This is an optimization exercise on Yosys and OpenROAD, whose aim is small area, a short achievable clock period and few clock cycles, not a production implementation.
Only simulation tests tie the RTL to the original design; equivalence was not proved.
The series may have gaps, and a smaller design here may also do less where the tests do not look.

===== design/flow/config.mk =====
export PLATFORM = sky130hd
export DESIGN_NAME = RV32ICore
export DESIGN_NICKNAME = RV32ICore
export VERILOG_FILES = /design/flow/design.v
export SDC_FILE = /design/flow/constraint.sdc
export NUM_CORES = 8
export LEC_CHECK = 0
export CAP_MARGIN = 20
export CORE_MARGIN = 2
export CORE_UTILIZATION = 40
export SLEW_MARGIN = 20

===== design/flow/constraint.sdc =====
create_clock -name core_clock -period 12.0 [get_ports {CPU_CLK}]
set_input_delay 2.4000 -clock core_clock [delete_from_list [all_inputs] [get_ports {CPU_CLK}]]
set_output_delay 2.4000 -clock core_clock [all_outputs]
set_load 0.01 [all_outputs]

===== design/flow/design.v =====
`timescale 1ns / 1ps
module RV32ICore(
    input wire CPU_CLK,
    input wire CPU_RST,
    output wire [31:0] CPU_InstMem_A,        
    input wire [31:0] CPU_InstMem_RD,        
    output wire [31:0] CPU_DataMem_A,        
    output wire [3:0] CPU_DataMem_WE,        
    output wire [31:0] CPU_DataMem_WD,       
    input wire [31:0] CPU_DataMem_RD         
    );
    wire clk = CPU_CLK;
    wire rst = CPU_RST;
    localparam NB = 6;                       
    wire        redir_e;                     
    wire [31:0] redir_e_pc;
    wire        redir_d;                     
    wire [31:0] redir_d_pc;
    wire        stall_d;                     
    wire        kill_d, kill_e;
    wire        q_mis;                       
    reg         q_mis2;                      
    reg  [31:0] q_tgt;                       
    reg         e_rw, e_ld, e_st, e_br, e_jal, e_jalr, e_csr, e_ptk;
    reg  [4:0]  e_rd;
    reg  [2:0]  e_f3;
    reg  [31:0] a_e, r2_e, imm_e, pc_e;
    reg         e_fa_m, e_fa_w, e_fa_l, e_fa_r, e_fb_m, e_fb_w, e_fb_l, e_fb_r;
    reg         e_bimm, e_sub, e_sl, e_sra;
    reg         e_r_sum, e_r_slt, e_r_sltu, e_r_xor, e_r_or, e_r_and, e_r_sh, e_r_b, e_r_link, e_r_csr;
    reg  [1:0]  e_ring;
    reg  [NB-1:0] e_hit;
    reg  [7:0]  e_tag;
    reg         m_rw, m_ld, m_lw;
    reg  [4:0]  m_rd;
    reg  [2:0]  m_f3;
    reg  [31:0] m_res, m_addr, m_wd;
    reg  [3:0]  m_we;
    reg         w_rw, w_ld;
    reg  [4:0]  w_rd;
    reg  [2:0]  w_f3;
    reg  [31:0] w_res;
    wire [31:0] rdata = CPU_DataMem_RD;
    wire [7:0]  ld_b = w_res[1] ? (w_res[0] ? rdata[31:24] : rdata[23:16]) : (w_res[0] ? rdata[15:8] : rdata[7:0]);
    wire [15:0] ld_h = w_res[1] ? rdata[31:16] : rdata[15:0];
    wire [31:0] ldv  = w_f3[1] ? rdata :
                       w_f3[0] ? {{16{!w_f3[2] && ld_h[15]}}, ld_h} :
                                 {{24{!w_f3[2] && ld_b[7]}}, ld_b};
    wire [31:0] w_data = w_ld ? ldv : w_res;
    reg  [NB-1:0]    btb_v;
    reg  [8*NB-1:0]  btb_tag;
    reg  [12*NB-1:0] btb_off;
    reg  [2*NB-1:0]  btb_ctr;
    reg  [2:0]       btb_ptr;
    reg  [31:0] pc_f;
    reg  [NB-1:0] hit_f;
    reg  [11:0] off_f;
    reg         pt_f;
    integer i;
    always @(*) begin
        off_f = 12'd0;
        pt_f = 1'b0;
        for (i = 0; i < NB; i = i + 1) begin
            hit_f[i] = btb_v[i] && (btb_tag[8*i +: 8] == pc_f[9:2]);
            if (hit_f[i]) off_f = off_f | btb_off[12*i +: 12];
            if (hit_f[i] && btb_ctr[2*i+1]) pt_f = 1'b1;
        end
    end
    wire [31:0] pc_f_inc = pc_f + 32'd4;
    reg  [13:0] tlo;
    reg  [13:0] lo_i;
    integer n;
    always @(*) begin
        tlo = 14'd0;
        for (n = 0; n < NB; n = n + 1) begin
            lo_i = {1'b0, pc_f[13:1]} + {1'b0, btb_off[12*n+11], btb_off[12*n +: 12]};
            tlo = tlo | ({14{hit_f[n]}} & lo_i);
        end
    end
    wire [17:0] thi_p = pc_f[31:14] + 18'd1;
    wire [17:0] thi_m = pc_f[31:14] - 18'd1;
    wire hi_p = tlo[13] && !off_f[11];
    wire hi_m = !tlo[13] && off_f[11];
    wire [17:0] thi = ({18{hi_p}} & thi_p) | ({18{hi_m}} & thi_m) | ({18{!hi_p && !hi_m}} & pc_f[31:14]);
    wire [31:0] pc_f_tgt = {thi, tlo[12:0], pc_f[0]};
    wire sel_d = redir_d;
    wire sel_h = !redir_d && stall_d;
    wire sel_t = !redir_d && !stall_d && pt_f;
    wire sel_i = !redir_d && !stall_d && !pt_f;
    wire [31:0] pc_f_nr = ({32{sel_d}} & redir_d_pc) | ({32{sel_h}} & pc_f)
                        | ({32{sel_t}} & pc_f_tgt) | ({32{sel_i}} & pc_f_inc);
    wire [31:0] pc_f_next = ({32{q_mis}} & q_tgt) | ({32{!q_mis && redir_e}} & redir_e_pc)
                          | ({32{!q_mis && !redir_e}} & pc_f_nr);
    always @(posedge clk) begin
        if (rst)
            pc_f <= 32'd0;
        else
            pc_f <= pc_f_next;
    end
    assign CPU_InstMem_A = pc_f;
    reg         v_d, hold_v, pt_d;
    reg  [31:0] ir_hold, pc_d;
    reg  [11:0] poff_d;
    reg  [NB-1:0] hit_d;
    always @(posedge clk or posedge rst) begin
        if (rst) begin
            v_d <= 1'b0;
            hold_v <= 1'b0;
        end else begin
            if (!stall_d) v_d <= 1'b1;
            hold_v <= stall_d;
        end
    end
    wire vd = v_d && !kill_d;
    wire [31:0] ir = hold_v ? ir_hold : CPU_InstMem_RD;
    always @(posedge clk) begin
        ir_hold <= ir;
        if (!stall_d) begin
            pc_d <= pc_f;
            pt_d <= pt_f;
            poff_d <= off_f;
            hit_d <= hit_f;
        end
    end
    wire [6:0] opc = ir[6:0];
    wire [2:0] f3  = ir[14:12];
    wire [4:0] rs1 = ir[19:15];
    wire [4:0] rs2 = ir[24:20];
    wire [4:0] rd  = ir[11:7];
    wire is_lui   = opc == 7'b0110111;
    wire is_auipc = opc == 7'b0010111;
    wire is_jal   = opc == 7'b1101111;
    wire is_jalr  = opc == 7'b1100111;
    wire is_br    = opc == 7'b1100011 && (f3[2] || !f3[1]);
    wire is_ld    = opc == 7'b0000011;
    wire is_st    = opc == 7'b0100011;
    wire is_opi   = opc == 7'b0010011;
    wire is_op    = opc == 7'b0110011;
    wire is_csr   = opc == 7'b1110011 && f3[1:0] != 2'b00;
    wire [31:0] immI = {{20{ir[31]}}, ir[31:20]};
    wire [31:0] immS = {{20{ir[31]}}, ir[31:25], ir[11:7]};
    wire [31:0] immB = {{20{ir[31]}}, ir[7], ir[30:25], ir[11:8], 1'b0};
    wire [31:0] immU = {ir[31:12], 12'b0};
    wire [31:0] immJ = {{12{ir[31]}}, ir[19:12], ir[20], ir[30:21], 1'b0};
    wire [31:0] pc4 = pc_d + 32'd4;
    wire jfit  = (&immJ[20:12]) || !(|immJ[20:12]);
    wire vhit  = (|hit_d) && ((is_br && poff_d == immB[12:1]) || (is_jal && jfit && poff_d == immJ[12:1]));
    wire ptk   = pt_d && vhit;
    assign redir_d = vd && !stall_d && pt_d && !vhit;
    assign redir_d_pc = pc4;
    wire has_rd = is_lui || is_auipc || is_jal || is_jalr || is_ld || is_opi || is_op || is_csr;
    wire use1 = !(is_lui || is_auipc || is_jal || (is_csr && f3[2]));
    wire use2 = is_br || is_st || is_op;
    wire haz_e = e_ld && ((use1 && rs1 == e_rd) || (use2 && rs2 == e_rd));
    wire lw_fast = is_br || ((is_op || is_opi) && f3[2] && (f3[1] || !f3[0]));
    wire haz_m = m_ld && !(m_lw && lw_fast) && ((use1 && rs1 == m_rd) || (use2 && rs2 == m_rd));
    reg  [4:0] csr_pos;
    reg  [5:0] csr_clr;
    wire csr_ready = csr_clr[5];
    wire csr_wait = is_csr && !(csr_ready && (csr_pos + 5'd1) == ir[24:20]);
    assign stall_d = vd && (haz_e || haz_m || csr_wait);
    wire fa_m = use1 && e_rw && e_rd == rs1;
    wire fa_x = use1 && m_rw && m_rd == rs1;
    wire fb_m = use2 && e_rw && e_rd == rs2;
    wire fb_x = use2 && m_rw && m_rd == rs2;
    reg  [32*32-1:32] rf;
    reg  [31:1]      rfv;
    reg  [31:0] rf_r1, rf_r2;
    integer k;
    always @(*) begin
        rf_r1 = 32'd0;
        rf_r2 = 32'd0;
        for (k = 1; k < 32; k = k + 1) begin
            if (rfv[k] && rs1 == k) rf_r1 = rf_r1 | rf[32*k +: 32];
            if (rfv[k] && rs2 == k) rf_r2 = rf_r2 | rf[32*k +: 32];
        end
    end
    wire [31:0] r1 = (w_rw && w_rd == rs1) ? w_data : rf_r1;
    wire [31:0] r2 = (w_rw && w_rd == rs2) ? w_data : rf_r2;
    genvar g;
    generate
        for (g = 1; g < 32; g = g + 1) begin : rfw
            always @(posedge clk)
                if (w_rw && w_rd == g) rf[32*g +: 32] <= w_data;
            always @(posedge clk or posedge rst)
                if (rst) rfv[g] <= 1'b0;
                else if (w_rw && w_rd == g) rfv[g] <= 1'b1;
        end
    endgenerate
    wire alu_rr = is_op;
    wire alu = is_op || is_opi;
    wire f7b = ir[30];
    wire d_sub  = (alu_rr && f3 == 3'b000 && f7b) || (alu && (f3 == 3'b010 || f3 == 3'b011));
    wire d_sl   = alu && f3 == 3'b001;
    wire d_sra  = alu && f3 == 3'b101 && f7b;
    wire go_e = vd && !stall_d;
    always @(posedge clk or posedge rst) begin
        if (rst) begin
            e_rw <= 1'b0; e_ld <= 1'b0; e_st <= 1'b0; e_br <= 1'b0;
            e_jal <= 1'b0; e_jalr <= 1'b0; e_csr <= 1'b0;
        end else begin
            e_rw   <= go_e && has_rd && rd != 5'd0;
            e_ld   <= go_e && is_ld && rd != 5'd0;
            e_st   <= go_e && is_st;
            e_br   <= go_e && is_br;
            e_jal  <= go_e && is_jal;
            e_jalr <= go_e && is_jalr;
            e_csr  <= go_e && is_csr;
        end
    end
    always @(posedge clk) begin
        e_rd   <= rd;
        e_f3   <= f3;
        e_ptk  <= ptk;
        a_e    <= (is_csr && f3[2]) ? {27'd0, rs1} : is_auipc ? pc_d : r1;
        pc_e   <= pc_d;
        r2_e   <= r2;
        imm_e  <= is_lui || is_auipc ? immU : is_st ? immS : is_br ? immB : is_jal ? immJ : immI;
        e_fa_m <= fa_m;
        e_fa_w <= !fa_m && fa_x && !m_ld;
        e_fa_l <= !fa_m && fa_x && m_ld;
        e_fa_r <= !fa_m && !fa_x;
        e_fb_m <= fb_m;
        e_fb_w <= !fb_m && fb_x && !m_ld;
        e_fb_l <= !fb_m && fb_x && m_ld;
        e_fb_r <= !fb_m && !fb_x;
        e_bimm <= !(is_op || is_br);
        e_sub  <= d_sub;
        e_sl   <= d_sl;
        e_sra  <= d_sra;
        e_r_sum  <= is_ld || is_st || is_auipc || (alu && f3 == 3'b000);
        e_r_slt  <= alu && f3 == 3'b010;
        e_r_sltu <= alu && f3 == 3'b011;
        e_r_xor  <= alu && f3 == 3'b100;
        e_r_or   <= alu && f3 == 3'b110;
        e_r_and  <= alu && f3 == 3'b111;
        e_r_sh   <= alu && (f3 == 3'b001 || f3 == 3'b101);
        e_r_b    <= is_lui;
        e_r_link <= is_jal || is_jalr;
        e_r_csr  <= is_csr;
        e_ring <= ir[26:25];
        e_hit  <= vhit ? hit_d : {NB{1'b0}};
        e_tag  <= pc_d[9:2];
    end
    wire e_br_v   = e_br && !kill_e;
    wire e_jal_v  = e_jal && !kill_e;
    wire e_jalr_v = e_jalr && !kill_e;
    wire e_st_v   = e_st && !kill_e;
    wire e_csr_v  = e_csr && !kill_e;
    wire [31:0] A  = ({32{e_fa_m}} & m_res) | ({32{e_fa_w}} & w_res) | ({32{e_fa_r}} & a_e);
    wire [31:0] R2 = ({32{e_fb_m}} & m_res) | ({32{e_fb_w}} & w_res) | ({32{e_fb_r}} & r2_e);
    wire [31:0] B  = e_bimm ? imm_e : R2;
    wire [31:0] Af = A | ({32{e_fa_l}} & rdata);
    wire [31:0] R2f = R2 | ({32{e_fb_l}} & rdata);
    wire [31:0] Bf = e_bimm ? imm_e : R2f;
    wire [32:0] sum33 = {1'b0, A ^ {32{e_sub}}} + {1'b0, B};
    wire [31:0] sum = sum33[31:0] ^ {32{e_sub}};
    wire ltu = sum33[32];
    wire lts = (A[31] ^ B[31]) ? A[31] : sum[31];
    wire eq  = Af == R2f;
    wire lt_lo = Af[30:0] < R2f[30:0];
    wire lt  = (Af[31] != R2f[31]) ? (e_f3[1] ? R2f[31] : Af[31]) : lt_lo;
    function [31:0] rev32(input [31:0] x);
        integer j;
        for (j = 0; j < 32; j = j + 1) rev32[j] = x[31-j];
    endfunction
    wire [31:0] sh_in = e_sl ? rev32(A) : A;
    wire signed [32:0] sh_x = {e_sra & sh_in[31], sh_in};
    wire [32:0] sh_r = sh_x >>> B[4:0];
    wire [31:0] sh_out = e_sl ? rev32(sh_r[31:0]) : sh_r[31:0];
    reg  [32*32-1:0] ring0, ring1, ring2, ring3;
    wire [31:0] head0 = ring0[31:0];
    wire [31:0] head1 = ring1[31:0];
    wire [31:0] head2 = ring2[31:0];
    wire [31:0] head3 = ring3[31:0];
    wire [31:0] csr_old = e_ring[1] ? (e_ring[0] ? head3 : head2) : (e_ring[0] ? head1 : head0);
    wire [31:0] csr_new = (e_f3[1:0] == 2'b01) ? A : (e_f3[1:0] == 2'b10) ? (csr_old | A) : (csr_old & ~A);
    wire csr_w = e_csr_v;
    wire [31:0] tail0 = (csr_w && e_ring == 2'd0) ? csr_new : (csr_ready ? head0 : 32'd0);
    wire [31:0] tail1 = (csr_w && e_ring == 2'd1) ? csr_new : (csr_ready ? head1 : 32'd0);
    wire [31:0] tail2 = (csr_w && e_ring == 2'd2) ? csr_new : (csr_ready ? head2 : 32'd0);
    wire [31:0] tail3 = (csr_w && e_ring == 2'd3) ? csr_new : (csr_ready ? head3 : 32'd0);
    always @(posedge clk) begin
        ring0 <= {tail0, ring0[32*32-1:32]};
        ring1 <= {tail1, ring1[32*32-1:32]};
        ring2 <= {tail2, ring2[32*32-1:32]};
        ring3 <= {tail3, ring3[32*32-1:32]};
    end
    always @(posedge clk or posedge rst) begin
        if (rst) begin
            csr_pos <= 5'd0;
            csr_clr <= 6'd0;
        end else begin
            csr_pos <= csr_pos + 5'd1;
            if (!csr_clr[5]) csr_clr <= csr_clr + 6'd1;
        end
    end
    wire [31:0] pc4_e;
    wire [31:0] res = ({32{e_r_sum}}  & sum)
                    | ({32{e_r_slt}}  & {31'd0, lts})
                    | ({32{e_r_sltu}} & {31'd0, ltu})
                    | ({32{e_r_xor}}  & (Af ^ Bf))
                    | ({32{e_r_or}}   & (Af | Bf))
                    | ({32{e_r_and}}  & (Af & Bf))
                    | ({32{e_r_sh}}   & sh_out)
                    | ({32{e_r_b}}    & imm_e)
                    | ({32{e_r_link}} & pc4_e)
                    | ({32{e_r_csr}}  & csr_old);
    wire [31:0] tgt_e = pc_e + imm_e;
    assign pc4_e = pc_e + 32'd4;
    wire cond  = e_f3[2] ? lt : eq;
    wire taken = cond ^ e_f3[0];
    assign redir_e = (e_jal_v && !e_ptk) || e_jalr_v;
    assign redir_e_pc = ({32{e_jalr}} & {sum[31:1], 1'b0}) | ({32{!e_jalr}} & tgt_e);
    always @(posedge clk or posedge rst) begin
        if (rst)
            q_mis2 <= 1'b0;
        else
            q_mis2 <= q_mis;
    end
    always @(posedge clk)
        q_tgt <= e_ptk ? pc4_e : tgt_e;
    reg  q_br, q_jal, q_jalr, q_ptk, q_taken, q_rd;
    always @(posedge clk or posedge rst) begin
        if (rst) begin
            q_br <= 1'b0; q_jal <= 1'b0; q_jalr <= 1'b0; q_rd <= 1'b0;
        end else begin
            q_br <= e_br_v;
            q_jal <= e_jal_v;
            q_jalr <= e_jalr_v;
            q_rd <= redir_d;
        end
    end
    always @(posedge clk) begin
        q_ptk <= e_ptk;
        q_taken <= taken;
    end
    assign q_mis = q_br && (q_taken != q_ptk);
    assign kill_e = q_mis || (q_jal && !q_ptk) || q_jalr;
    assign kill_d = kill_e || q_mis2 || q_rd;
    wire jfit_e = (&imm_e[20:12]) || !(|imm_e[20:12]);
    reg  u_br, u_jalfit, u_jal;
    wire u_taken = q_taken;
    reg  [NB-1:0] u_hit;
    reg  [7:0]  u_tag;
    reg  [11:0] u_off;
    always @(posedge clk or posedge rst) begin
        if (rst) begin
            u_br <= 1'b0;
            u_jalfit <= 1'b0;
        end else begin
            u_br <= e_br_v;
            u_jalfit <= e_jal_v && jfit_e;
        end
    end
    always @(posedge clk) begin
        u_jal <= e_jal;
        u_hit <= e_hit;
        u_tag <= e_tag;
        u_off <= imm_e[12:1];
    end
    wire u_alloc = !(|u_hit) && ((u_br && u_taken) || u_jalfit);
    genvar b;
    generate
        for (b = 0; b < NB; b = b + 1) begin : btbu
            always @(posedge clk or posedge rst) begin
                if (rst)
                    btb_v[b] <= 1'b0;
                else if (u_alloc && btb_ptr == b)
                    btb_v[b] <= 1'b1;
            end
            always @(posedge clk) begin
                if (u_alloc && btb_ptr == b) begin
                    btb_tag[8*b +: 8] <= u_tag;
                    btb_off[12*b +: 12] <= u_off;
                    btb_ctr[2*b +: 2] <= u_jal ? 2'd3 : 2'd2;
                end else if (u_br && u_hit[b]) begin
                    if (u_taken && btb_ctr[2*b +: 2] != 2'd3)
                        btb_ctr[2*b +: 2] <= btb_ctr[2*b +: 2] + 2'd1;
                    else if (!u_taken && btb_ctr[2*b +: 2] != 2'd0)
                        btb_ctr[2*b +: 2] <= btb_ctr[2*b +: 2] - 2'd1;
                end
            end
        end
    endgenerate
    always @(posedge clk or posedge rst) begin
        if (rst)
            btb_ptr <= 3'd0;
        else if (u_alloc)
            btb_ptr <= (btb_ptr == 3'd5) ? 3'd0 : btb_ptr + 3'd1;
    end
    wire [3:0] st_mask = (e_f3[1:0] == 2'b00) ? 4'b0001 : (e_f3[1:0] == 2'b01) ? 4'b0011 :
                         (e_f3[1:0] == 2'b10) ? 4'b1111 : 4'b0000;
    always @(posedge clk or posedge rst) begin
        if (rst) begin
            m_rw <= 1'b0; m_ld <= 1'b0;
        end else begin
            m_rw <= e_rw && !kill_e;
            m_ld <= e_ld && !kill_e;
        end
    end
    always @(posedge clk) begin
        m_we  <= (e_st_v && !e_f3[2]) ? (st_mask << sum[1:0]) : 4'd0;
        m_lw  <= e_f3 == 3'b010;
        m_rd  <= e_rd;
        m_f3  <= e_f3;
        m_res <= res;
        if (e_ld || e_st) m_addr <= sum;
        m_wd  <= e_f3[1] ? R2 : e_f3[0] ? {2{R2[15:0]}} : {4{R2[7:0]}};
    end
    assign CPU_DataMem_A  = m_addr;
    assign CPU_DataMem_WE = m_we;
    assign CPU_DataMem_WD = m_wd;
    always @(posedge clk or posedge rst) begin
        if (rst) begin
            w_rw <= 1'b0; w_ld <= 1'b0;
        end else begin
            w_rw <= m_rw;
            w_ld <= m_ld;
        end
    end
    always @(posedge clk) begin
        w_rd  <= m_rd;
        w_f3  <= m_f3;
        w_res <= m_res;
    end
endmodule

===== design/flow/flow/run.sh =====
#!/bin/bash
set -euo pipefail
bash standard.sh \
  SETUP_SLACK_MARGIN=8 \
  "BUFFER_PORTS_ARGS=-buffer_cell sky130_fd_sc_hd__buf_4" \
  "CTS_ARGS=-sink_clustering_enable -repair_clock_nets -sink_clustering_size 24 -sink_clustering_max_diameter 80 -dont_use_dummy_load" \
  finish > orfs_make.log 2>&1

===== design/flow/standard.sh =====
#!/bin/bash
# synth_recipe.tcl (not shown) runs the flow's synth.tcl, then flattens the netlist and writes it again
# the make line also repeats each setting of config.mk as NAME=value (left out here)
make -C /OpenROAD-flow-scripts/flow DESIGN_CONFIG=/design/flow/config.mk WORK_HOME=/design/flow/orfs CLKGATE_MAP_FILE= SYNTH_SCRIPT=/design/flow/synth_recipe.tcl "${@:-finish}"

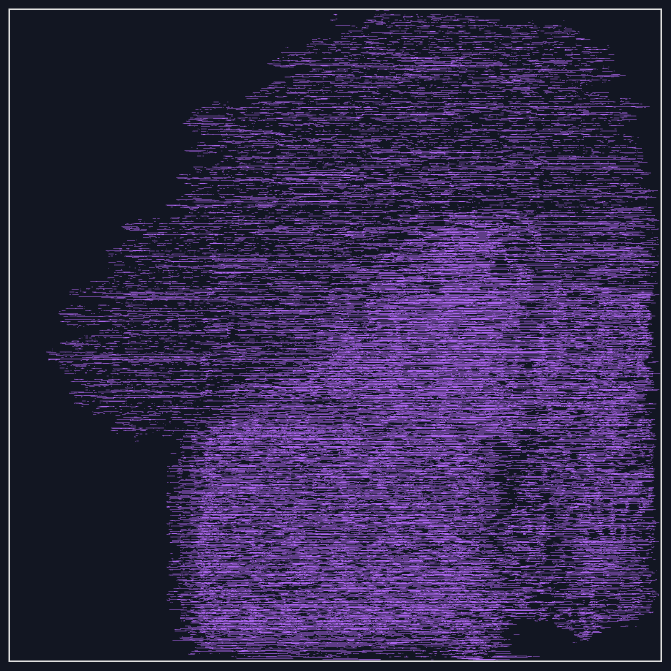
Fig. 1. Signal wires on met1 (run 1).
Drawn at 1 px/um.
The layer holds 37% of the routed length. The wires run mostly horizontal. The layer carries 213 mm of wire.
DR vias: 106k
met1 usage: 0.327
wirelength, routed: 570000 um

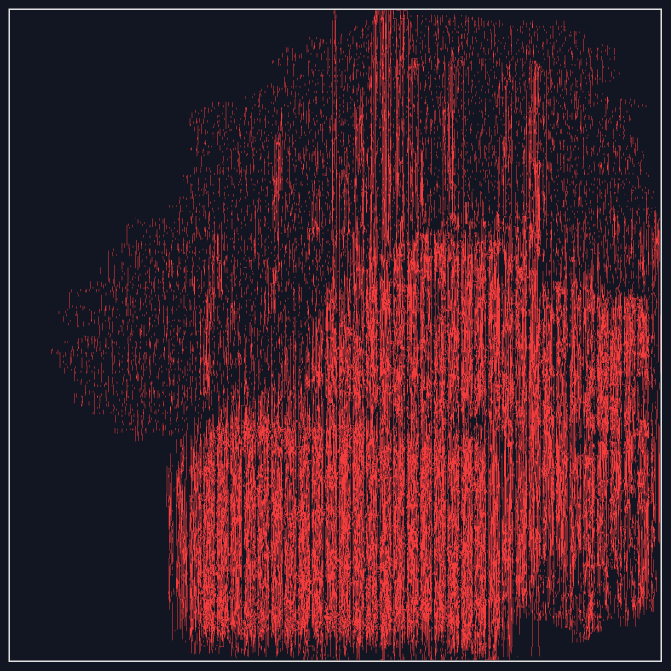
Fig. 2. The metal 2 layer (run 1).
Drawn at 1 px/um.
10920 nets have wire on it. The layer holds 39% of the routed length. The longest straight run is 281 um.
met2 Use GR: 0.346

==> results.py, run 1 <==
metrics = {
    "run_status": {
        "status": "complete, no violations",
    },
    "yosys": {
        "synth.avg_cell_area_um2": 14.2,
        "synth_warnings": 1,
        "synthesis.area_mm2": 0.167,
        "async_reset_ff_frac": 0.0121,
        "ys.flop_type": "dfxtp_1",
        "synth_top_family_by_area": "compound AO/OA/AOI/OAI gates",
        "synthMuxAreaShare": 0.0139,
        "synth-adder-area-share": 0.0196,
        "synth_xor_xnor_area_share": 0.0191,
        "synth_top_area_cell": "dfxtp_1",
        "synth_edf_count": 1207,
        "synth-simple-area-share": 0.0563,
        "synth_top_area_share": 0.538,
        "synth_area_leaders": "dfxtp_1 54%, edfxtp_1 22%, a22oi_1 2.4%, ha_1 1.9%, a221oi_1 1.8%",
        "synthesis.nets": 12069,
        "synth-compound-area-share": 0.108,
        "synthCells": 11746,
        "synthDistinctLibCells": 101,
        "ys_ff_latch": 5771,
        "seq_area_frac_synth": 0.765,
    },
    "drt": {
        "highest_layer": "met5",
        "routedWlPerCell_um": 31.6,
        "met1_length_um": 213000,
        "dr_wl_met3_um": 81000,
        "first_pass_iters": 14,
        "ant_nets": 0,
        "vias_per_cell": 5.86,
        "drc": 0,
        "wl_met2_um": 222000,
        "drtIter0Drc": 19603,
    },
    "cts": {
        "htree_levels": 5,
        "clock_path_buffers": 4,
        "cts_tree": "yes",
        "clock_latency_ns": 0.96,
        "cts_buffers": 296,
        "cts_root_buf": "clkbuf_16",
        "post-cts-setup-buffers": 197,
        "clock-sinks": 5771,
        "ctsResizeCount": 690,
        "path_clk_slew_ns": 0.09,
        "cts-hold-fix-buffers": 0,
    },
    "final_layout": {
        "num-nonclk-inverters": 211,
        "final_util": 0.468,
        "seq_share": 0.658,
        "buf_share": 0.0531,
        "nMultiInputCombCells": 5221,
        "final_layout_size_suffix_gt1_frac": 0.174,
        "largest_cell_class": "registers",
        "multi_input_area_share": 0.210,
        "final_common_cell": "dfxtp_1",
        "mostFrequentLayoutCells": "4440 x dfxtp_1, 1207 x edfxtp_1, 622 x buf_4, 510 x nand2_1, 496 x a22oi_1",
        "nets": 12760,
        "final-clk-cell-share": 0.0380,
        "antenna_cells": 105,
        "seq_cell_count": 5771,
        "fillers": 36147,
        "area_growth_pct": 16.5,
        "clock_buffers": 296,
        "nNonClkBuffers": 936,
        "regArea_mm2": 0.128,
        "instances_no_fill": 18037,
        "multi_input_area_mm2": 0.0409,
    },
    "global_route": {
        "grt.busiest_layer": "met2",
        "grt_pass1_wl_um": 753000,
        "grt_max_degree": 81,
        "grt_usage": 0.251,
        "first_global_vias": 95184,
        "grt-ovfl-total": 0,
        "antenna_found_initial": 88,
    },
    "critical_path": {
        "slowest_delay_ns": 0.54,
        "cp_max_fo": 7,
        "crit_slowest_cell": "or4_4",
        "path_class": "input pin to flop",
        "end_kind": "flop",
        "crit_family": "compound AO/OA/AOI/OAI gates",
        "startpoint": "CPU_InstMem_RD[19]",
        "startpoint_type": "input pin",
        "arrival_ns": 5.65,
        "crit_chain": "buf_8 > or4_4 > a222oi_1 > a32o_2 > nand4_1 > a22o_4 > o41a_4 > nor2_4 > nand2_4 > or3_1 > a31o_1 > a21oi_1",
        "required_ns": 12.88,
        "crit_buf_inv": 1,
        "reg2reg_from": "hold_v",
    },
    "timing": {
        "grt_setup_unrepaired": "true",
        "finalSetupTns_ns": 0,
        "fin_crit_sh": 0.398,
        "setup_viol": 0,
        "min_period_ns": 4.77,
        "final_hold_viol_count": 0,
        "maxSlewHeadroom": 0.111,
        "fin_skew_ns": 0.125,
        "slew_viol_final": 0,
        "max_freq_ghz": 0.210,
        "worst_slew_pin_slew_ns": 1.33,
    },
    "placed_design": {
        "post-dp-hpwl_um": 342000,
        "io_buffer_count": 165,
        "dp.cells": 17149,
        "routabilityCongestion": 1.01,
    },
    "floorplanning": {
        "core_area_mm2": 0.416,
        "start_util": 0.402,
        "floorplan.rows": 237,
        "die_area_mm2": 0.423,
        "die_h_um": 651,
        "tap_cells": 5497,
        "io_pins": 166,
        "fp.dieW_um": 651,
    },
    "min_path": {
        "worstHoldStart": "ring3[49]",
        "hold_path_class": "flop to flop",
    },
    "job": {
        "cap_violations": 0,
    },
}
Testbench counts for the RTL of run 1, summed over its fixed seeds: cycles 712,832.
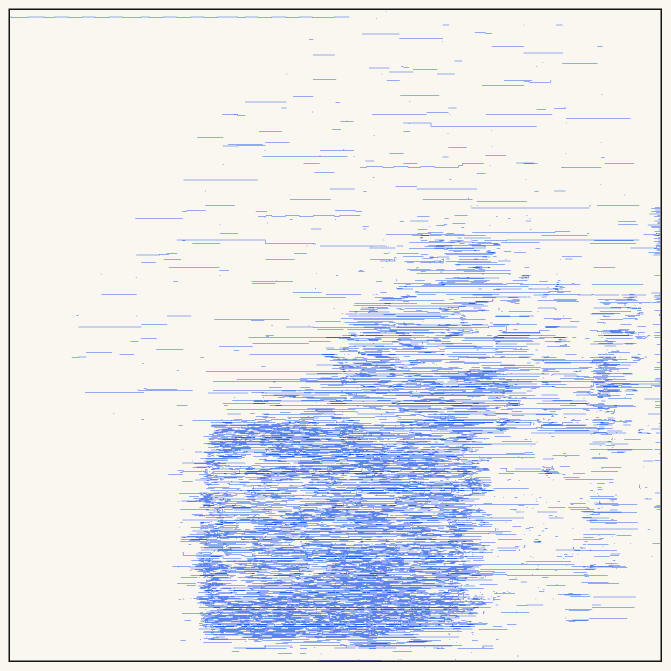
Fig. 3. Signal wires on met3 (run 1).
Drawn at 1 px/um.
The layer carries 81.0 mm of wire. The layer holds 14% of the routed length. 1857 nets have wire on it.
met3 Use GR: 0.0893

==> run 1: through the flow <==
stage                     cell area, um^2  hold WS [ns]  setup slack, ns
after floorplan                    170000         0.310             6.72
after global placement             177000         0.310             5.00
after detailed placement           177000         0.312             5.10
after CTS                          190000         0.259             7.35
after global routing               195000         0.266             7.22
final                              195000         0.266             7.23
==> run 1: worst reg2reg max path: cells and delay by family, from the launching register on <==
family | cells | cell delay [ns]
AND/OR/NAND/NOR | 5 | 1.53
buffers and inverters | 1 | 0.54
AO/OA/AOI/OAI | 6 | 1.68
flip-flops | 1 | 0.77
==> run 1: registers in the layout, summed over array words and instances, names as in the netlist, 32 cells and up <==
register and flops:
pc_d 32, ring0 1024, ring1 1024, ring3 1024
r2_e 32, ring2 1024, btb_off 72, rf 992
pc_f 32, m_wd 32, m_res 32, m_addr 32
w_res 32, imm_e 32, btb_tag 48, a_e 32
q_tgt 32
==> run 1: cell usage after synthesis (52+ instances only) <==
| library cell | instances |
|---|---|
| o211ai_1 | 55 |
| mux4_2 | 59 |
| nor2_1 | 402 |
| edfxtp_1 | 1207 |
| nand3_1 | 332 |
| a21oi_1 | 362 |
| inv_1 | 193 |
| a221oi_1 | 341 |
| a211oi_1 | 64 |
| a22o_1 | 282 |
| o21ai_0 | 373 |
| dfrtp_1 | 70 |
| xnor2_1 | 240 |
| buf_1 | 63 |
| dfxtp_1 | 4494 |
| nand2_1 | 528 |
| xor2_1 | 124 |
| a222oi_1 | 94 |
| a31oi_1 | 52 |
| a22oi_1 | 534 |
| a21o_1 | 59 |
| ha_1 | 249 |
| clkbuf_1 | 456 |
| and3_1 | 112 |
| mux2i_1 | 55 |
| nand2b_1 | 67 |
| nand4_1 | 163 |
| nor3_1 | 115 |
==> run 1: path summary, 6_finish.rpt <==
kind / slack, ns / end / cells past startpoint
setup / recovery: 7.23 / pc_f[16] / 12
hold / removal: 0.27 / ring3[17] / 0
setup reg to reg: 7.45 / pc_f[16] / 12
hold reg to reg: 0.27 / ring3[17] / 0
max in group asynchronous: 8.74 / btb_ptr[1] / 3
min in group asynchronous: 1.79 / q_rd / 2
Fig. 4: run 1, met4 routing
Drawn at 1 px/um.
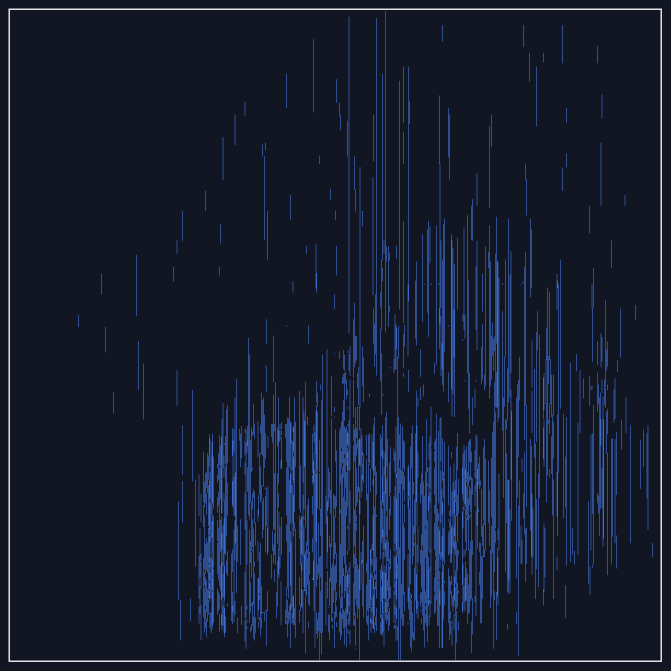

==> run 1 -> run 2 <==
--- a/design/flow/design.v
+++ b/design/flow/design.v
@@ -14,21 +14,18 @@
     localparam NB = 6;                       
     wire        redir_e;                     
     wire [31:0] redir_e_pc;
-    wire        redir_d;                     
-    wire [31:0] redir_d_pc;
     wire        stall_d;                     
     wire        kill_d, kill_e;
     wire        q_mis;                       
-    reg         q_mis2;                      
     reg  [31:0] q_tgt;                       
-    reg         e_rw, e_ld, e_st, e_br, e_jal, e_jalr, e_csr, e_ptk;
+    reg         e_rw, e_ld, e_st, e_br, e_jal, e_jalr, e_csr, e_bad, e_ptk;
     reg  [4:0]  e_rd;
     reg  [2:0]  e_f3;
     reg  [31:0] a_e, r2_e, imm_e, pc_e;
     reg         e_fa_m, e_fa_w, e_fa_l, e_fa_r, e_fb_m, e_fb_w, e_fb_l, e_fb_r;
     reg         e_bimm, e_sub, e_sl, e_sra;
     reg         e_r_sum, e_r_slt, e_r_sltu, e_r_xor, e_r_or, e_r_and, e_r_sh, e_r_b, e_r_link, e_r_csr;
-    reg  [1:0]  e_ring;
+    reg         e_ring;
     reg  [NB-1:0] e_hit;
     reg  [7:0]  e_tag;
     reg         m_rw, m_ld, m_lw;
@@ -83,11 +80,21 @@
     wire hi_m = !tlo[13] && off_f[11];
     wire [17:0] thi = ({18{hi_p}} & thi_p) | ({18{hi_m}} & thi_m) | ({18{!hi_p && !hi_m}} & pc_f[31:14]);
     wire [31:0] pc_f_tgt = {thi, tlo[12:0], pc_f[0]};
-    wire sel_d = redir_d;
-    wire sel_h = !redir_d && stall_d;
-    wire sel_t = !redir_d && !stall_d && pt_f;
-    wire sel_i = !redir_d && !stall_d && !pt_f;
-    wire [31:0] pc_f_nr = ({32{sel_d}} & redir_d_pc) | ({32{sel_h}} & pc_f)
+    reg  [31:0] a_pc;
+    reg         a_pt;
+    reg  [11:0] a_off;
+    reg  [NB-1:0] a_hit;
+    reg         f_held1, f_held2, f_redir1;
+    wire        a_v = !f_held2 && !f_redir1;
+    reg         hold_v, sk_v;                
+    wire        clear = q_mis || redir_e;    
+    wire        replay = !clear && hold_v && sk_v && a_v;
+    wire        f_hold = !clear && !replay && hold_v;
+    wire sel_r = !clear && replay;
+    wire sel_h = f_hold;
+    wire sel_t = !clear && !replay && !hold_v && pt_f;
+    wire sel_i = !clear && !replay && !hold_v && !pt_f;
+    wire [31:0] pc_f_nr = ({32{sel_r}} & a_pc) | ({32{sel_h}} & pc_f)
                         | ({32{sel_t}} & pc_f_tgt) | ({32{sel_i}} & pc_f_inc);
     wire [31:0] pc_f_next = ({32{q_mis}} & q_tgt) | ({32{!q_mis && redir_e}} & redir_e_pc)
                           | ({32{!q_mis && !redir_e}} & pc_f_nr);
@@ -96,30 +103,57 @@
             pc_f <= 32'd0;
         else
             pc_f <= pc_f_next;
+        a_pc <= pc_f;
+        a_pt <= pt_f;
+        a_off <= off_f;
+        a_hit <= hit_f;
+    end
+    always @(posedge clk or posedge rst) begin
+        if (rst) begin
+            f_held1 <= 1'b0;
+            f_held2 <= 1'b0;
+            f_redir1 <= 1'b1;
+        end else begin
+            f_held1 <= f_hold;
+            f_held2 <= f_held1;
+            f_redir1 <= clear || replay;
+        end
     end
     assign CPU_InstMem_A = pc_f;
-    reg         v_d, hold_v, pt_d;
-    reg  [31:0] ir_hold, pc_d;
-    reg  [11:0] poff_d;
-    reg  [NB-1:0] hit_d;
+    reg  [31:0] ir_hold, dh_pc, sk_ir, sk_pc;
+    reg         dh_pt, sk_pt;
+    reg  [11:0] dh_off, sk_off;
+    reg  [NB-1:0] dh_hit, sk_hit;
+    wire [31:0] ir     = hold_v ? ir_hold : sk_v ? sk_ir : CPU_InstMem_RD;
+    wire [31:0] pc_d   = hold_v ? dh_pc   : sk_v ? sk_pc   : a_pc;
+    wire        pt_d   = hold_v ? dh_pt   : sk_v ? sk_pt   : a_pt;
+    wire [11:0] poff_d = hold_v ? dh_off  : sk_v ? sk_off  : a_off;
+    wire [NB-1:0] hit_d = hold_v ? dh_hit : sk_v ? sk_hit  : a_hit;
+    wire vd = (hold_v || sk_v || a_v) && !kill_d;
     always @(posedge clk or posedge rst) begin
         if (rst) begin
-            v_d <= 1'b0;
             hold_v <= 1'b0;
+            sk_v <= 1'b0;
         end else begin
-            if (!stall_d) v_d <= 1'b1;
-            hold_v <= stall_d;
+            hold_v <= !clear && stall_d;
+            if (clear)
+                sk_v <= 1'b0;
+            else if (hold_v || sk_v)
+                sk_v <= (hold_v && sk_v) || a_v;
         end
     end
-    wire vd = v_d && !kill_d;
-    wire [31:0] ir = hold_v ? ir_hold : CPU_InstMem_RD;
     always @(posedge clk) begin
         ir_hold <= ir;
-        if (!stall_d) begin
-            pc_d <= pc_f;
-            pt_d <= pt_f;
-            poff_d <= off_f;
-            hit_d <= hit_f;
+        dh_pc <= pc_d;
+        dh_pt <= pt_d;
+        dh_off <= poff_d;
+        dh_hit <= hit_d;
+        if (!(hold_v && sk_v)) begin
+            sk_ir <= CPU_InstMem_RD;
+            sk_pc <= a_pc;
+            sk_pt <= a_pt;
+            sk_off <= a_off;
+            sk_hit <= a_hit;
         end
     end
     wire [6:0] opc = ir[6:0];
@@ -146,18 +180,17 @@
     wire jfit  = (&immJ[20:12]) || !(|immJ[20:12]);
     wire vhit  = (|hit_d) && ((is_br && poff_d == immB[12:1]) || (is_jal && jfit && poff_d == immJ[12:1]));
     wire ptk   = pt_d && vhit;
-    assign redir_d = vd && !stall_d && pt_d && !vhit;
-    assign redir_d_pc = pc4;
+    wire bad   = pt_d && !vhit && !is_jal;
     wire has_rd = is_lui || is_auipc || is_jal || is_jalr || is_ld || is_opi || is_op || is_csr;
     wire use1 = !(is_lui || is_auipc || is_jal || (is_csr && f3[2]));
     wire use2 = is_br || is_st || is_op;
     wire haz_e = e_ld && ((use1 && rs1 == e_rd) || (use2 && rs2 == e_rd));
     wire lw_fast = is_br || ((is_op || is_opi) && f3[2] && (f3[1] || !f3[0]));
     wire haz_m = m_ld && !(m_lw && lw_fast) && ((use1 && rs1 == m_rd) || (use2 && rs2 == m_rd));
-    reg  [4:0] csr_pos;
-    reg  [5:0] csr_clr;
-    wire csr_ready = csr_clr[5];
-    wire csr_wait = is_csr && !(csr_ready && (csr_pos + 5'd1) == ir[24:20]);
+    reg  [5:0] csr_pos;
+    reg  [6:0] csr_clr;
+    wire csr_ready = csr_clr[6];
+    wire csr_wait = is_csr && !(csr_ready && (csr_pos + 6'd1) == ir[25:20]);
     assign stall_d = vd && (haz_e || haz_m || csr_wait);
     wire fa_m = use1 && e_rw && e_rd == rs1;
     wire fa_x = use1 && m_rw && m_rd == rs1;
@@ -197,7 +230,7 @@
     always @(posedge clk or posedge rst) begin
         if (rst) begin
             e_rw <= 1'b0; e_ld <= 1'b0; e_st <= 1'b0; e_br <= 1'b0;
-            e_jal <= 1'b0; e_jalr <= 1'b0; e_csr <= 1'b0;
+            e_jal <= 1'b0; e_jalr <= 1'b0; e_csr <= 1'b0; e_bad <= 1'b0;
         end else begin
             e_rw   <= go_e && has_rd && rd != 5'd0;
             e_ld   <= go_e && is_ld && rd != 5'd0;
@@ -206,6 +239,7 @@
             e_jal  <= go_e && is_jal;
             e_jalr <= go_e && is_jalr;
             e_csr  <= go_e && is_csr;
+            e_bad  <= go_e && bad;
         end
     end
     always @(posedge clk) begin
@@ -238,7 +272,7 @@
         e_r_b    <= is_lui;
         e_r_link <= is_jal || is_jalr;
         e_r_csr  <= is_csr;
-        e_ring <= ir[26:25];
+        e_ring <= ir[26];
         e_hit  <= vhit ? hit_d : {NB{1'b0}};
         e_tag  <= pc_d[9:2];
     end
@@ -268,31 +302,25 @@
     wire signed [32:0] sh_x = {e_sra & sh_in[31], sh_in};
     wire [32:0] sh_r = sh_x >>> B[4:0];
     wire [31:0] sh_out = e_sl ? rev32(sh_r[31:0]) : sh_r[31:0];
-    reg  [32*32-1:0] ring0, ring1, ring2, ring3;
+    reg  [64*32-1:0] ring0, ring1;
     wire [31:0] head0 = ring0[31:0];
     wire [31:0] head1 = ring1[31:0];
-    wire [31:0] head2 = ring2[31:0];
-    wire [31:0] head3 = ring3[31:0];
-    wire [31:0] csr_old = e_ring[1] ? (e_ring[0] ? head3 : head2) : (e_ring[0] ? head1 : head0);
+    wire [31:0] csr_old = e_ring ? head1 : head0;
     wire [31:0] csr_new = (e_f3[1:0] == 2'b01) ? A : (e_f3[1:0] == 2'b10) ? (csr_old | A) : (csr_old & ~A);
     wire csr_w = e_csr_v;
-    wire [31:0] tail0 = (csr_w && e_ring == 2'd0) ? csr_new : (csr_ready ? head0 : 32'd0);
-    wire [31:0] tail1 = (csr_w && e_ring == 2'd1) ? csr_new : (csr_ready ? head1 : 32'd0);
-    wire [31:0] tail2 = (csr_w && e_ring == 2'd2) ? csr_new : (csr_ready ? head2 : 32'd0);
-    wire [31:0] tail3 = (csr_w && e_ring == 2'd3) ? csr_new : (csr_ready ? head3 : 32'd0);
+    wire [31:0] tail0 = (csr_w && !e_ring) ? csr_new : (csr_ready ? head0 : 32'd0);
+    wire [31:0] tail1 = (csr_w && e_ring) ? csr_new : (csr_ready ? head1 : 32'd0);
     always @(posedge clk) begin
-        ring0 <= {tail0, ring0[32*32-1:32]};
-        ring1 <= {tail1, ring1[32*32-1:32]};
-        ring2 <= {tail2, ring2[32*32-1:32]};
-        ring3 <= {tail3, ring3[32*32-1:32]};
+        ring0 <= {tail0, ring0[64*32-1:32]};
+        ring1 <= {tail1, ring1[64*32-1:32]};
     end
     always @(posedge clk or posedge rst) begin
         if (rst) begin
-            csr_pos <= 5'd0;
-            csr_clr <= 6'd0;
+            csr_pos <= 6'd0;
+            csr_clr <= 7'd0;
         end else begin
-            csr_pos <= csr_pos + 5'd1;
-            if (!csr_clr[5]) csr_clr <= csr_clr + 6'd1;
+            csr_pos <= csr_pos + 6'd1;
+            if (!csr_clr[6]) csr_clr <= csr_clr + 7'd1;
         end
     end
     wire [31:0] pc4_e;
@@ -310,25 +338,21 @@
     assign pc4_e = pc_e + 32'd4;
     wire cond  = e_f3[2] ? lt : eq;
     wire taken = cond ^ e_f3[0];
-    assign redir_e = (e_jal_v && !e_ptk) || e_jalr_v;
-    assign redir_e_pc = ({32{e_jalr}} & {sum[31:1], 1'b0}) | ({32{!e_jalr}} & tgt_e);
-    always @(posedge clk or posedge rst) begin
-        if (rst)
-            q_mis2 <= 1'b0;
-        else
-            q_mis2 <= q_mis;
-    end
+    wire e_bad_v = e_bad && !kill_e;
+    assign redir_e = (e_jal_v && !e_ptk) || e_jalr_v || e_bad_v;
+    assign redir_e_pc = ({32{e_jalr}} & {sum[31:1], 1'b0}) | ({32{!e_jalr && e_jal}} & tgt_e)
+                      | ({32{!e_jalr && !e_jal}} & pc4_e);
     always @(posedge clk)
         q_tgt <= e_ptk ? pc4_e : tgt_e;
-    reg  q_br, q_jal, q_jalr, q_ptk, q_taken, q_rd;
+    reg  q_br, q_jal, q_jalr, q_bad, q_ptk, q_taken;
     always @(posedge clk or posedge rst) begin
         if (rst) begin
-            q_br <= 1'b0; q_jal <= 1'b0; q_jalr <= 1'b0; q_rd <= 1'b0;
+            q_br <= 1'b0; q_jal <= 1'b0; q_jalr <= 1'b0; q_bad <= 1'b0;
         end else begin
             q_br <= e_br_v;
             q_jal <= e_jal_v;
             q_jalr <= e_jalr_v;
-            q_rd <= redir_d;
+            q_bad <= e_bad_v;
         end
     end
     always @(posedge clk) begin
@@ -336,8 +360,8 @@
         q_taken <= taken;
     end
     assign q_mis = q_br && (q_taken != q_ptk);
-    assign kill_e = q_mis || (q_jal && !q_ptk) || q_jalr;
-    assign kill_d = kill_e || q_mis2 || q_rd;
+    assign kill_e = q_mis || (q_jal && !q_ptk) || q_jalr || q_bad;
+    assign kill_d = q_mis;
     wire jfit_e = (&imm_e[20:12]) || !(|imm_e[20:12]);
     reg  u_br, u_jalfit, u_jal;
     wire u_taken = q_taken;
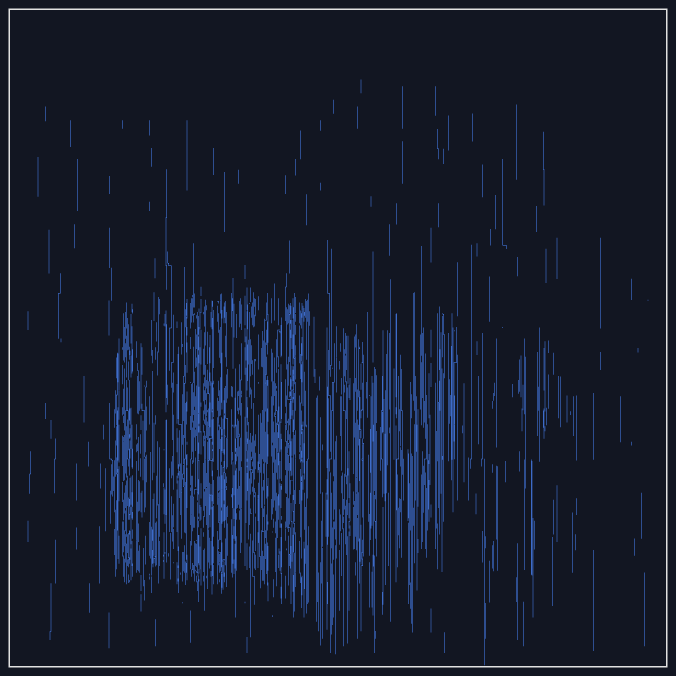
Fig. 5. Met4 routing (run 2).
Drawn at 1 px/um.
The longest straight run is 342 um. The wires run mostly vertical. 566 nets have wire on it.

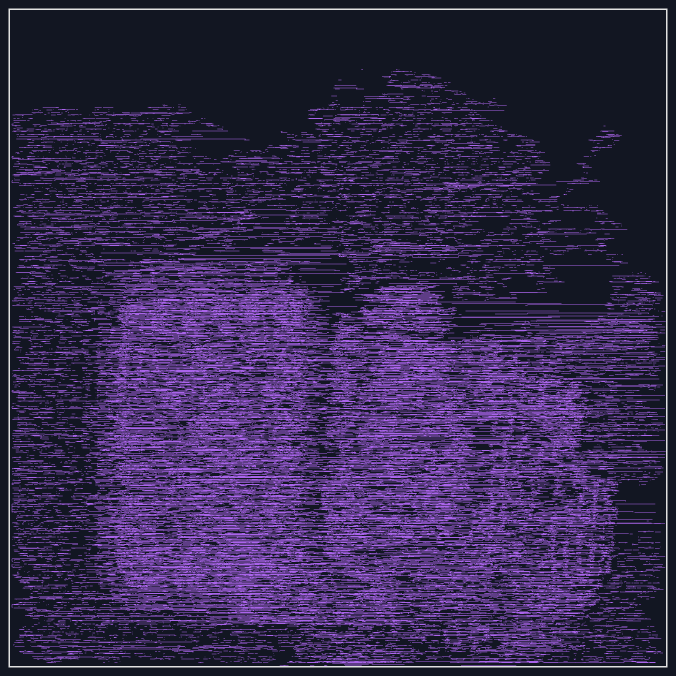
Fig. 6. Signal wires on met1 (run 2).
Drawn at 1 px/um.
The layer carries 219 mm of wire. The longest straight run is 185 um.

==> run 2 against run 1 <==
Against the previous run:
- sequential share of layout area is 1.3 points higher
- fmax is 9.9% higher
- register-to-register slack better by 0.21 ns
==> results.py, run 2 <==
metrics = {
    "cts": {
        "clock_path_buffers": 4,
        "ctsResizeCount": 505,
        "cts_tree": "yes",
        "cts_root_buf": "clkbuf_16",
        "clock-sinks": 5878,
        "path_clk_slew_ns": 0.10,
        "cts_buffers": 298,
        "post-cts-setup-buffers": 171,
        "htree_levels": 5,
        "clock_latency_ns": 1.06,
        "cts-hold-fix-buffers": 0,
    },
    "timing": {
        "min_period_ns": 4.34,
        "max_freq_ghz": 0.230,
        "maxSlewHeadroom": 0.0865,
        "fin_crit_sh": 0.362,
        "fin_skew_ns": 0.164,
        "setup_viol": 0,
        "grt_setup_unrepaired": "true",
        "final_hold_viol_count": 0,
        "finalSetupTns_ns": 0,
        "slew_viol_final": 0,
        "worst_slew_pin_slew_ns": 1.36,
    },
    "yosys": {
        "async_reset_ff_frac": 0.0128,
        "synthesis.area_mm2": 0.170,
        "ys.flop_type": "dfxtp_1",
        "synth_common_cells": "4564 x dfxtp_1, 1239 x edfxtp_1, 573 x nand2_1",
        "synthDistinctLibCells": 92,
        "synthesis.nets": 12262,
        "synth_area_leaders": "dfxtp_1 54%, edfxtp_1 22%, a22oi_1 2.3%, ha_1 1.8%, a221oi_1 1.6%",
        "yosysMostFrequentCell": "dfxtp_1",
        "ys_ff_latch": 5878,
        "synth_top_area_cell": "dfxtp_1",
        "synth_warnings": 1,
        "synth_top_area_share": 0.537,
        "synthCells": 11940,
        "seq_area_frac_synth": 0.767,
        "synth_edf_count": 1239,
        "synth.avg_cell_area_um2": 14.2,
    },
    "min_path": {
        "worstHoldStart": "ring1[472]",
        "hold_path_depth": 0,
        "hold_path_class": "flop to flop",
        "whs_endpoint": "ring1[440]",
    },
    "critical_path": {
        "slowest_delay_ns": 0.53,
        "end_kind": "flop",
        "regToRegEndpoint": "pc_f[30]",
        "arrival_ns": 5.21,
        "crit_chain": "buf_6 > ha_4 > a21o_1 > a21o_1 > a211oi_4 > nor3_4 > o31ai_2 > a21boi_1 > o21a_1 > o21a_1 > or4_4 > ha_4 > clkinvlp_4 > buf_6 > buf_4 > o22ai_2 > o211ai_1 > a41oi_2 > a221o_1",
        "crit_slowest_cell": "or4_4",
        "cp_max_fo": 8,
        "reg2regPathDepth": 19,
        "startpoint_type": "flop",
        "reg2reg_from": "pc_f[2]",
        "startpoint": "pc_f[2]",
        "rrSetupSlack_ns": 7.66,
        "path_class": "flop to flop",
        "crit_buf_inv": 4,
        "crit_family": "compound AO/OA/AOI/OAI gates",
        "required_ns": 12.87,
    },
    "drt": {
        "ant_nets": 0,
        "wl_um": 565000,
        "drtIter0Drc": 18552,
        "vias_per_cell": 5.83,
        "first_pass_iters": 21,
        "vias": 106070,
        "drc": 0,
        "routedWlPerCell_um": 31.0,
    },
    "global_route": {
        "grt-ovfl-total": 0,
        "first_global_vias": 96567,
        "grt_max_degree": 68,
        "grt_pass1_wl_um": 760000,
        "grt_usage": 0.247,
        "antenna_found_initial": 61,
    },
    "final_layout": {
        "final_layout_size_suffix_gt1_frac": 0.149,
        "final_common_cell": "dfxtp_1",
        "fillers": 37247,
        "reg_top3": "ring0 (2048), ring1 (2048), rf (992)",
        "nets": 12802,
        "area_growth_pct": 14.6,
        "mostFrequentLayoutCells": "4510 x dfxtp_1, 1239 x edfxtp_1, 555 x nand2_1, 542 x buf_4, 504 x a22oi_1",
        "final_util": 0.460,
    },
    "floorplanning": {
        "core_area_mm2": 0.423,
        "die_h_um": 656,
        "die_area_mm2": 0.430,
        "io_pins": 166,
        "fp.dieW_um": 656,
        "floorplan.rows": 239,
        "start_util": 0.402,
    },
    "placed_design": {
        "post-dp-hpwl_um": 328000,
        "routabilityCongestion": 1.02,
        "io_buffer_count": 165,
    },
    "run_status": {
        "status": "complete, no violations",
    },
    "job": {
        "cap_violations": 0,
    },
}
Testbench counts for the RTL of run 2, summed over its fixed seeds: cycles 712,832.
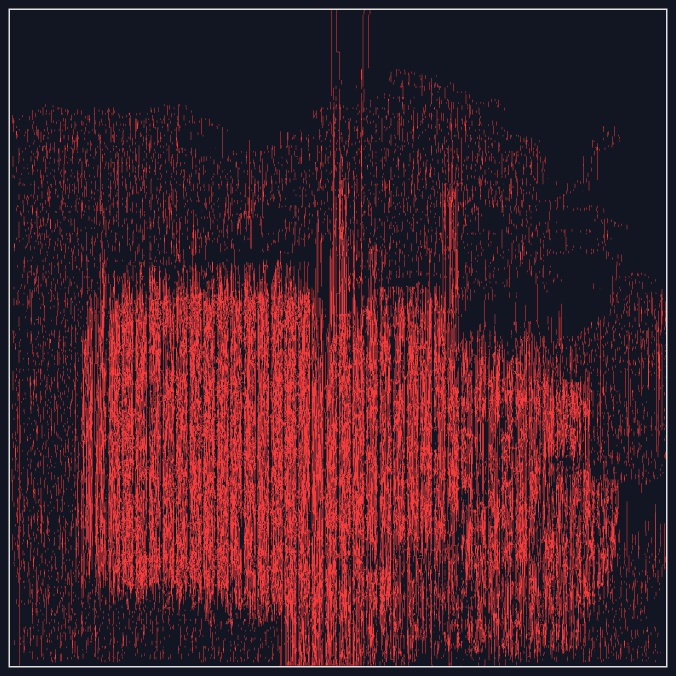
Fig. 7. The metal 2 layer (run 2).
Drawn at 1 px/um.
10881 nets have wire on it. The longest straight run is 287 um. The layer carries 218 mm of wire. The layer holds 39% of the routed length. The wires run mostly vertical.

==> run 2: changes by cell type after synthesis, moves of 33 or more <==
cell,before,now
nor2_1,402,360
nand2_1,528,573
mux2i_1,55,182
mux4_2,59,16
a221oi_1,341,307
xor2_1,124,85
buf_2,36,94
clkbuf_1,456,414
a222oi_1,94,127
dfxtp_1,4494,4564
nand3_1,332,269
==> run 2: cell type report <==
type / count / area [um^2] / share of cell area
multi-input combinational: 5287 / 40100 / 0.206
antenna: 57 / 143 / 0.000732
timing repair buffer: 801 / 8480 / 0.0435
timing repair inverter: 6 / 47.5 / 0.000244
clock buffer: 298 / 7460 / 0.0383
sequential: 5878 / 131000 / 0.670
inverter: 208 / 945 / 0.00485
tap: 5663 / 7090 / 0.0364
==> run 2: logic make-up after synthesis <==
logic type      share of synthesized area
fa+ha+maj                          0.0192
buf+inv                            0.0182
xor+xnor                           0.0168
flops                               0.767
simple gates                       0.0546
compound gates                      0.108
mux                                0.0163
==> run 2: stage by stage <==
stage               hold slack, ns  instances  setup WS [ns]  instance area [um^2]
floorplan                    0.310      11940           7.48                172000
CTS                          0.213      17938           7.59                191000
detailed placement           0.312      17442           5.45                180000
finish                       0.214      18198           7.66                195000
global placement             0.310      17434           5.58                180000
global route                 0.204      18158           7.51                195000
==> run 2: worst max-delay path by stage <==
stage | end | slack (ns) | cells past startpoint
final | pc_f[30] | 7.66 | 19
after detailed placement | a_e[0] | 5.45 | 12
after floorplan | pc_f[19] | 7.48 | 6
after CTS | pc_f[23] | 7.59 | 19
after global placement | a_e[0] | 5.58 | 12
after global routing | pc_f[22] | 7.51 | 18
==> run 2: metal layers <==
metal | GRT usage | share of wire | routed length (um)
met1 | 0.321 | 0.39 | 219000
met2 | 0.340 | 0.39 | 218000
met3 | 0.0999 | 0.14 | 78200
met4 | 0.160 | 0.086 | 48500
met5 | 0.00477 | 0.0016 | 905
Fig. 8: run 2, signal wires on met3
Drawn at 1 px/um.
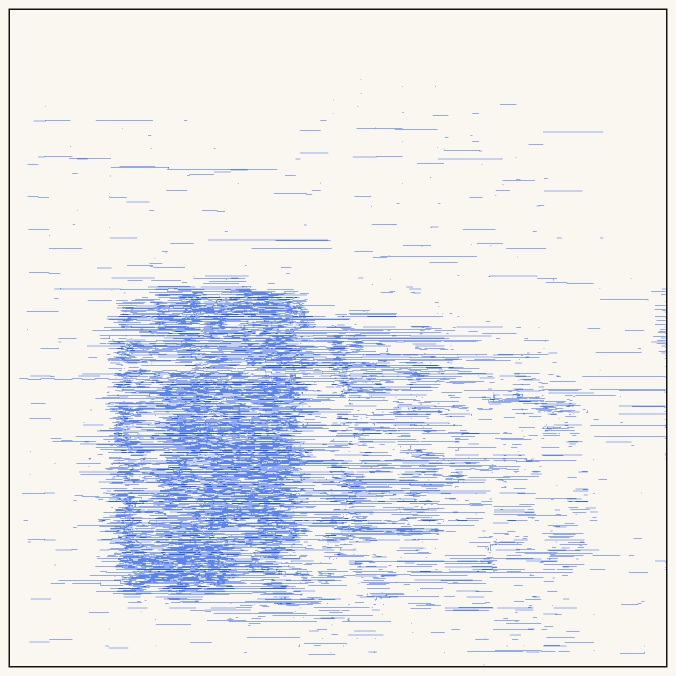

==> run 2 -> run 3 <==
--- a/design/flow/design.v
+++ b/design/flow/design.v
@@ -23,7 +23,8 @@
     reg  [2:0]  e_f3;
     reg  [31:0] a_e, r2_e, imm_e, pc_e;
     reg         e_fa_m, e_fa_w, e_fa_l, e_fa_r, e_fb_m, e_fb_w, e_fb_l, e_fb_r;
-    reg         e_bimm, e_sub, e_sl, e_sra;
+    reg         e_gb_m, e_gb_w, e_gb_l, e_gb_r, e_gb_i;    
+    reg         e_sub, e_sl, e_sra;
     reg         e_r_sum, e_r_slt, e_r_sltu, e_r_xor, e_r_or, e_r_and, e_r_sh, e_r_b, e_r_link, e_r_csr;
     reg         e_ring;
     reg  [NB-1:0] e_hit;
@@ -38,51 +39,52 @@
     reg  [2:0]  w_f3;
     reg  [31:0] w_res;
     wire [31:0] rdata = CPU_DataMem_RD;
-    wire [7:0]  ld_b = w_res[1] ? (w_res[0] ? rdata[31:24] : rdata[23:16]) : (w_res[0] ? rdata[15:8] : rdata[7:0]);
-    wire [15:0] ld_h = w_res[1] ? rdata[31:16] : rdata[15:0];
-    wire [31:0] ldv  = w_f3[1] ? rdata :
-                       w_f3[0] ? {{16{!w_f3[2] && ld_h[15]}}, ld_h} :
-                                 {{24{!w_f3[2] && ld_b[7]}}, ld_b};
-    wire [31:0] w_data = w_ld ? ldv : w_res;
+    reg         w_snl, w_sw, w_sb0, w_sb1, w_sb2, w_sb3, w_sh0, w_sh2, w_sbx, w_shx, w_ss;
+    wire sign = w_ss && ((w_sb0 && rdata[7]) || ((w_sb1 || w_sh0) && rdata[15]) || (w_sb2 && rdata[23]) ||
+                         ((w_sb3 || w_sh2) && rdata[31]));
+    wire [31:0] w_data;
+    assign w_data[7:0]   = ({8{w_snl}} & w_res[7:0]) | ({8{w_sw || w_sb0 || w_sh0}} & rdata[7:0])
+                         | ({8{w_sb1}} & rdata[15:8]) | ({8{w_sb2 || w_sh2}} & rdata[23:16])
+                         | ({8{w_sb3}} & rdata[31:24]);
+    assign w_data[15:8]  = ({8{w_snl}} & w_res[15:8]) | ({8{w_sw || w_sh0}} & rdata[15:8])
+                         | ({8{w_sh2}} & rdata[31:24]) | ({8{w_sbx && sign}});
+    assign w_data[31:16] = ({16{w_snl}} & w_res[31:16]) | ({16{w_sw}} & rdata[31:16])
+                         | ({16{(w_sbx || w_shx) && sign}});
     reg  [NB-1:0]    btb_v;
     reg  [8*NB-1:0]  btb_tag;
-    reg  [12*NB-1:0] btb_off;
+    reg  [11*NB-1:0] btb_off;                
+    reg  [9*NB-1:0]  btb_tlo;                
+    reg  [2*NB-1:0]  btb_dh;                 
     reg  [2*NB-1:0]  btb_ctr;
     reg  [2:0]       btb_ptr;
     reg  [31:0] pc_f;
     reg  [NB-1:0] hit_f;
-    reg  [11:0] off_f;
+    reg  [10:0] off_f;
+    reg  [8:0]  tlo_f;
+    reg  [1:0]  dh_f;
     reg         pt_f;
     integer i;
     always @(*) begin
-        off_f = 12'd0;
+        off_f = 11'd0;
+        tlo_f = 9'd0;
+        dh_f = 2'd0;
         pt_f = 1'b0;
         for (i = 0; i < NB; i = i + 1) begin
             hit_f[i] = btb_v[i] && (btb_tag[8*i +: 8] == pc_f[9:2]);
-            if (hit_f[i]) off_f = off_f | btb_off[12*i +: 12];
+            off_f = off_f | ({11{hit_f[i]}} & btb_off[11*i +: 11]);
+            tlo_f = tlo_f | ({9{hit_f[i]}} & btb_tlo[9*i +: 9]);
+            dh_f = dh_f | ({2{hit_f[i]}} & btb_dh[2*i +: 2]);
             if (hit_f[i] && btb_ctr[2*i+1]) pt_f = 1'b1;
         end
     end
     wire [31:0] pc_f_inc = pc_f + 32'd4;
-    reg  [13:0] tlo;
-    reg  [13:0] lo_i;
-    integer n;
-    always @(*) begin
-        tlo = 14'd0;
-        for (n = 0; n < NB; n = n + 1) begin
-            lo_i = {1'b0, pc_f[13:1]} + {1'b0, btb_off[12*n+11], btb_off[12*n +: 12]};
-            tlo = tlo | ({14{hit_f[n]}} & lo_i);
-        end
-    end
-    wire [17:0] thi_p = pc_f[31:14] + 18'd1;
-    wire [17:0] thi_m = pc_f[31:14] - 18'd1;
-    wire hi_p = tlo[13] && !off_f[11];
-    wire hi_m = !tlo[13] && off_f[11];
-    wire [17:0] thi = ({18{hi_p}} & thi_p) | ({18{hi_m}} & thi_m) | ({18{!hi_p && !hi_m}} & pc_f[31:14]);
-    wire [31:0] pc_f_tgt = {thi, tlo[12:0], pc_f[0]};
+    wire [21:0] thi_p = pc_f[31:10] + 22'd1;
+    wire [21:0] thi_m = pc_f[31:10] - 22'd1;
+    wire [21:0] thi = ({22{dh_f[0]}} & thi_p) | ({22{dh_f[1]}} & thi_m) | ({22{!dh_f[0] && !dh_f[1]}} & pc_f[31:10]);
+    wire [31:0] pc_f_tgt = {thi, tlo_f, pc_f[0]};
     reg  [31:0] a_pc;
     reg         a_pt;
-    reg  [11:0] a_off;
+    reg  [10:0] a_off;
     reg  [NB-1:0] a_hit;
     reg         f_held1, f_held2, f_redir1;
     wire        a_v = !f_held2 && !f_redir1;
@@ -122,12 +124,12 @@
     assign CPU_InstMem_A = pc_f;
     reg  [31:0] ir_hold, dh_pc, sk_ir, sk_pc;
     reg         dh_pt, sk_pt;
-    reg  [11:0] dh_off, sk_off;
+    reg  [10:0] dh_off, sk_off;
     reg  [NB-1:0] dh_hit, sk_hit;
     wire [31:0] ir     = hold_v ? ir_hold : sk_v ? sk_ir : CPU_InstMem_RD;
     wire [31:0] pc_d   = hold_v ? dh_pc   : sk_v ? sk_pc   : a_pc;
     wire        pt_d   = hold_v ? dh_pt   : sk_v ? sk_pt   : a_pt;
-    wire [11:0] poff_d = hold_v ? dh_off  : sk_v ? sk_off  : a_off;
+    wire [10:0] poff_d = hold_v ? dh_off  : sk_v ? sk_off  : a_off;
     wire [NB-1:0] hit_d = hold_v ? dh_hit : sk_v ? sk_hit  : a_hit;
     wire vd = (hold_v || sk_v || a_v) && !kill_d;
     always @(posedge clk or posedge rst) begin
@@ -177,8 +179,9 @@
     wire [31:0] immU = {ir[31:12], 12'b0};
     wire [31:0] immJ = {{12{ir[31]}}, ir[19:12], ir[20], ir[30:21], 1'b0};
     wire [31:0] pc4 = pc_d + 32'd4;
-    wire jfit  = (&immJ[20:12]) || !(|immJ[20:12]);
-    wire vhit  = (|hit_d) && ((is_br && poff_d == immB[12:1]) || (is_jal && jfit && poff_d == immJ[12:1]));
+    wire jfit  = (&immJ[20:11]) || !(|immJ[20:11]);
+    wire bfit  = immB[12] == immB[11];
+    wire vhit  = (|hit_d) && ((is_br && bfit && poff_d == immB[11:1]) || (is_jal && jfit && poff_d == immJ[11:1]));
     wire ptk   = pt_d && vhit;
     wire bad   = pt_d && !vhit && !is_jal;
     wire has_rd = is_lui || is_auipc || is_jal || is_jalr || is_ld || is_opi || is_op || is_csr;
@@ -198,18 +201,16 @@
     wire fb_x = use2 && m_rw && m_rd == rs2;
     reg  [32*32-1:32] rf;
     reg  [31:1]      rfv;
-    reg  [31:0] rf_r1, rf_r2;
+    reg  [31:0] r1, r2;
     integer k;
     always @(*) begin
-        rf_r1 = 32'd0;
-        rf_r2 = 32'd0;
+        r1 = ({32{w_rw && w_rd == rs1}} & w_data);
+        r2 = ({32{w_rw && w_rd == rs2}} & w_data);
         for (k = 1; k < 32; k = k + 1) begin
-            if (rfv[k] && rs1 == k) rf_r1 = rf_r1 | rf[32*k +: 32];
-            if (rfv[k] && rs2 == k) rf_r2 = rf_r2 | rf[32*k +: 32];
+            if (rfv[k] && !(w_rw && w_rd == k) && rs1 == k) r1 = r1 | rf[32*k +: 32];
+            if (rfv[k] && !(w_rw && w_rd == k) && rs2 == k) r2 = r2 | rf[32*k +: 32];
         end
     end
-    wire [31:0] r1 = (w_rw && w_rd == rs1) ? w_data : rf_r1;
-    wire [31:0] r2 = (w_rw && w_rd == rs2) ? w_data : rf_r2;
     genvar g;
     generate
         for (g = 1; g < 32; g = g + 1) begin : rfw
@@ -227,6 +228,7 @@
     wire d_sl   = alu && f3 == 3'b001;
     wire d_sra  = alu && f3 == 3'b101 && f7b;
     wire go_e = vd && !stall_d;
+    wire bimm = !(is_op || is_br);
     always @(posedge clk or posedge rst) begin
         if (rst) begin
             e_rw <= 1'b0; e_ld <= 1'b0; e_st <= 1'b0; e_br <= 1'b0;
@@ -258,7 +260,11 @@
         e_fb_w <= !fb_m && fb_x && !m_ld;
         e_fb_l <= !fb_m && fb_x && m_ld;
         e_fb_r <= !fb_m && !fb_x;
-        e_bimm <= !(is_op || is_br);
+        e_gb_m <= !bimm && fb_m;
+        e_gb_w <= !bimm && !fb_m && fb_x && !m_ld;
+        e_gb_l <= !bimm && !fb_m && fb_x && m_ld;
+        e_gb_r <= !bimm && !fb_m && !fb_x;
+        e_gb_i <= bimm;
         e_sub  <= d_sub;
         e_sl   <= d_sl;
         e_sra  <= d_sra;
@@ -283,10 +289,10 @@
     wire e_csr_v  = e_csr && !kill_e;
     wire [31:0] A  = ({32{e_fa_m}} & m_res) | ({32{e_fa_w}} & w_res) | ({32{e_fa_r}} & a_e);
     wire [31:0] R2 = ({32{e_fb_m}} & m_res) | ({32{e_fb_w}} & w_res) | ({32{e_fb_r}} & r2_e);
-    wire [31:0] B  = e_bimm ? imm_e : R2;
+    wire [31:0] B  = ({32{e_gb_m}} & m_res) | ({32{e_gb_w}} & w_res) | ({32{e_gb_r}} & r2_e) | ({32{e_gb_i}} & imm_e);
     wire [31:0] Af = A | ({32{e_fa_l}} & rdata);
     wire [31:0] R2f = R2 | ({32{e_fb_l}} & rdata);
-    wire [31:0] Bf = e_bimm ? imm_e : R2f;
+    wire [31:0] Bf = B | ({32{e_gb_l}} & rdata);
     wire [32:0] sum33 = {1'b0, A ^ {32{e_sub}}} + {1'b0, B};
     wire [31:0] sum = sum33[31:0] ^ {32{e_sub}};
     wire ltu = sum33[32];
@@ -362,28 +368,35 @@
     assign q_mis = q_br && (q_taken != q_ptk);
     assign kill_e = q_mis || (q_jal && !q_ptk) || q_jalr || q_bad;
     assign kill_d = q_mis;
-    wire jfit_e = (&imm_e[20:12]) || !(|imm_e[20:12]);
-    reg  u_br, u_jalfit, u_jal;
+    wire fit_e = (&imm_e[20:11]) || !(|imm_e[20:11]);
+    wire hi_ne = tgt_e[31:10] != pc_e[31:10];
+    reg  u_br, u_brfit, u_jalfit, u_jal;
     wire u_taken = q_taken;
     reg  [NB-1:0] u_hit;
     reg  [7:0]  u_tag;
-    reg  [11:0] u_off;
+    reg  [10:0] u_off;
+    reg  [8:0]  u_tlo;
+    reg  [1:0]  u_dh;
     always @(posedge clk or posedge rst) begin
         if (rst) begin
             u_br <= 1'b0;
+            u_brfit <= 1'b0;
             u_jalfit <= 1'b0;
         end else begin
             u_br <= e_br_v;
-            u_jalfit <= e_jal_v && jfit_e;
+            u_brfit <= e_br_v && fit_e;
+            u_jalfit <= e_jal_v && fit_e;
         end
     end
     always @(posedge clk) begin
         u_jal <= e_jal;
         u_hit <= e_hit;
         u_tag <= e_tag;
-        u_off <= imm_e[12:1];
+        u_off <= imm_e[11:1];
+        u_tlo <= tgt_e[9:1];
+        u_dh  <= {hi_ne && imm_e[31], hi_ne && !imm_e[31]};
     end
-    wire u_alloc = !(|u_hit) && ((u_br && u_taken) || u_jalfit);
+    wire u_alloc = !(|u_hit) && ((u_brfit && u_taken) || u_jalfit);
     genvar b;
     generate
         for (b = 0; b < NB; b = b + 1) begin : btbu
@@ -396,7 +409,9 @@
             always @(posedge clk) begin
                 if (u_alloc && btb_ptr == b) begin
                     btb_tag[8*b +: 8] <= u_tag;
-                    btb_off[12*b +: 12] <= u_off;
+                    btb_off[11*b +: 11] <= u_off;
+                    btb_tlo[9*b +: 9] <= u_tlo;
+                    btb_dh[2*b +: 2] <= u_dh;
                     btb_ctr[2*b +: 2] <= u_jal ? 2'd3 : 2'd2;
                 end else if (u_br && u_hit[b]) begin
                     if (u_taken && btb_ctr[2*b +: 2] != 2'd3)
@@ -429,7 +444,7 @@
         m_rd  <= e_rd;
         m_f3  <= e_f3;
         m_res <= res;
-        if (e_ld || e_st) m_addr <= sum;
+        m_addr <= sum;
         m_wd  <= e_f3[1] ? R2 : e_f3[0] ? {2{R2[15:0]}} : {4{R2[7:0]}};
     end
     assign CPU_DataMem_A  = m_addr;
@@ -446,6 +461,17 @@
     always @(posedge clk) begin
         w_rd  <= m_rd;
         w_f3  <= m_f3;
+        w_snl <= !m_ld;
+        w_sw  <= m_ld && m_f3[1];
+        w_sb0 <= m_ld && m_f3[1:0] == 2'b00 && m_res[1:0] == 2'd0;
+        w_sb1 <= m_ld && m_f3[1:0] == 2'b00 && m_res[1:0] == 2'd1;
+        w_sb2 <= m_ld && m_f3[1:0] == 2'b00 && m_res[1:0] == 2'd2;
+        w_sb3 <= m_ld && m_f3[1:0] == 2'b00 && m_res[1:0] == 2'd3;
+        w_sh0 <= m_ld && m_f3[1:0] == 2'b01 && !m_res[1];
+        w_sh2 <= m_ld && m_f3[1:0] == 2'b01 && m_res[1];
+        w_sbx <= m_ld && m_f3[1:0] == 2'b00;
+        w_shx <= m_ld && m_f3[1:0] == 2'b01;
+        w_ss  <= !m_f3[2];
         w_res <= m_res;
     end
 endmodule
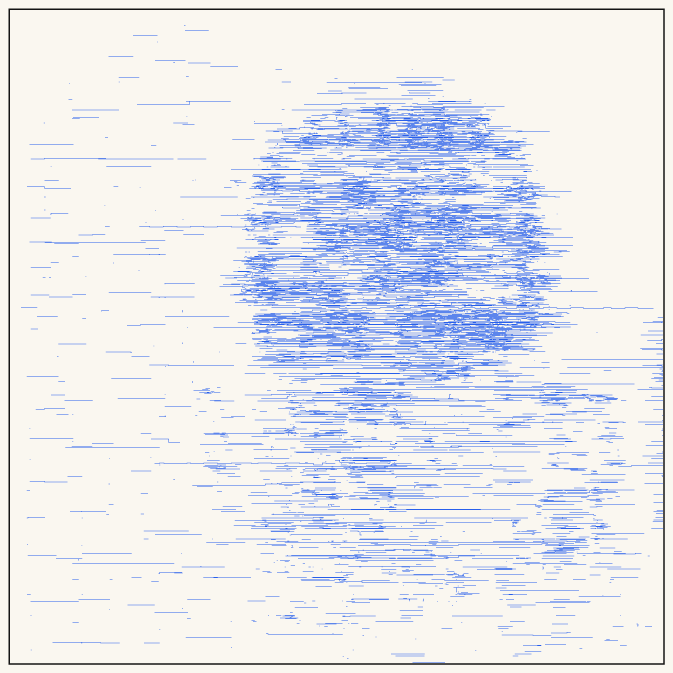
Fig. 9. Signal wires on met3 (run 3).
Drawn at 1 px/um.
1731 nets have wire on it. The layer holds 12% of the routed length. The layer carries 74.0 mm of wire. The longest straight run is 280 um.
wirelength, routed: 606000 um
met3 Use GR: 0.0882

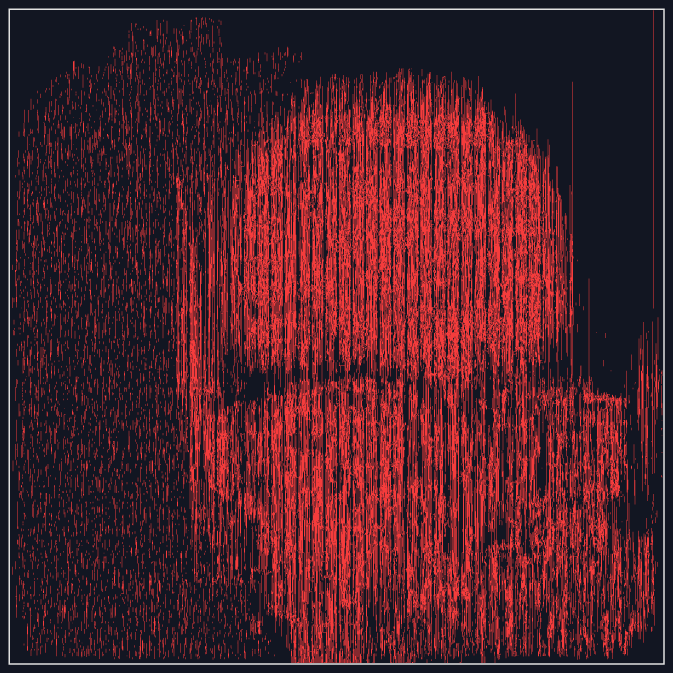
Fig. 10. The metal 2 layer (run 3).
Drawn at 1 px/um.
10862 nets have wire on it. The layer holds 41% of the routed length. The wires run mostly vertical.
met2 Use GR: 0.387
DR vias: 104k

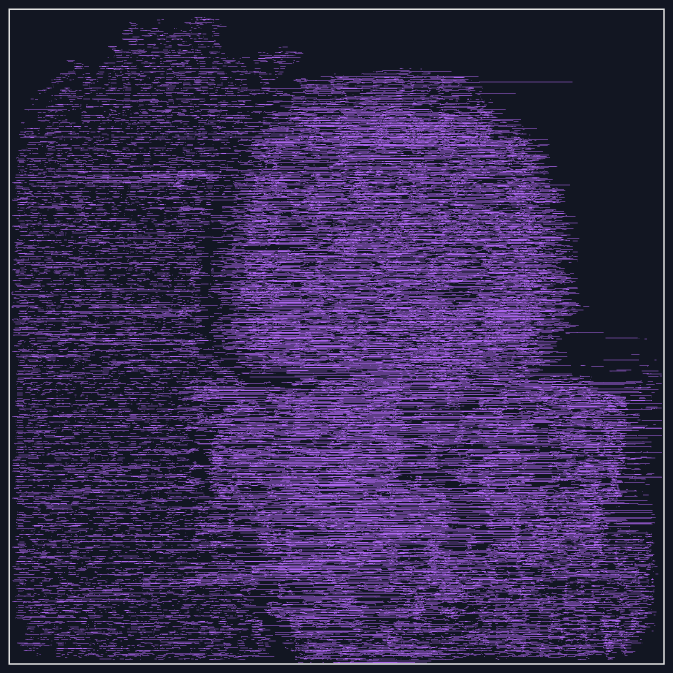
Fig. 11. Signal wires on met1 (run 3).
Drawn at 1 px/um.
12042 nets have wire on it. The layer carries 236 mm of wire. The longest straight run is 155 um. The layer holds 39% of the routed length. The wires run mostly horizontal.

==> run 3 against run 2 <==
Against the previous run:
- non-clock buffer count up 175
- worst setup slack better by 0.16 ns
- area after synthesis down 0.89%
- global-route usage up 2.3 points
- cell area up 0.92%
- utilization up 0.82 points
- sequential share of layout area up 0.33 points
- largest cell class unchanged
==> results.py, run 3 <==
metrics = {
    "min_path": {
        "hold_path_class": "flop to flop",
        "hold_path_depth": 0,
    },
    "yosys": {
        "synth_top_area_cell": "dfxtp_1",
        "ys.flop_type": "dfxtp_1",
        "synth_area_leaders": "dfxtp_1 55%, edfxtp_1 23%, a221oi_1 1.9%, a22o_1 1.8%, a22oi_1 1.7%",
        "synth_edf_count": 1266,
        "synth_warnings": 1,
        "synthesis.area_mm2": 0.169,
        "seq_area_frac_synth": 0.785,
        "synthDistinctLibCells": 86,
        "synth_common_cells": "4616 x dfxtp_1, 1266 x edfxtp_1, 561 x nand2_1",
        "synthesis.nets": 11696,
        "synthCells": 11460,
        "async_reset_ff_frac": 0.0126,
        "synth.avg_cell_area_um2": 14.7,
        "yosysMostFrequentCell": "dfxtp_1",
    },
    "critical_path": {
        "end_kind": "flop",
        "crit_chain": "buf_8 > a222oi_1 > buf_4 > xnor2_2 > ha_2 > fa_2 > a21oi_4 > o21ai_4 > a21o_4 > a31oi_4 > o31a_1 > buf_6 > buf_12 > o31ai_4 > buf_4 > a21oi_4 > xnor2_4 > nand2_1 > a41oi_1",
        "crit_buf_inv": 5,
        "slowest_delay_ns": 0.42,
        "path_class": "flop to flop",
        "crit_family": "compound AO/OA/AOI/OAI gates",
        "critical_path_depth": 19,
        "crit_slowest_cell": "dfxtp_4",
        "reg2regPathDepth": 19,
        "required_ns": 12.87,
        "startpoint_type": "flop",
        "cp_max_fo": 8,
        "arrival_ns": 5.05,
    },
    "cts": {
        "path_clk_slew_ns": 0.09,
        "cts_tree": "yes",
        "clock_path_buffers": 4,
        "cts_root_buf": "clkbuf_16",
        "clock-sinks": 5957,
        "clock_latency_ns": 1.04,
        "htree_levels": 5,
        "cts_buffers": 310,
    },
    "timing": {
        "final_hold_viol_count": 0,
        "maxSlewHeadroom": 0.0458,
        "finalSetupTns_ns": 0,
        "setup_viol": 0,
        "min_period_ns": 4.19,
        "grt_setup_unrepaired": "true",
        "slew_viol_final": 0,
        "max_freq_ghz": 0.239,
        "worst_slew_pin_slew_ns": 1.42,
    },
    "floorplanning": {
        "floorplan.rows": 238,
        "die_h_um": 653,
        "io_pins": 166,
        "core_area_mm2": 0.420,
        "start_util": 0.401,
        "die_area_mm2": 0.427,
    },
    "global_route": {
        "grt_usage": 0.270,
        "antenna_found_initial": 69,
        "grt_pass1_wl_um": 805000,
        "grt-ovfl-total": 0,
        "first_global_vias": 97638,
        "grt_max_degree": 75,
    },
    "final_layout": {
        "reg_top3": "ring0 (2048), ring1 (2048), rf (992)",
        "fillers": 36232,
        "final_common_cell": "dfxtp_1",
        "mostFrequentLayoutCells": "4543 x dfxtp_1, 1266 x edfxtp_1, 698 x buf_4, 524 x nand2_1, 361 x a22oi_1",
        "final_layout_size_suffix_gt1_frac": 0.176,
        "nets": 12452,
        "final_util": 0.468,
        "area_growth_pct": 16.7,
    },
    "drt": {
        "drc": 0,
        "routedWlPerCell_um": 34.0,
        "first_pass_iters": 20,
        "vias_per_cell": 5.85,
        "ant_nets": 0,
        "drtIter0Drc": 17775,
    },
    "placed_design": {
        "io_buffer_count": 165,
        "routabilityCongestion": 1.02,
        "post-dp-hpwl_um": 366000,
    },
    "run_status": {
        "status": "complete, no violations",
    },
    "job": {
        "cap_violations": 0,
    },
}
Testbench counts for the RTL of run 3, summed over its fixed seeds: cycles 712,832.
[run 3: cell count changes after synthesis, sizes merged, moves of 53 or more]
cell    previous run  this run
a221oi           308       374
and3             116        55
ha               248       168
a21oi            383       254
a22oi            516       379
nor2             360       307
nand3            269       204
a22o             269       339
[run 3: cell type report]
| cell class | count | area [um^2] | share of cell area |
|---|---|---|---|
| inverters | 173 | 802 | 0.00408 |
| repair inverters | 2 | 10.0 | 0.0000509 |
| clock buffers | 310 | 7760 | 0.0394 |
| multi-input cells | 4796 | 38100 | 0.194 |
| well taps | 5520 | 6910 | 0.0351 |
| diodes | 67 | 168 | 0.000853 |
| flip-flops and latches | 5957 | 132000 | 0.674 |
| repair buffers | 976 | 10500 | 0.0532 |
[run 3: worst paths after layout]
kind,slack (ns),end,startpoint
worst max-delay path,7.81,pc_f[26],e_fa_m
worst min-delay path,0.27,ring0[27],ring0[59]
worst max register to register,7.81,pc_f[26],e_fa_m
worst min register to register,0.27,ring0[27],ring0[59]
max in group asynchronous,9.10,csr_clr[6],CPU_RST
min in group asynchronous,1.67,rfv[17],CPU_RST
[run 3: routing by layer]
layer,routed length [um],GRT usage,share of wire
met1,236000,0.352,0.39
met2,246000,0.387,0.41
met3,74000,0.0882,0.12
met4,50100,0.169,0.083
met5,190,0.000566,0.00031
[run 3: through the flow]
stage / instance area [um^2] / instances / hold WS [ns] / worst slack [ns]
after floorplan: 172000 / 11460 / 0.310 / 7.72
after global placement: 180000 / 16941 / 0.309 / 5.10
after detailed placement: 180000 / 16950 / 0.312 / 5.42
after CTS: 192000 / 17483 / 0.279 / 7.86
after global routing: 197000 / 17747 / 0.284 / 7.73
final: 197000 / 17801 / 0.266 / 7.81
[run 3: cells by family (layout without fill, tap and decap cells)]
logic type	Yosys count	count (layout)	share of synthesized area
AO/OA/AOI/OAI	2365	2365	0.105
flip-flops	5957	5957	0.785
other	0	67	0
buffers and inverters	709	1461	0.0164
adder cells (fa/ha/maj)	170	170	0.0127
XOR/XNOR	287	287	0.0155
AND/OR/NAND/NOR	1730	1732	0.0494
multiplexers	242	242	0.0161
[run 3: what timing repair did]
action | CTS | global route
endpoints found under the setup margin | 380 | 136
setup buffers | 204 | 226
hold buffers | 0 | 0
pin swaps | 97 | 184
gates resized for setup | 529 | 308
cloned | 19 | 24
Fig. 12: run 3, final layout
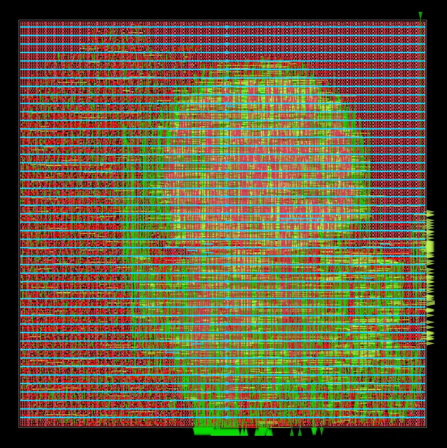

==> run 3 -> run 4 <==
--- a/design/flow/design.v
+++ b/design/flow/design.v
@@ -16,6 +16,7 @@
     wire [31:0] redir_e_pc;
     wire        stall_d;                     
     wire        kill_d, kill_e;
+    reg         q_br, q_jal, q_jalr, q_bad, q_ptk, q_taken;    
     wire        q_mis;                       
     reg  [31:0] q_tgt;                       
     reg         e_rw, e_ld, e_st, e_br, e_jal, e_jalr, e_csr, e_bad, e_ptk;
@@ -89,7 +90,8 @@
     reg         f_held1, f_held2, f_redir1;
     wire        a_v = !f_held2 && !f_redir1;
     reg         hold_v, sk_v;                
-    wire        clear = q_mis || redir_e;    
+    wire        q_red = q_mis || q_jalr;     
+    wire        clear = q_red || redir_e;    
     wire        replay = !clear && hold_v && sk_v && a_v;
     wire        f_hold = !clear && !replay && hold_v;
     wire sel_r = !clear && replay;
@@ -98,8 +100,8 @@
     wire sel_i = !clear && !replay && !hold_v && !pt_f;
     wire [31:0] pc_f_nr = ({32{sel_r}} & a_pc) | ({32{sel_h}} & pc_f)
                         | ({32{sel_t}} & pc_f_tgt) | ({32{sel_i}} & pc_f_inc);
-    wire [31:0] pc_f_next = ({32{q_mis}} & q_tgt) | ({32{!q_mis && redir_e}} & redir_e_pc)
-                          | ({32{!q_mis && !redir_e}} & pc_f_nr);
+    wire [31:0] pc_f_next = ({32{q_red}} & q_tgt) | ({32{!q_red && redir_e}} & redir_e_pc)
+                          | ({32{!q_red && !redir_e}} & pc_f_nr);
     always @(posedge clk) begin
         if (rst)
             pc_f <= 32'd0;
@@ -345,12 +347,10 @@
     wire cond  = e_f3[2] ? lt : eq;
     wire taken = cond ^ e_f3[0];
     wire e_bad_v = e_bad && !kill_e;
-    assign redir_e = (e_jal_v && !e_ptk) || e_jalr_v || e_bad_v;
-    assign redir_e_pc = ({32{e_jalr}} & {sum[31:1], 1'b0}) | ({32{!e_jalr && e_jal}} & tgt_e)
-                      | ({32{!e_jalr && !e_jal}} & pc4_e);
+    assign redir_e = (e_jal_v && !e_ptk) || e_bad_v;
+    assign redir_e_pc = ({32{e_jal}} & tgt_e) | ({32{!e_jal}} & pc4_e);
     always @(posedge clk)
-        q_tgt <= e_ptk ? pc4_e : tgt_e;
-    reg  q_br, q_jal, q_jalr, q_bad, q_ptk, q_taken;
+        q_tgt <= e_jalr ? {sum[31:1], 1'b0} : e_ptk ? pc4_e : tgt_e;
     always @(posedge clk or posedge rst) begin
         if (rst) begin
             q_br <= 1'b0; q_jal <= 1'b0; q_jalr <= 1'b0; q_bad <= 1'b0;
@@ -367,7 +367,7 @@
     end
     assign q_mis = q_br && (q_taken != q_ptk);
     assign kill_e = q_mis || (q_jal && !q_ptk) || q_jalr || q_bad;
-    assign kill_d = q_mis;
+    assign kill_d = q_red;
     wire fit_e = (&imm_e[20:11]) || !(|imm_e[20:11]);
     wire hi_ne = tgt_e[31:10] != pc_e[31:10];
     reg  u_br, u_brfit, u_jalfit, u_jal;
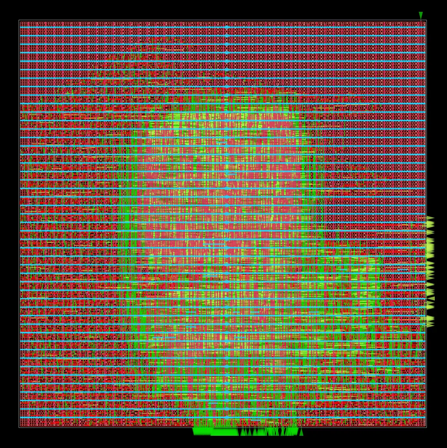
Fig. 13. Final layout (run 4).
wirelength, routed: 565000 um
Die Area: 0.427 mm^2
DIE WIDTH: 654 um

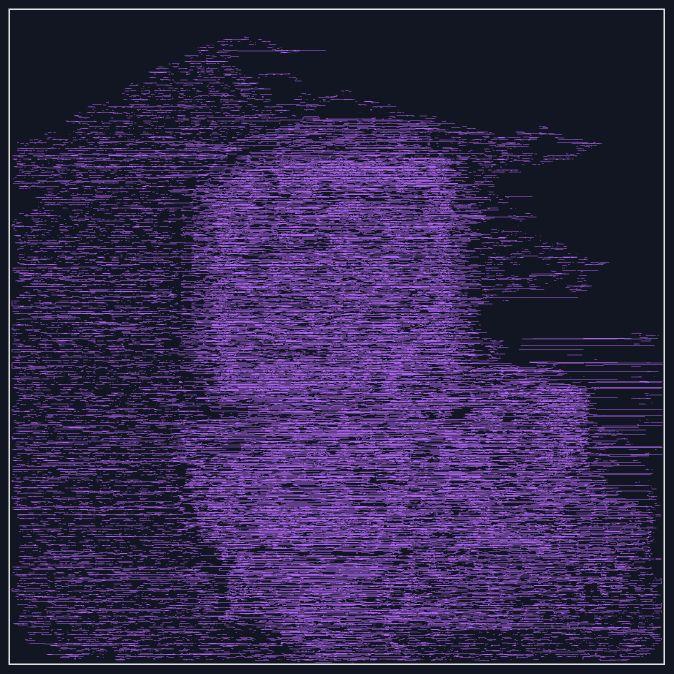
Fig. 14. Signal wires on met1 (run 4).
Drawn at 1 px/um.
The layer holds 38% of the routed length. The longest straight run is 144 um. The wires run mostly horizontal.

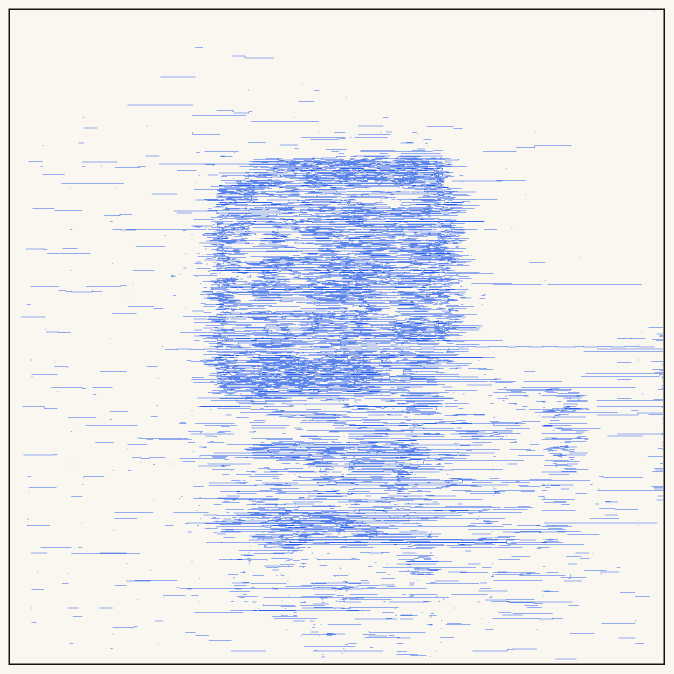
Fig. 15. Signal wires on met3 (run 4).
Drawn at 1 px/um.
The layer holds 13% of the routed length. The longest straight run is 254 um.
met3 Use GR: 0.0944
DR vias: 104k

==> run 4 against run 3 <==
Against the previous run:
- critical path type unchanged
- largest cell class unchanged
- non-clock buffer count shrank 134
- die area up 0.11%
- first-iteration DRC count increased by 7.3%
- clock-buffer cell count shrank 1
- cell count about the same
- area after synthesis grew 0.11%
- still clean on timing, DRC and antenna
- via count fell by 0.50%
==> results.py, run 4 <==
metrics = {
    "critical_path": {
        "critical_path_depth": 19,
        "reg2regPathDepth": 19,
        "required_ns": 12.83,
        "crit_chain": "buf_12 > a222oi_1 > buf_4 > xnor2_4 > ha_4 > fa_2 > a21o_1 > a21o_1 > a2111o_1 > a31oi_4 > o221ai_4 > buf_12 > a211oi_4 > o31a_1 > buf_6 > o31ai_4 > xnor2_2 > buf_4 > a221o_1",
        "startpoint_type": "flop",
        "cp_max_fo": 4,
        "crit_slowest_cell": "a2111o_1",
        "crit_buf_inv": 5,
        "arrival_ns": 5.19,
        "end_kind": "flop",
        "slowest_delay_ns": 0.41,
        "path_class": "flop to flop",
        "crit_family": "compound AO/OA/AOI/OAI gates",
    },
    "floorplanning": {
        "start_util": 0.402,
        "floorplan.rows": 238,
        "core_area_mm2": 0.420,
        "io_pins": 166,
    },
    "drt": {
        "vias_per_cell": 5.83,
        "drtIter0Drc": 19068,
        "first_pass_iters": 17,
        "drc": 0,
        "ant_nets": 0,
        "routedWlPerCell_um": 31.8,
    },
    "yosys": {
        "synth.avg_cell_area_um2": 14.7,
        "synth_area_leaders": "dfxtp_1 55%, edfxtp_1 23%, a221oi_1 2.0%, a22o_1 1.8%, a22oi_1 1.6%",
        "synthCells": 11498,
        "synthesis.nets": 11734,
        "seq_area_frac_synth": 0.784,
        "synth_common_cells": "4616 x dfxtp_1, 1266 x edfxtp_1, 566 x nand2_1",
        "ys.flop_type": "dfxtp_1",
        "yosysMostFrequentCell": "dfxtp_1",
        "synth_top_area_cell": "dfxtp_1",
        "synthesis.area_mm2": 0.169,
        "synth_edf_count": 1266,
        "ys_ff_latch": 5957,
        "synth_warnings": 1,
        "async_reset_ff_frac": 0.0126,
        "synthDistinctLibCells": 88,
        "synth_top_area_share": 0.548,
    },
    "cts": {
        "htree_levels": 5,
        "path_clk_slew_ns": 0.10,
        "clock-sinks": 5957,
        "cts_root_buf": "clkbuf_16",
        "cts-hold-fix-buffers": 0,
        "cts_tree": "yes",
        "clock_path_buffers": 4,
        "cts_buffers": 309,
        "clock_latency_ns": 1.01,
    },
    "final_layout": {
        "final_common_cell": "dfxtp_1",
        "final_layout_size_suffix_gt1_frac": 0.162,
        "regArea_mm2": 0.133,
        "nets": 12361,
        "mostFrequentLayoutCells": "4537 x dfxtp_1, 1266 x edfxtp_1, 593 x buf_4, 540 x nand2_1, 345 x a22oi_1",
        "final_util": 0.464,
        "multi_input_area_mm2": 0.0382,
        "fillers": 36533,
        "reg_top3": "ring0 (2048), ring1 (2048), rf (992)",
        "area_growth_pct": 15.5,
    },
    "timing": {
        "fin_crit_sh": 0.364,
        "slew_viol_final": 0,
        "grt_setup_unrepaired": "true",
        "fin_skew_ns": 0.125,
        "worst_slew_pin_slew_ns": 1.37,
        "max_freq_ghz": 0.229,
        "min_period_ns": 4.37,
        "finalSetupTns_ns": 0,
        "fin_ws_ns": 7.63,
        "maxSlewHeadroom": 0.0805,
        "final_hold_viol_count": 0,
        "setup_viol": 0,
    },
    "global_route": {
        "grt_pass1_wl_um": 761000,
        "grt_usage": 0.253,
        "grt-ovfl-total": 0,
        "antenna_found_initial": 49,
        "first_global_vias": 94426,
        "grt_max_degree": 83,
    },
    "run_status": {
        "status": "complete, no violations",
    },
    "job": {
        "cap_violations": 0,
    },
    "min_path": {
        "hold_path_class": "flop to flop",
        "hold_path_depth": 0,
    },
    "placed_design": {
        "routabilityCongestion": 1.02,
        "post-dp-hpwl_um": 333000,
        "place_ws_ns": 5.56,
        "io_buffer_count": 165,
    },
}
Testbench counts for the RTL of run 4, summed over its fixed seeds: cycles 715,574.
## run 4: cell types whose count changed after synthesis, moves of 12 or more
cell,change
a22oi_1,-19
inv_1,-12
clkbuf_1,+26
mux4_2,-12
and3_1,-27
mux2i_1,+25
o21ai_0,+23
buf_2,-29
## run 4: logic make-up after synthesis
family | count (synthesis) | share of synthesized area
flops | 5957 | 0.784
xor+xnor | 291 | 0.0152
buf+inv | 686 | 0.0158
mux | 257 | 0.0162
simple gates | 1732 | 0.0493
compound gates | 2404 | 0.107
fa+ha+maj | 171 | 0.0128
## run 4: path summary, 6_finish.rpt
check | from | endpoint | slack (ns)
max | e_fa_m | m_res[26] | 7.63
min | ring1[1624] | ring1[1592] | 0.23
max reg2reg | e_fa_m | m_res[26] | 7.63
min reg2reg | ring1[1624] | ring1[1592] | 0.23
max in group asynchronous | CPU_RST | hold_v | 8.78
min in group asynchronous | CPU_RST | btb_v[4] | 1.78
## run 4: repair_timing
item                                    CTS  global route
buffers inserted                        218           126
pin swaps                               115           201
gates resized for setup                 571           332
endpoints found under the setup margin  346           145
gates cloned                             19            10
## run 4: final cells by class
| class | instances | area share |
|---|---|---|
| Tap cell | 5640 | 0.0362 |
| Multi-Input combinational cell | 4856 | 0.196 |
| Timing Repair Buffer | 842 | 0.0448 |
| Inverter | 156 | 0.00334 |
| Timing Repair inverter | 3 | 0.0000770 |
| Antenna cell | 27 | 0.000347 |
| Sequential cell | 5957 | 0.680 |
| Clock buffer | 309 | 0.0397 |
## run 4: metrics by stage
stage,instances,cell area [um^2],hold slack (ns)
after global placement,17068,179000,0.310
final,17790,195000,0.227
after global routing,17768,195000,0.227
after detailed placement,17080,180000,0.312
after floorplan,11498,171000,0.310
after CTS,17626,192000,0.222
## run 4: metal layers
layer / up-vias / wire [um] / global-route usage
met5: - / 243 / 0.000453
met1: 50135 / 216000 / 0.327
met2: 7915 / 219000 / 0.350
li1: 42915 / - / -
met4: 32 / 53700 / 0.176
met3: 2632 / 76100 / 0.0944
Fig. 16: run 4, met4 routing
Drawn at 1 px/um.
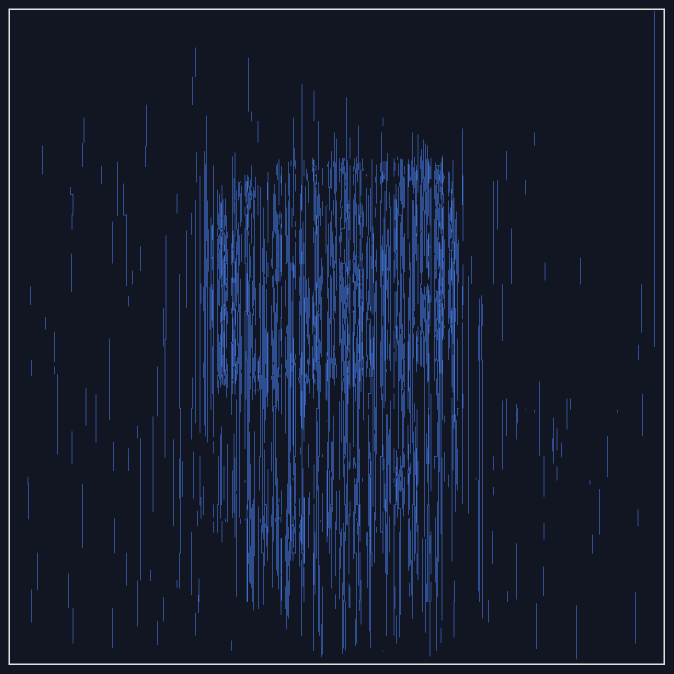

==> run 4 -> run 5 <==
--- a/design/flow/design.v
+++ b/design/flow/design.v
@@ -53,26 +53,22 @@
                          | ({16{(w_sbx || w_shx) && sign}});
     reg  [NB-1:0]    btb_v;
     reg  [8*NB-1:0]  btb_tag;
-    reg  [11*NB-1:0] btb_off;                
     reg  [9*NB-1:0]  btb_tlo;                
     reg  [2*NB-1:0]  btb_dh;                 
     reg  [2*NB-1:0]  btb_ctr;
     reg  [2:0]       btb_ptr;
     reg  [31:0] pc_f;
     reg  [NB-1:0] hit_f;
-    reg  [10:0] off_f;
     reg  [8:0]  tlo_f;
     reg  [1:0]  dh_f;
     reg         pt_f;
     integer i;
     always @(*) begin
-        off_f = 11'd0;
         tlo_f = 9'd0;
         dh_f = 2'd0;
         pt_f = 1'b0;
         for (i = 0; i < NB; i = i + 1) begin
             hit_f[i] = btb_v[i] && (btb_tag[8*i +: 8] == pc_f[9:2]);
-            off_f = off_f | ({11{hit_f[i]}} & btb_off[11*i +: 11]);
             tlo_f = tlo_f | ({9{hit_f[i]}} & btb_tlo[9*i +: 9]);
             dh_f = dh_f | ({2{hit_f[i]}} & btb_dh[2*i +: 2]);
             if (hit_f[i] && btb_ctr[2*i+1]) pt_f = 1'b1;
@@ -109,7 +105,7 @@
             pc_f <= pc_f_next;
         a_pc <= pc_f;
         a_pt <= pt_f;
-        a_off <= off_f;
+        a_off <= {dh_f, tlo_f};
         a_hit <= hit_f;
     end
     always @(posedge clk or posedge rst) begin
@@ -181,9 +177,23 @@
     wire [31:0] immU = {ir[31:12], 12'b0};
     wire [31:0] immJ = {{12{ir[31]}}, ir[19:12], ir[20], ir[30:21], 1'b0};
     wire [31:0] pc4 = pc_d + 32'd4;
-    wire jfit  = (&immJ[20:11]) || !(|immJ[20:11]);
-    wire bfit  = immB[12] == immB[11];
-    wire vhit  = (|hit_d) && ((is_br && bfit && poff_d == immB[11:1]) || (is_jal && jfit && poff_d == immJ[11:1]));
+    wire [9:0]  lo_b = {1'b0, pc_d[9:1]} + {1'b0, immB[9:1]};
+    wire [9:0]  lo_j = {1'b0, pc_d[9:1]} + {1'b0, immJ[9:1]};
+    function step_ok(input [21:0] hi, input c, input [1:0] dh);
+        reg z, o, p1, m2;
+        begin
+            z  = hi == 22'd0;
+            o  = &hi;
+            p1 = hi == 22'd1;
+            m2 = hi == 22'h3ffffe;
+            step_ok = (dh == 2'b00 && ((z && !c) || (o && c))) ||
+                      (dh == 2'b01 && ((z && c) || (p1 && !c))) ||
+                      (dh == 2'b10 && ((o && !c) || (m2 && c)));
+        end
+    endfunction
+    wire ok_b = lo_b[8:0] == poff_d[8:0] && step_ok(immB[31:10], lo_b[9], poff_d[10:9]);
+    wire ok_j = lo_j[8:0] == poff_d[8:0] && step_ok(immJ[31:10], lo_j[9], poff_d[10:9]);
+    wire vhit  = (|hit_d) && ((is_br && ok_b) || (is_jal && ok_j));
     wire ptk   = pt_d && vhit;
     wire bad   = pt_d && !vhit && !is_jal;
     wire has_rd = is_lui || is_auipc || is_jal || is_jalr || is_ld || is_opi || is_op || is_csr;
@@ -368,13 +378,12 @@
     assign q_mis = q_br && (q_taken != q_ptk);
     assign kill_e = q_mis || (q_jal && !q_ptk) || q_jalr || q_bad;
     assign kill_d = q_red;
-    wire fit_e = (&imm_e[20:11]) || !(|imm_e[20:11]);
+    wire fit_e = (&imm_e[20:10]) || !(|imm_e[20:10]);
     wire hi_ne = tgt_e[31:10] != pc_e[31:10];
     reg  u_br, u_brfit, u_jalfit, u_jal;
     wire u_taken = q_taken;
     reg  [NB-1:0] u_hit;
     reg  [7:0]  u_tag;
-    reg  [10:0] u_off;
     reg  [8:0]  u_tlo;
     reg  [1:0]  u_dh;
     always @(posedge clk or posedge rst) begin
@@ -392,7 +401,6 @@
         u_jal <= e_jal;
         u_hit <= e_hit;
         u_tag <= e_tag;
-        u_off <= imm_e[11:1];
         u_tlo <= tgt_e[9:1];
         u_dh  <= {hi_ne && imm_e[31], hi_ne && !imm_e[31]};
     end
@@ -409,7 +417,6 @@
             always @(posedge clk) begin
                 if (u_alloc && btb_ptr == b) begin
                     btb_tag[8*b +: 8] <= u_tag;
-                    btb_off[11*b +: 11] <= u_off;
                     btb_tlo[9*b +: 9] <= u_tlo;
                     btb_dh[2*b +: 2] <= u_dh;
                     btb_ctr[2*b +: 2] <= u_jal ? 2'd3 : 2'd2;
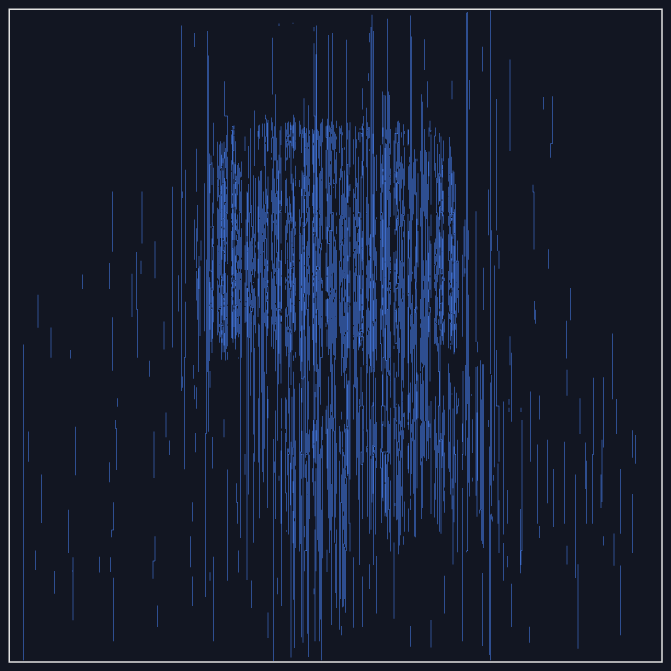
Fig. 17. Met4 routing (run 5).
Drawn at 1 px/um.
The layer holds 11% of the routed length. 671 nets have wire on it. The wires run mostly vertical. The longest straight run is 407 um. The layer carries 65.8 mm of wire.

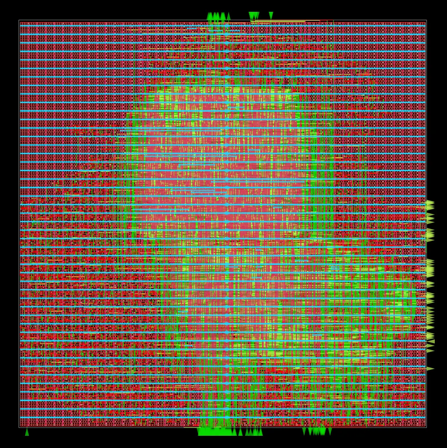
Fig. 18. Final layout (run 5).
Post-Route Utilization: 0.467
Post-Layout Cell Count: 17.8k
Die Y: 651 um
row count: 237

==> run 5 against run 4 <==
Against the previous run:
- area after synthesis decreased by 0.71%
- wire length increased by 6.1%
- non-clock buffer count increased by 100
- flip-flop and latch count decreased by 77
- critical path depth decreased by 8
- fmax decreased by 3.8%
- cell area about the same
- worst setup slack got worse by 0.17 ns
==> results.py, run 5 <==
metrics = {
    "run_status": {
        "status": "complete, no violations",
    },
    "yosys": {
        "synth_common_cells": "4605 x dfxtp_1, 1200 x edfxtp_1, 595 x nand2_1",
        "async_reset_ff_frac": 0.0128,
        "synth-adder-area-share": 0.0142,
        "synthMuxAreaShare": 0.0168,
        "synth-compound-area-share": 0.106,
        "synthesis.nets": 11757,
        "seq_area_frac_synth": 0.777,
        "synth_edf_count": 1200,
        "synthCells": 11506,
        "synth-simple-area-share": 0.0525,
        "ys.flop_type": "dfxtp_1",
        "synth_warnings": 1,
        "synth_top_family_by_area": "compound AO/OA/AOI/OAI gates",
        "yosysMostFrequentCell": "dfxtp_1",
        "synth_area_leaders": "dfxtp_1 55%, edfxtp_1 22%, a221oi_1 1.8%, a22o_1 1.7%, a22oi_1 1.6%",
        "synth_xor_xnor_area_share": 0.0163,
        "synthesis.area_mm2": 0.168,
        "synthDistinctLibCells": 113,
        "ys_ff_latch": 5880,
        "synth_top_area_cell": "dfxtp_1",
        "synth.avg_cell_area_um2": 14.6,
        "synth_top_area_share": 0.550,
    },
    "final_layout": {
        "fillers": 36161,
        "reg_top3": "ring0 (2048), ring1 (2048), rf (992)",
        "final_common_cell": "dfxtp_1",
        "mostFrequentLayoutCells": "4524 x dfxtp_1, 1200 x edfxtp_1, 681 x buf_4, 554 x nand2_1, 350 x a22oi_1",
        "area_growth_pct": 16.3,
        "final_layout_size_suffix_gt1_frac": 0.177,
        "final_cell_area_mm2": 0.195,
        "nets": 12465,
    },
    "cts": {
        "cts_tree": "yes",
        "clock-sinks": 5880,
        "cts-hold-fix-buffers": 0,
        "cts_buffers": 300,
        "cts_root_buf": "clkbuf_16",
        "clock_path_buffers": 4,
        "path_clk_slew_ns": 0.10,
        "htree_levels": 5,
        "clock_latency_ns": 1.00,
    },
    "placed_design": {
        "io_buffer_count": 165,
        "post-dp-hpwl_um": 348000,
        "routabilityCongestion": 1.04,
        "place_area_mm2": 0.177,
    },
    "floorplanning": {
        "die_area_mm2": 0.424,
        "core_area_mm2": 0.417,
        "io_pins": 166,
        "start_util": 0.402,
        "fp.dieW_um": 651,
    },
    "critical_path": {
        "cp_max_fo": 17,
        "crit_slowest_cell": "xnor2_2",
        "startpoint": "CPU_InstMem_RD[18]",
        "required_ns": 12.92,
        "rrSetupSlack_ns": 7.64,
        "crit_family": "simple AND/OR/NAND/NOR gates",
        "regToRegEndpoint": "m_res[28]",
        "reg2reg_from": "e_fa_m",
        "arrival_ns": 5.46,
        "startpoint_type": "input pin",
        "path_class": "input pin to flop",
        "slowest_delay_ns": 0.92,
        "end_kind": "flop",
        "reg2regPathDepth": 13,
        "critical_path_depth": 11,
        "crit_chain": "buf_6 > mux2i_4 > o21a_4 > clkinv_8 > buf_4 > xnor2_2 > and3_4 > nand2_1 > nand4_1 > nor3_1 > nor2_1",
        "crit_buf_inv": 3,
        "critical_path.endpoint": "a_e[21]",
    },
    "timing": {
        "maxSlewHeadroom": 0.0740,
        "finalSetupTns_ns": 0,
        "worst_slew_pin_slew_ns": 1.38,
        "grt_setup_unrepaired": "true",
        "setup_viol": 0,
        "min_period_ns": 4.54,
        "slew_viol_final": 0,
        "fin_crit_sh": 0.378,
        "max_freq_ghz": 0.220,
        "fin_skew_ns": 0.133,
        "final_hold_viol_count": 0,
    },
    "global_route": {
        "grt-ovfl-total": 0,
        "first_global_vias": 94155,
        "grt_usage": 0.263,
        "grt_pass1_wl_um": 776000,
        "antenna_found_initial": 114,
        "grt_max_degree": 61,
    },
    "drt": {
        "vias": 105930,
        "ant_nets": 0,
        "vias_per_cell": 5.94,
        "routedWlPerCell_um": 33.6,
        "drtIter0Drc": 20324,
        "wl_um": 600000,
        "first_pass_iters": 15,
        "drc": 0,
    },
    "job": {
        "cap_violations": 0,
    },
    "min_path": {
        "hold_path_class": "flop to flop",
    },
}
Testbench counts for the RTL of run 5, summed over its fixed seeds: cycles 715,574.
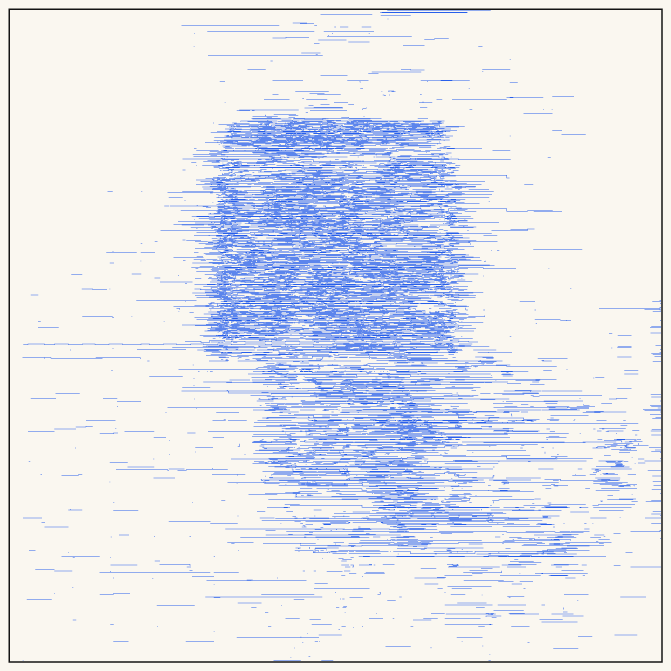
Fig. 19. Signal wires on met3 (run 5).
Drawn at 1 px/um.
The layer holds 15% of the routed length. 1863 nets have wire on it. The layer carries 89.2 mm of wire.

[run 5: timing repair]
item                       4_1_cts  5_1_grt
setup buffers                  216      233
gates resized for setup        531      477
pin swaps                      112      191
cloned                          18       36
setup endpoints to repair      250      162
hold endpoints to repair         0        0
[run 5: worst min path at each step]
stage / from / to / slack, ns / depth (start not counted)
global placement: ring0[729] / ring0[697] / 0.31 / 0
floorplan: ring0[32] / ring0[0] / 0.31 / 0
detailed placement: ring0[1036] / ring0[1004] / 0.31 / 0
finish: ring1[1255] / ring1[1223] / 0.25 / 0
CTS: ring1[1255] / ring1[1223] / 0.25 / 0
global route: ring1[1255] / ring1[1223] / 0.25 / 0
[run 5: final cells by class]
type / count / area (um^2) / area share
Sequential cell: 5880 / 130000 / 0.669
Multi-Input combinational cell: 4910 / 39000 / 0.200
Timing Repair Buffer: 942 / 9960 / 0.0511
Clock buffer: 300 / 7510 / 0.0385
Tap cell: 5497 / 6880 / 0.0353
Inverter: 179 / 782 / 0.00402
Antenna cell: 130 / 325 / 0.00167
Timing Repair inverter: 1 / 5.00 / 0.0000257
[run 5: cell families (layout without fill, tap and decap cells)]
group	count (synthesis)	after routing
flops	5880	5880
mux	235	235
simple gates	1805	1809
xor+xnor	309	309
other cells	0	130
compound gates	2369	2369
fa+ha+maj	188	188
buf+inv	720	1422
[run 5: layer usage]
metal,GRT usage,wire length [um]
met1,0.330,218000
met2,0.352,226000
met3,0.107,89200
met4,0.214,65800
met5,0.00407,957
[run 5: metrics by stage]
step	setup WS, ns	hold WS (ns)	instances
2_1_floorplan	7.20	0.310	11506
3_3_place_gp	5.12	0.310	16894
3_5_place_dp	5.44	0.312	16905
4_1_cts	7.73	0.246	17439
5_1_grt	7.52	0.252	17785
6_report	7.46	0.249	17839
Fig. 20: run 5, the metal 2 layer
Drawn at 1 px/um.
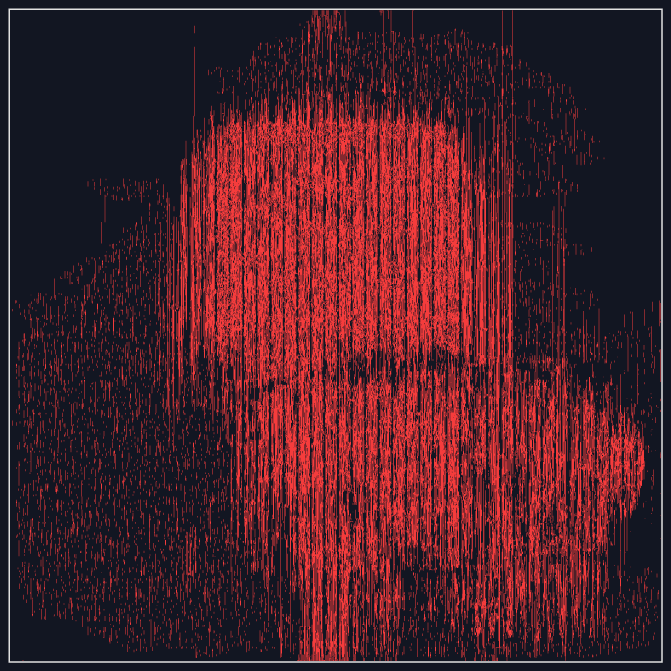

==> run 5 -> run 6 <==
--- a/design/flow/design.v
+++ b/design/flow/design.v
@@ -81,7 +81,7 @@
     wire [31:0] pc_f_tgt = {thi, tlo_f, pc_f[0]};
     reg  [31:0] a_pc;
     reg         a_pt;
-    reg  [10:0] a_off;
+    reg  [11:0] a_off;
     reg  [NB-1:0] a_hit;
     reg         f_held1, f_held2, f_redir1;
     wire        a_v = !f_held2 && !f_redir1;
@@ -105,7 +105,7 @@
             pc_f <= pc_f_next;
         a_pc <= pc_f;
         a_pt <= pt_f;
-        a_off <= {dh_f, tlo_f};
+        a_off <= {tlo_f < pc_f[9:1], dh_f, tlo_f - pc_f[9:1]};
         a_hit <= hit_f;
     end
     always @(posedge clk or posedge rst) begin
@@ -122,12 +122,12 @@
     assign CPU_InstMem_A = pc_f;
     reg  [31:0] ir_hold, dh_pc, sk_ir, sk_pc;
     reg         dh_pt, sk_pt;
-    reg  [10:0] dh_off, sk_off;
+    reg  [11:0] dh_off, sk_off;
     reg  [NB-1:0] dh_hit, sk_hit;
     wire [31:0] ir     = hold_v ? ir_hold : sk_v ? sk_ir : CPU_InstMem_RD;
     wire [31:0] pc_d   = hold_v ? dh_pc   : sk_v ? sk_pc   : a_pc;
     wire        pt_d   = hold_v ? dh_pt   : sk_v ? sk_pt   : a_pt;
-    wire [10:0] poff_d = hold_v ? dh_off  : sk_v ? sk_off  : a_off;
+    wire [11:0] poff_d = hold_v ? dh_off  : sk_v ? sk_off  : a_off;
     wire [NB-1:0] hit_d = hold_v ? dh_hit : sk_v ? sk_hit  : a_hit;
     wire vd = (hold_v || sk_v || a_v) && !kill_d;
     always @(posedge clk or posedge rst) begin
@@ -177,8 +177,6 @@
     wire [31:0] immU = {ir[31:12], 12'b0};
     wire [31:0] immJ = {{12{ir[31]}}, ir[19:12], ir[20], ir[30:21], 1'b0};
     wire [31:0] pc4 = pc_d + 32'd4;
-    wire [9:0]  lo_b = {1'b0, pc_d[9:1]} + {1'b0, immB[9:1]};
-    wire [9:0]  lo_j = {1'b0, pc_d[9:1]} + {1'b0, immJ[9:1]};
     function step_ok(input [21:0] hi, input c, input [1:0] dh);
         reg z, o, p1, m2;
         begin
@@ -191,8 +189,8 @@
                       (dh == 2'b10 && ((o && !c) || (m2 && c)));
         end
     endfunction
-    wire ok_b = lo_b[8:0] == poff_d[8:0] && step_ok(immB[31:10], lo_b[9], poff_d[10:9]);
-    wire ok_j = lo_j[8:0] == poff_d[8:0] && step_ok(immJ[31:10], lo_j[9], poff_d[10:9]);
+    wire ok_b = immB[9:1] == poff_d[8:0] && step_ok(immB[31:10], poff_d[11], poff_d[10:9]);
+    wire ok_j = immJ[9:1] == poff_d[8:0] && step_ok(immJ[31:10], poff_d[11], poff_d[10:9]);
     wire vhit  = (|hit_d) && ((is_br && ok_b) || (is_jal && ok_j));
     wire ptk   = pt_d && vhit;
     wire bad   = pt_d && !vhit && !is_jal;
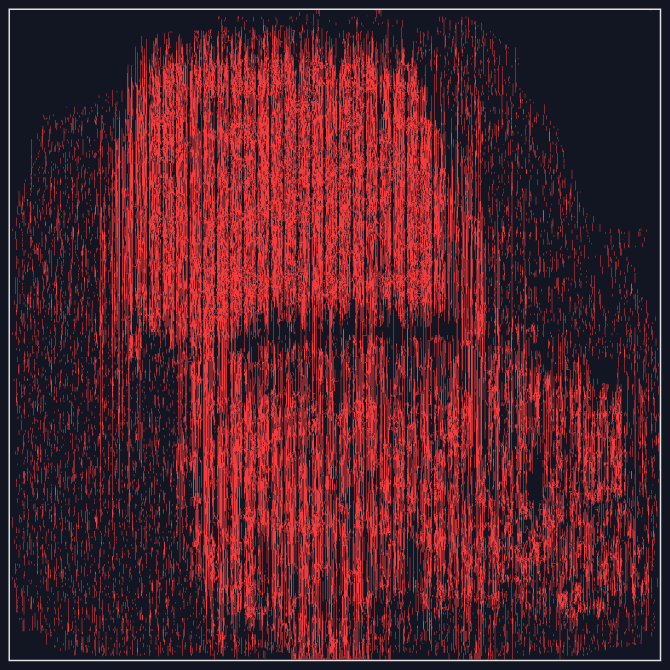
Fig. 21. The metal 2 layer (run 6).
Drawn at 1 px/um.
The layer holds 40% of the routed length. 11130 nets have wire on it. The wires run mostly vertical.
met2 Use GR: 0.424
wirelength, routed: 671000 um
DR vias: 107k

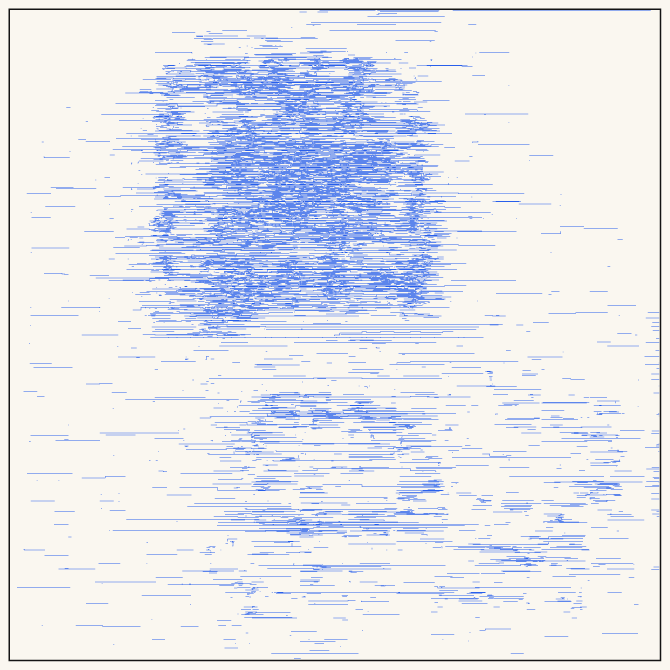
Fig. 22. Signal wires on met3 (run 6).
Drawn at 1 px/um.
The longest straight run is 248 um. The wires run mostly horizontal. The layer carries 82.4 mm of wire. 1885 nets have wire on it.
met3 Use GR: 0.110

==> run 6 against run 5 <==
Against the previous run:
- hold slack gained 0.013 ns
- area after synthesis shrank 0.42%
- critical endpoint is now e_bad
- register-to-register slack lost 0.07 ns
- still clean
- sequential share of layout area shrank 1.6 points
- largest cell class unchanged
- worst setup slack lost 0.20 ns
- global-route usage grew 4.1 points
- non-clock buffer count grew 315
==> results.py, run 6 <==
metrics = {
    "run_status": {
        "status": "complete, no violations",
    },
    "final_layout": {
        "final_cell_area_mm2": 0.200,
        "final_layout_size_suffix_gt1_frac": 0.206,
        "mostFrequentLayoutCells": "4531 x dfxtp_1, 1201 x edfxtp_1, 788 x buf_4, 504 x nand2_1, 374 x a22o_1",
    },
    "floorplanning": {
        "floorplan.rows": 237,
        "fp.dieW_um": 650,
        "io_pins": 166,
    },
    "yosys": {
        "seq_area_frac_synth": 0.780,
        "synthesis.nets": 11565,
        "synthDistinctLibCells": 99,
        "synth_top_area_share": 0.553,
    },
    "timing": {
        "worst_slew_pin_slew_ns": 1.37,
        "worst_hold_slack_ns": 0.262,
        "min_period_ns": 4.74,
        "setup_viol": 0,
    },
    "critical_path": {
        "critical_path_depth": 12,
        "slowest_delay_ns": 0.78,
        "regToRegEndpoint": "m_res[0]",
        "end_kind": "flop",
    },
    "global_route": {
        "first_global_vias": 99524,
    },
    "drt": {
        "highest_layer": "met5",
    },
    "cts": {
        "clock-sinks": 5883,
        "cts_root_buf": "clkbuf_16",
    },
}
Testbench counts for the RTL of run 6, summed over its fixed seeds: cycles 715,574.
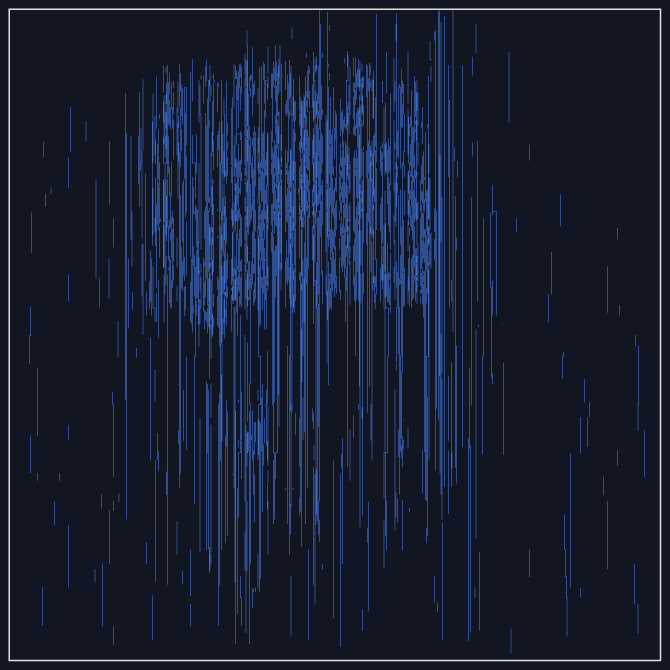
Fig. 23. Met4 routing (run 6).
Drawn at 1 px/um.
The layer carries 62.5 mm of wire. The longest straight run is 471 um. 687 nets have wire on it. The layer holds 9.3% of the routed length.

## run 6: per-stage QoR
step | worst slack (ns) | util
2_1_floorplan | 7.53 | -
3_3_place_gp | 5.01 | 0.426
3_5_place_dp | 5.37 | 0.427
4_1_cts | 7.65 | 0.470
5_1_grt | 7.35 | 0.480
6_report | 7.26 | 0.480
## run 6: layout make-up
type / instances / share of cell area
Tap cell: 5497 / 0.0344
Sequential cell: 5883 / 0.653
Multi-Input combinational cell: 4765 / 0.196
Timing Repair Buffer: 1257 / 0.0730
Antenna cell: 63 / 0.000789
Inverter: 166 / 0.00379
Clock buffer: 309 / 0.0387
Timing Repair inverter: 3 / 0.0000877
## run 6: what timing repair did
action / CTS / global route
hold buffers: 0 / 0
resized for setup: 922 / 343
buffers inserted: 462 / 220
cloned: 62 / 15
setup endpoints to repair: 269 / 168
pin swaps: 255 / 256
hold endpoints to repair: 0 / 0
## run 6: worst max-delay path by stage
stage	slack (ns)	to
after global placement	5.01	e_bad
after CTS	7.65	m_res[0]
after floorplan	7.53	a_e[26]
after global routing	7.35	e_bad
after detailed placement	5.37	a_e[26]
final	7.26	e_bad
## run 6: logic make-up (layout without fill, tap and decap cells)
group | after synthesis | after routing | share of synthesized area
buffers and inverters | 682 | 1735 | 0.0166
adders and majority gates | 180 | 180 | 0.0136
other | 0 | 63 | 0
and+or+nand+nor | 1667 | 1678 | 0.0490
xor gates and xnor gates | 294 | 294 | 0.0158
DFF | 5883 | 5883 | 0.780
muxes | 256 | 256 | 0.0175
AOI/OAI and AO/OA | 2357 | 2357 | 0.107

==> gallery <==
Final layout.
Plate I
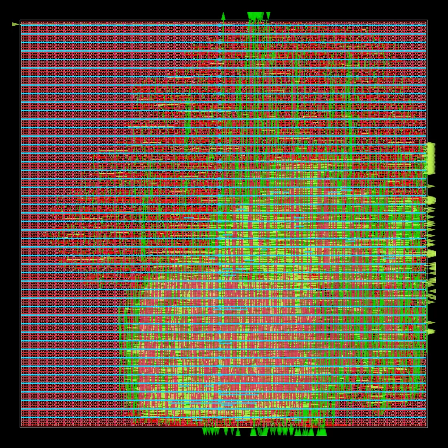
Plate II
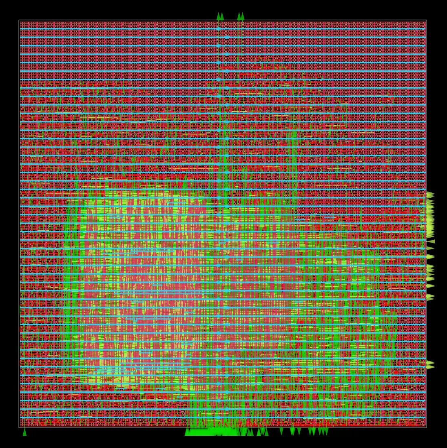
Plate III
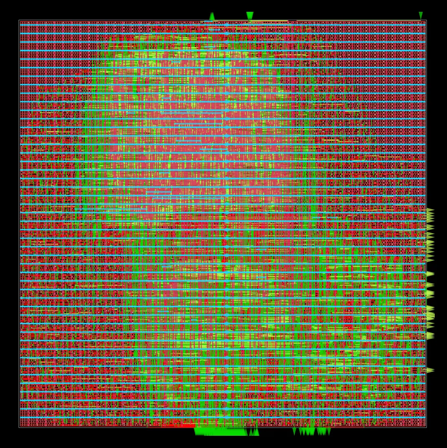
The one with the most wire is Plate III.
run 1: Plate I
run 2: Plate II
run 6: Plate III

[re-timing with driven ports]
How much do the figures lean on ideal ports? The routed layouts below were timed once more, with nothing changed but the port constraints.
Step 1 (the two cells are an assumption about what drives the block):
set clk [get_ports {CPU_CLK}]
set_driving_cell -lib_cell sky130_fd_sc_hd__clkbuf_16 $clk
set_driving_cell -lib_cell sky130_fd_sc_hd__buf_2 [delete_from_list [all_inputs] $clk]
Step 2 adds t to the input delays and takes it off the output delays; t is the mean of the earliest and latest rising clock arrival at the registers after step 1. Input paths then give back, and output paths get back, about the clock's delay inside the block.
Three values: no drivers, after step 1, after step 2; two values: the first two.
run | t (ns) | setup WS [ns] | worst register clock-pin slew, ns | cell pins on the clock port's net
run 1 | 1.025 | 7.230 / 7.285 / 6.260 | 0.11 / 0.11 | 1
run 2 | 1.066 | 7.658 / 7.658 / 6.780 | 0.11 / 0.11 | 1
run 3 | 1.078 | 7.814 / 7.814 / 6.818 | 0.10 / 0.10 | 1
run 4 | 1.071 | 7.634 / 7.634 / 6.672 | 0.10 / 0.10 | 1
run 5 | 1.041 | 7.460 / 7.522 / 6.481 | 0.11 / 0.11 | 1
run 6 | 1.059 | 7.263 / 7.227 / 6.168 | 0.11 / 0.11 | 1
After both steps every run listed still meets setup and hold. For run 6, which loses most, drivers alone change the setup slack by -0.036 ns; drivers and shift together by -1.095 ns.
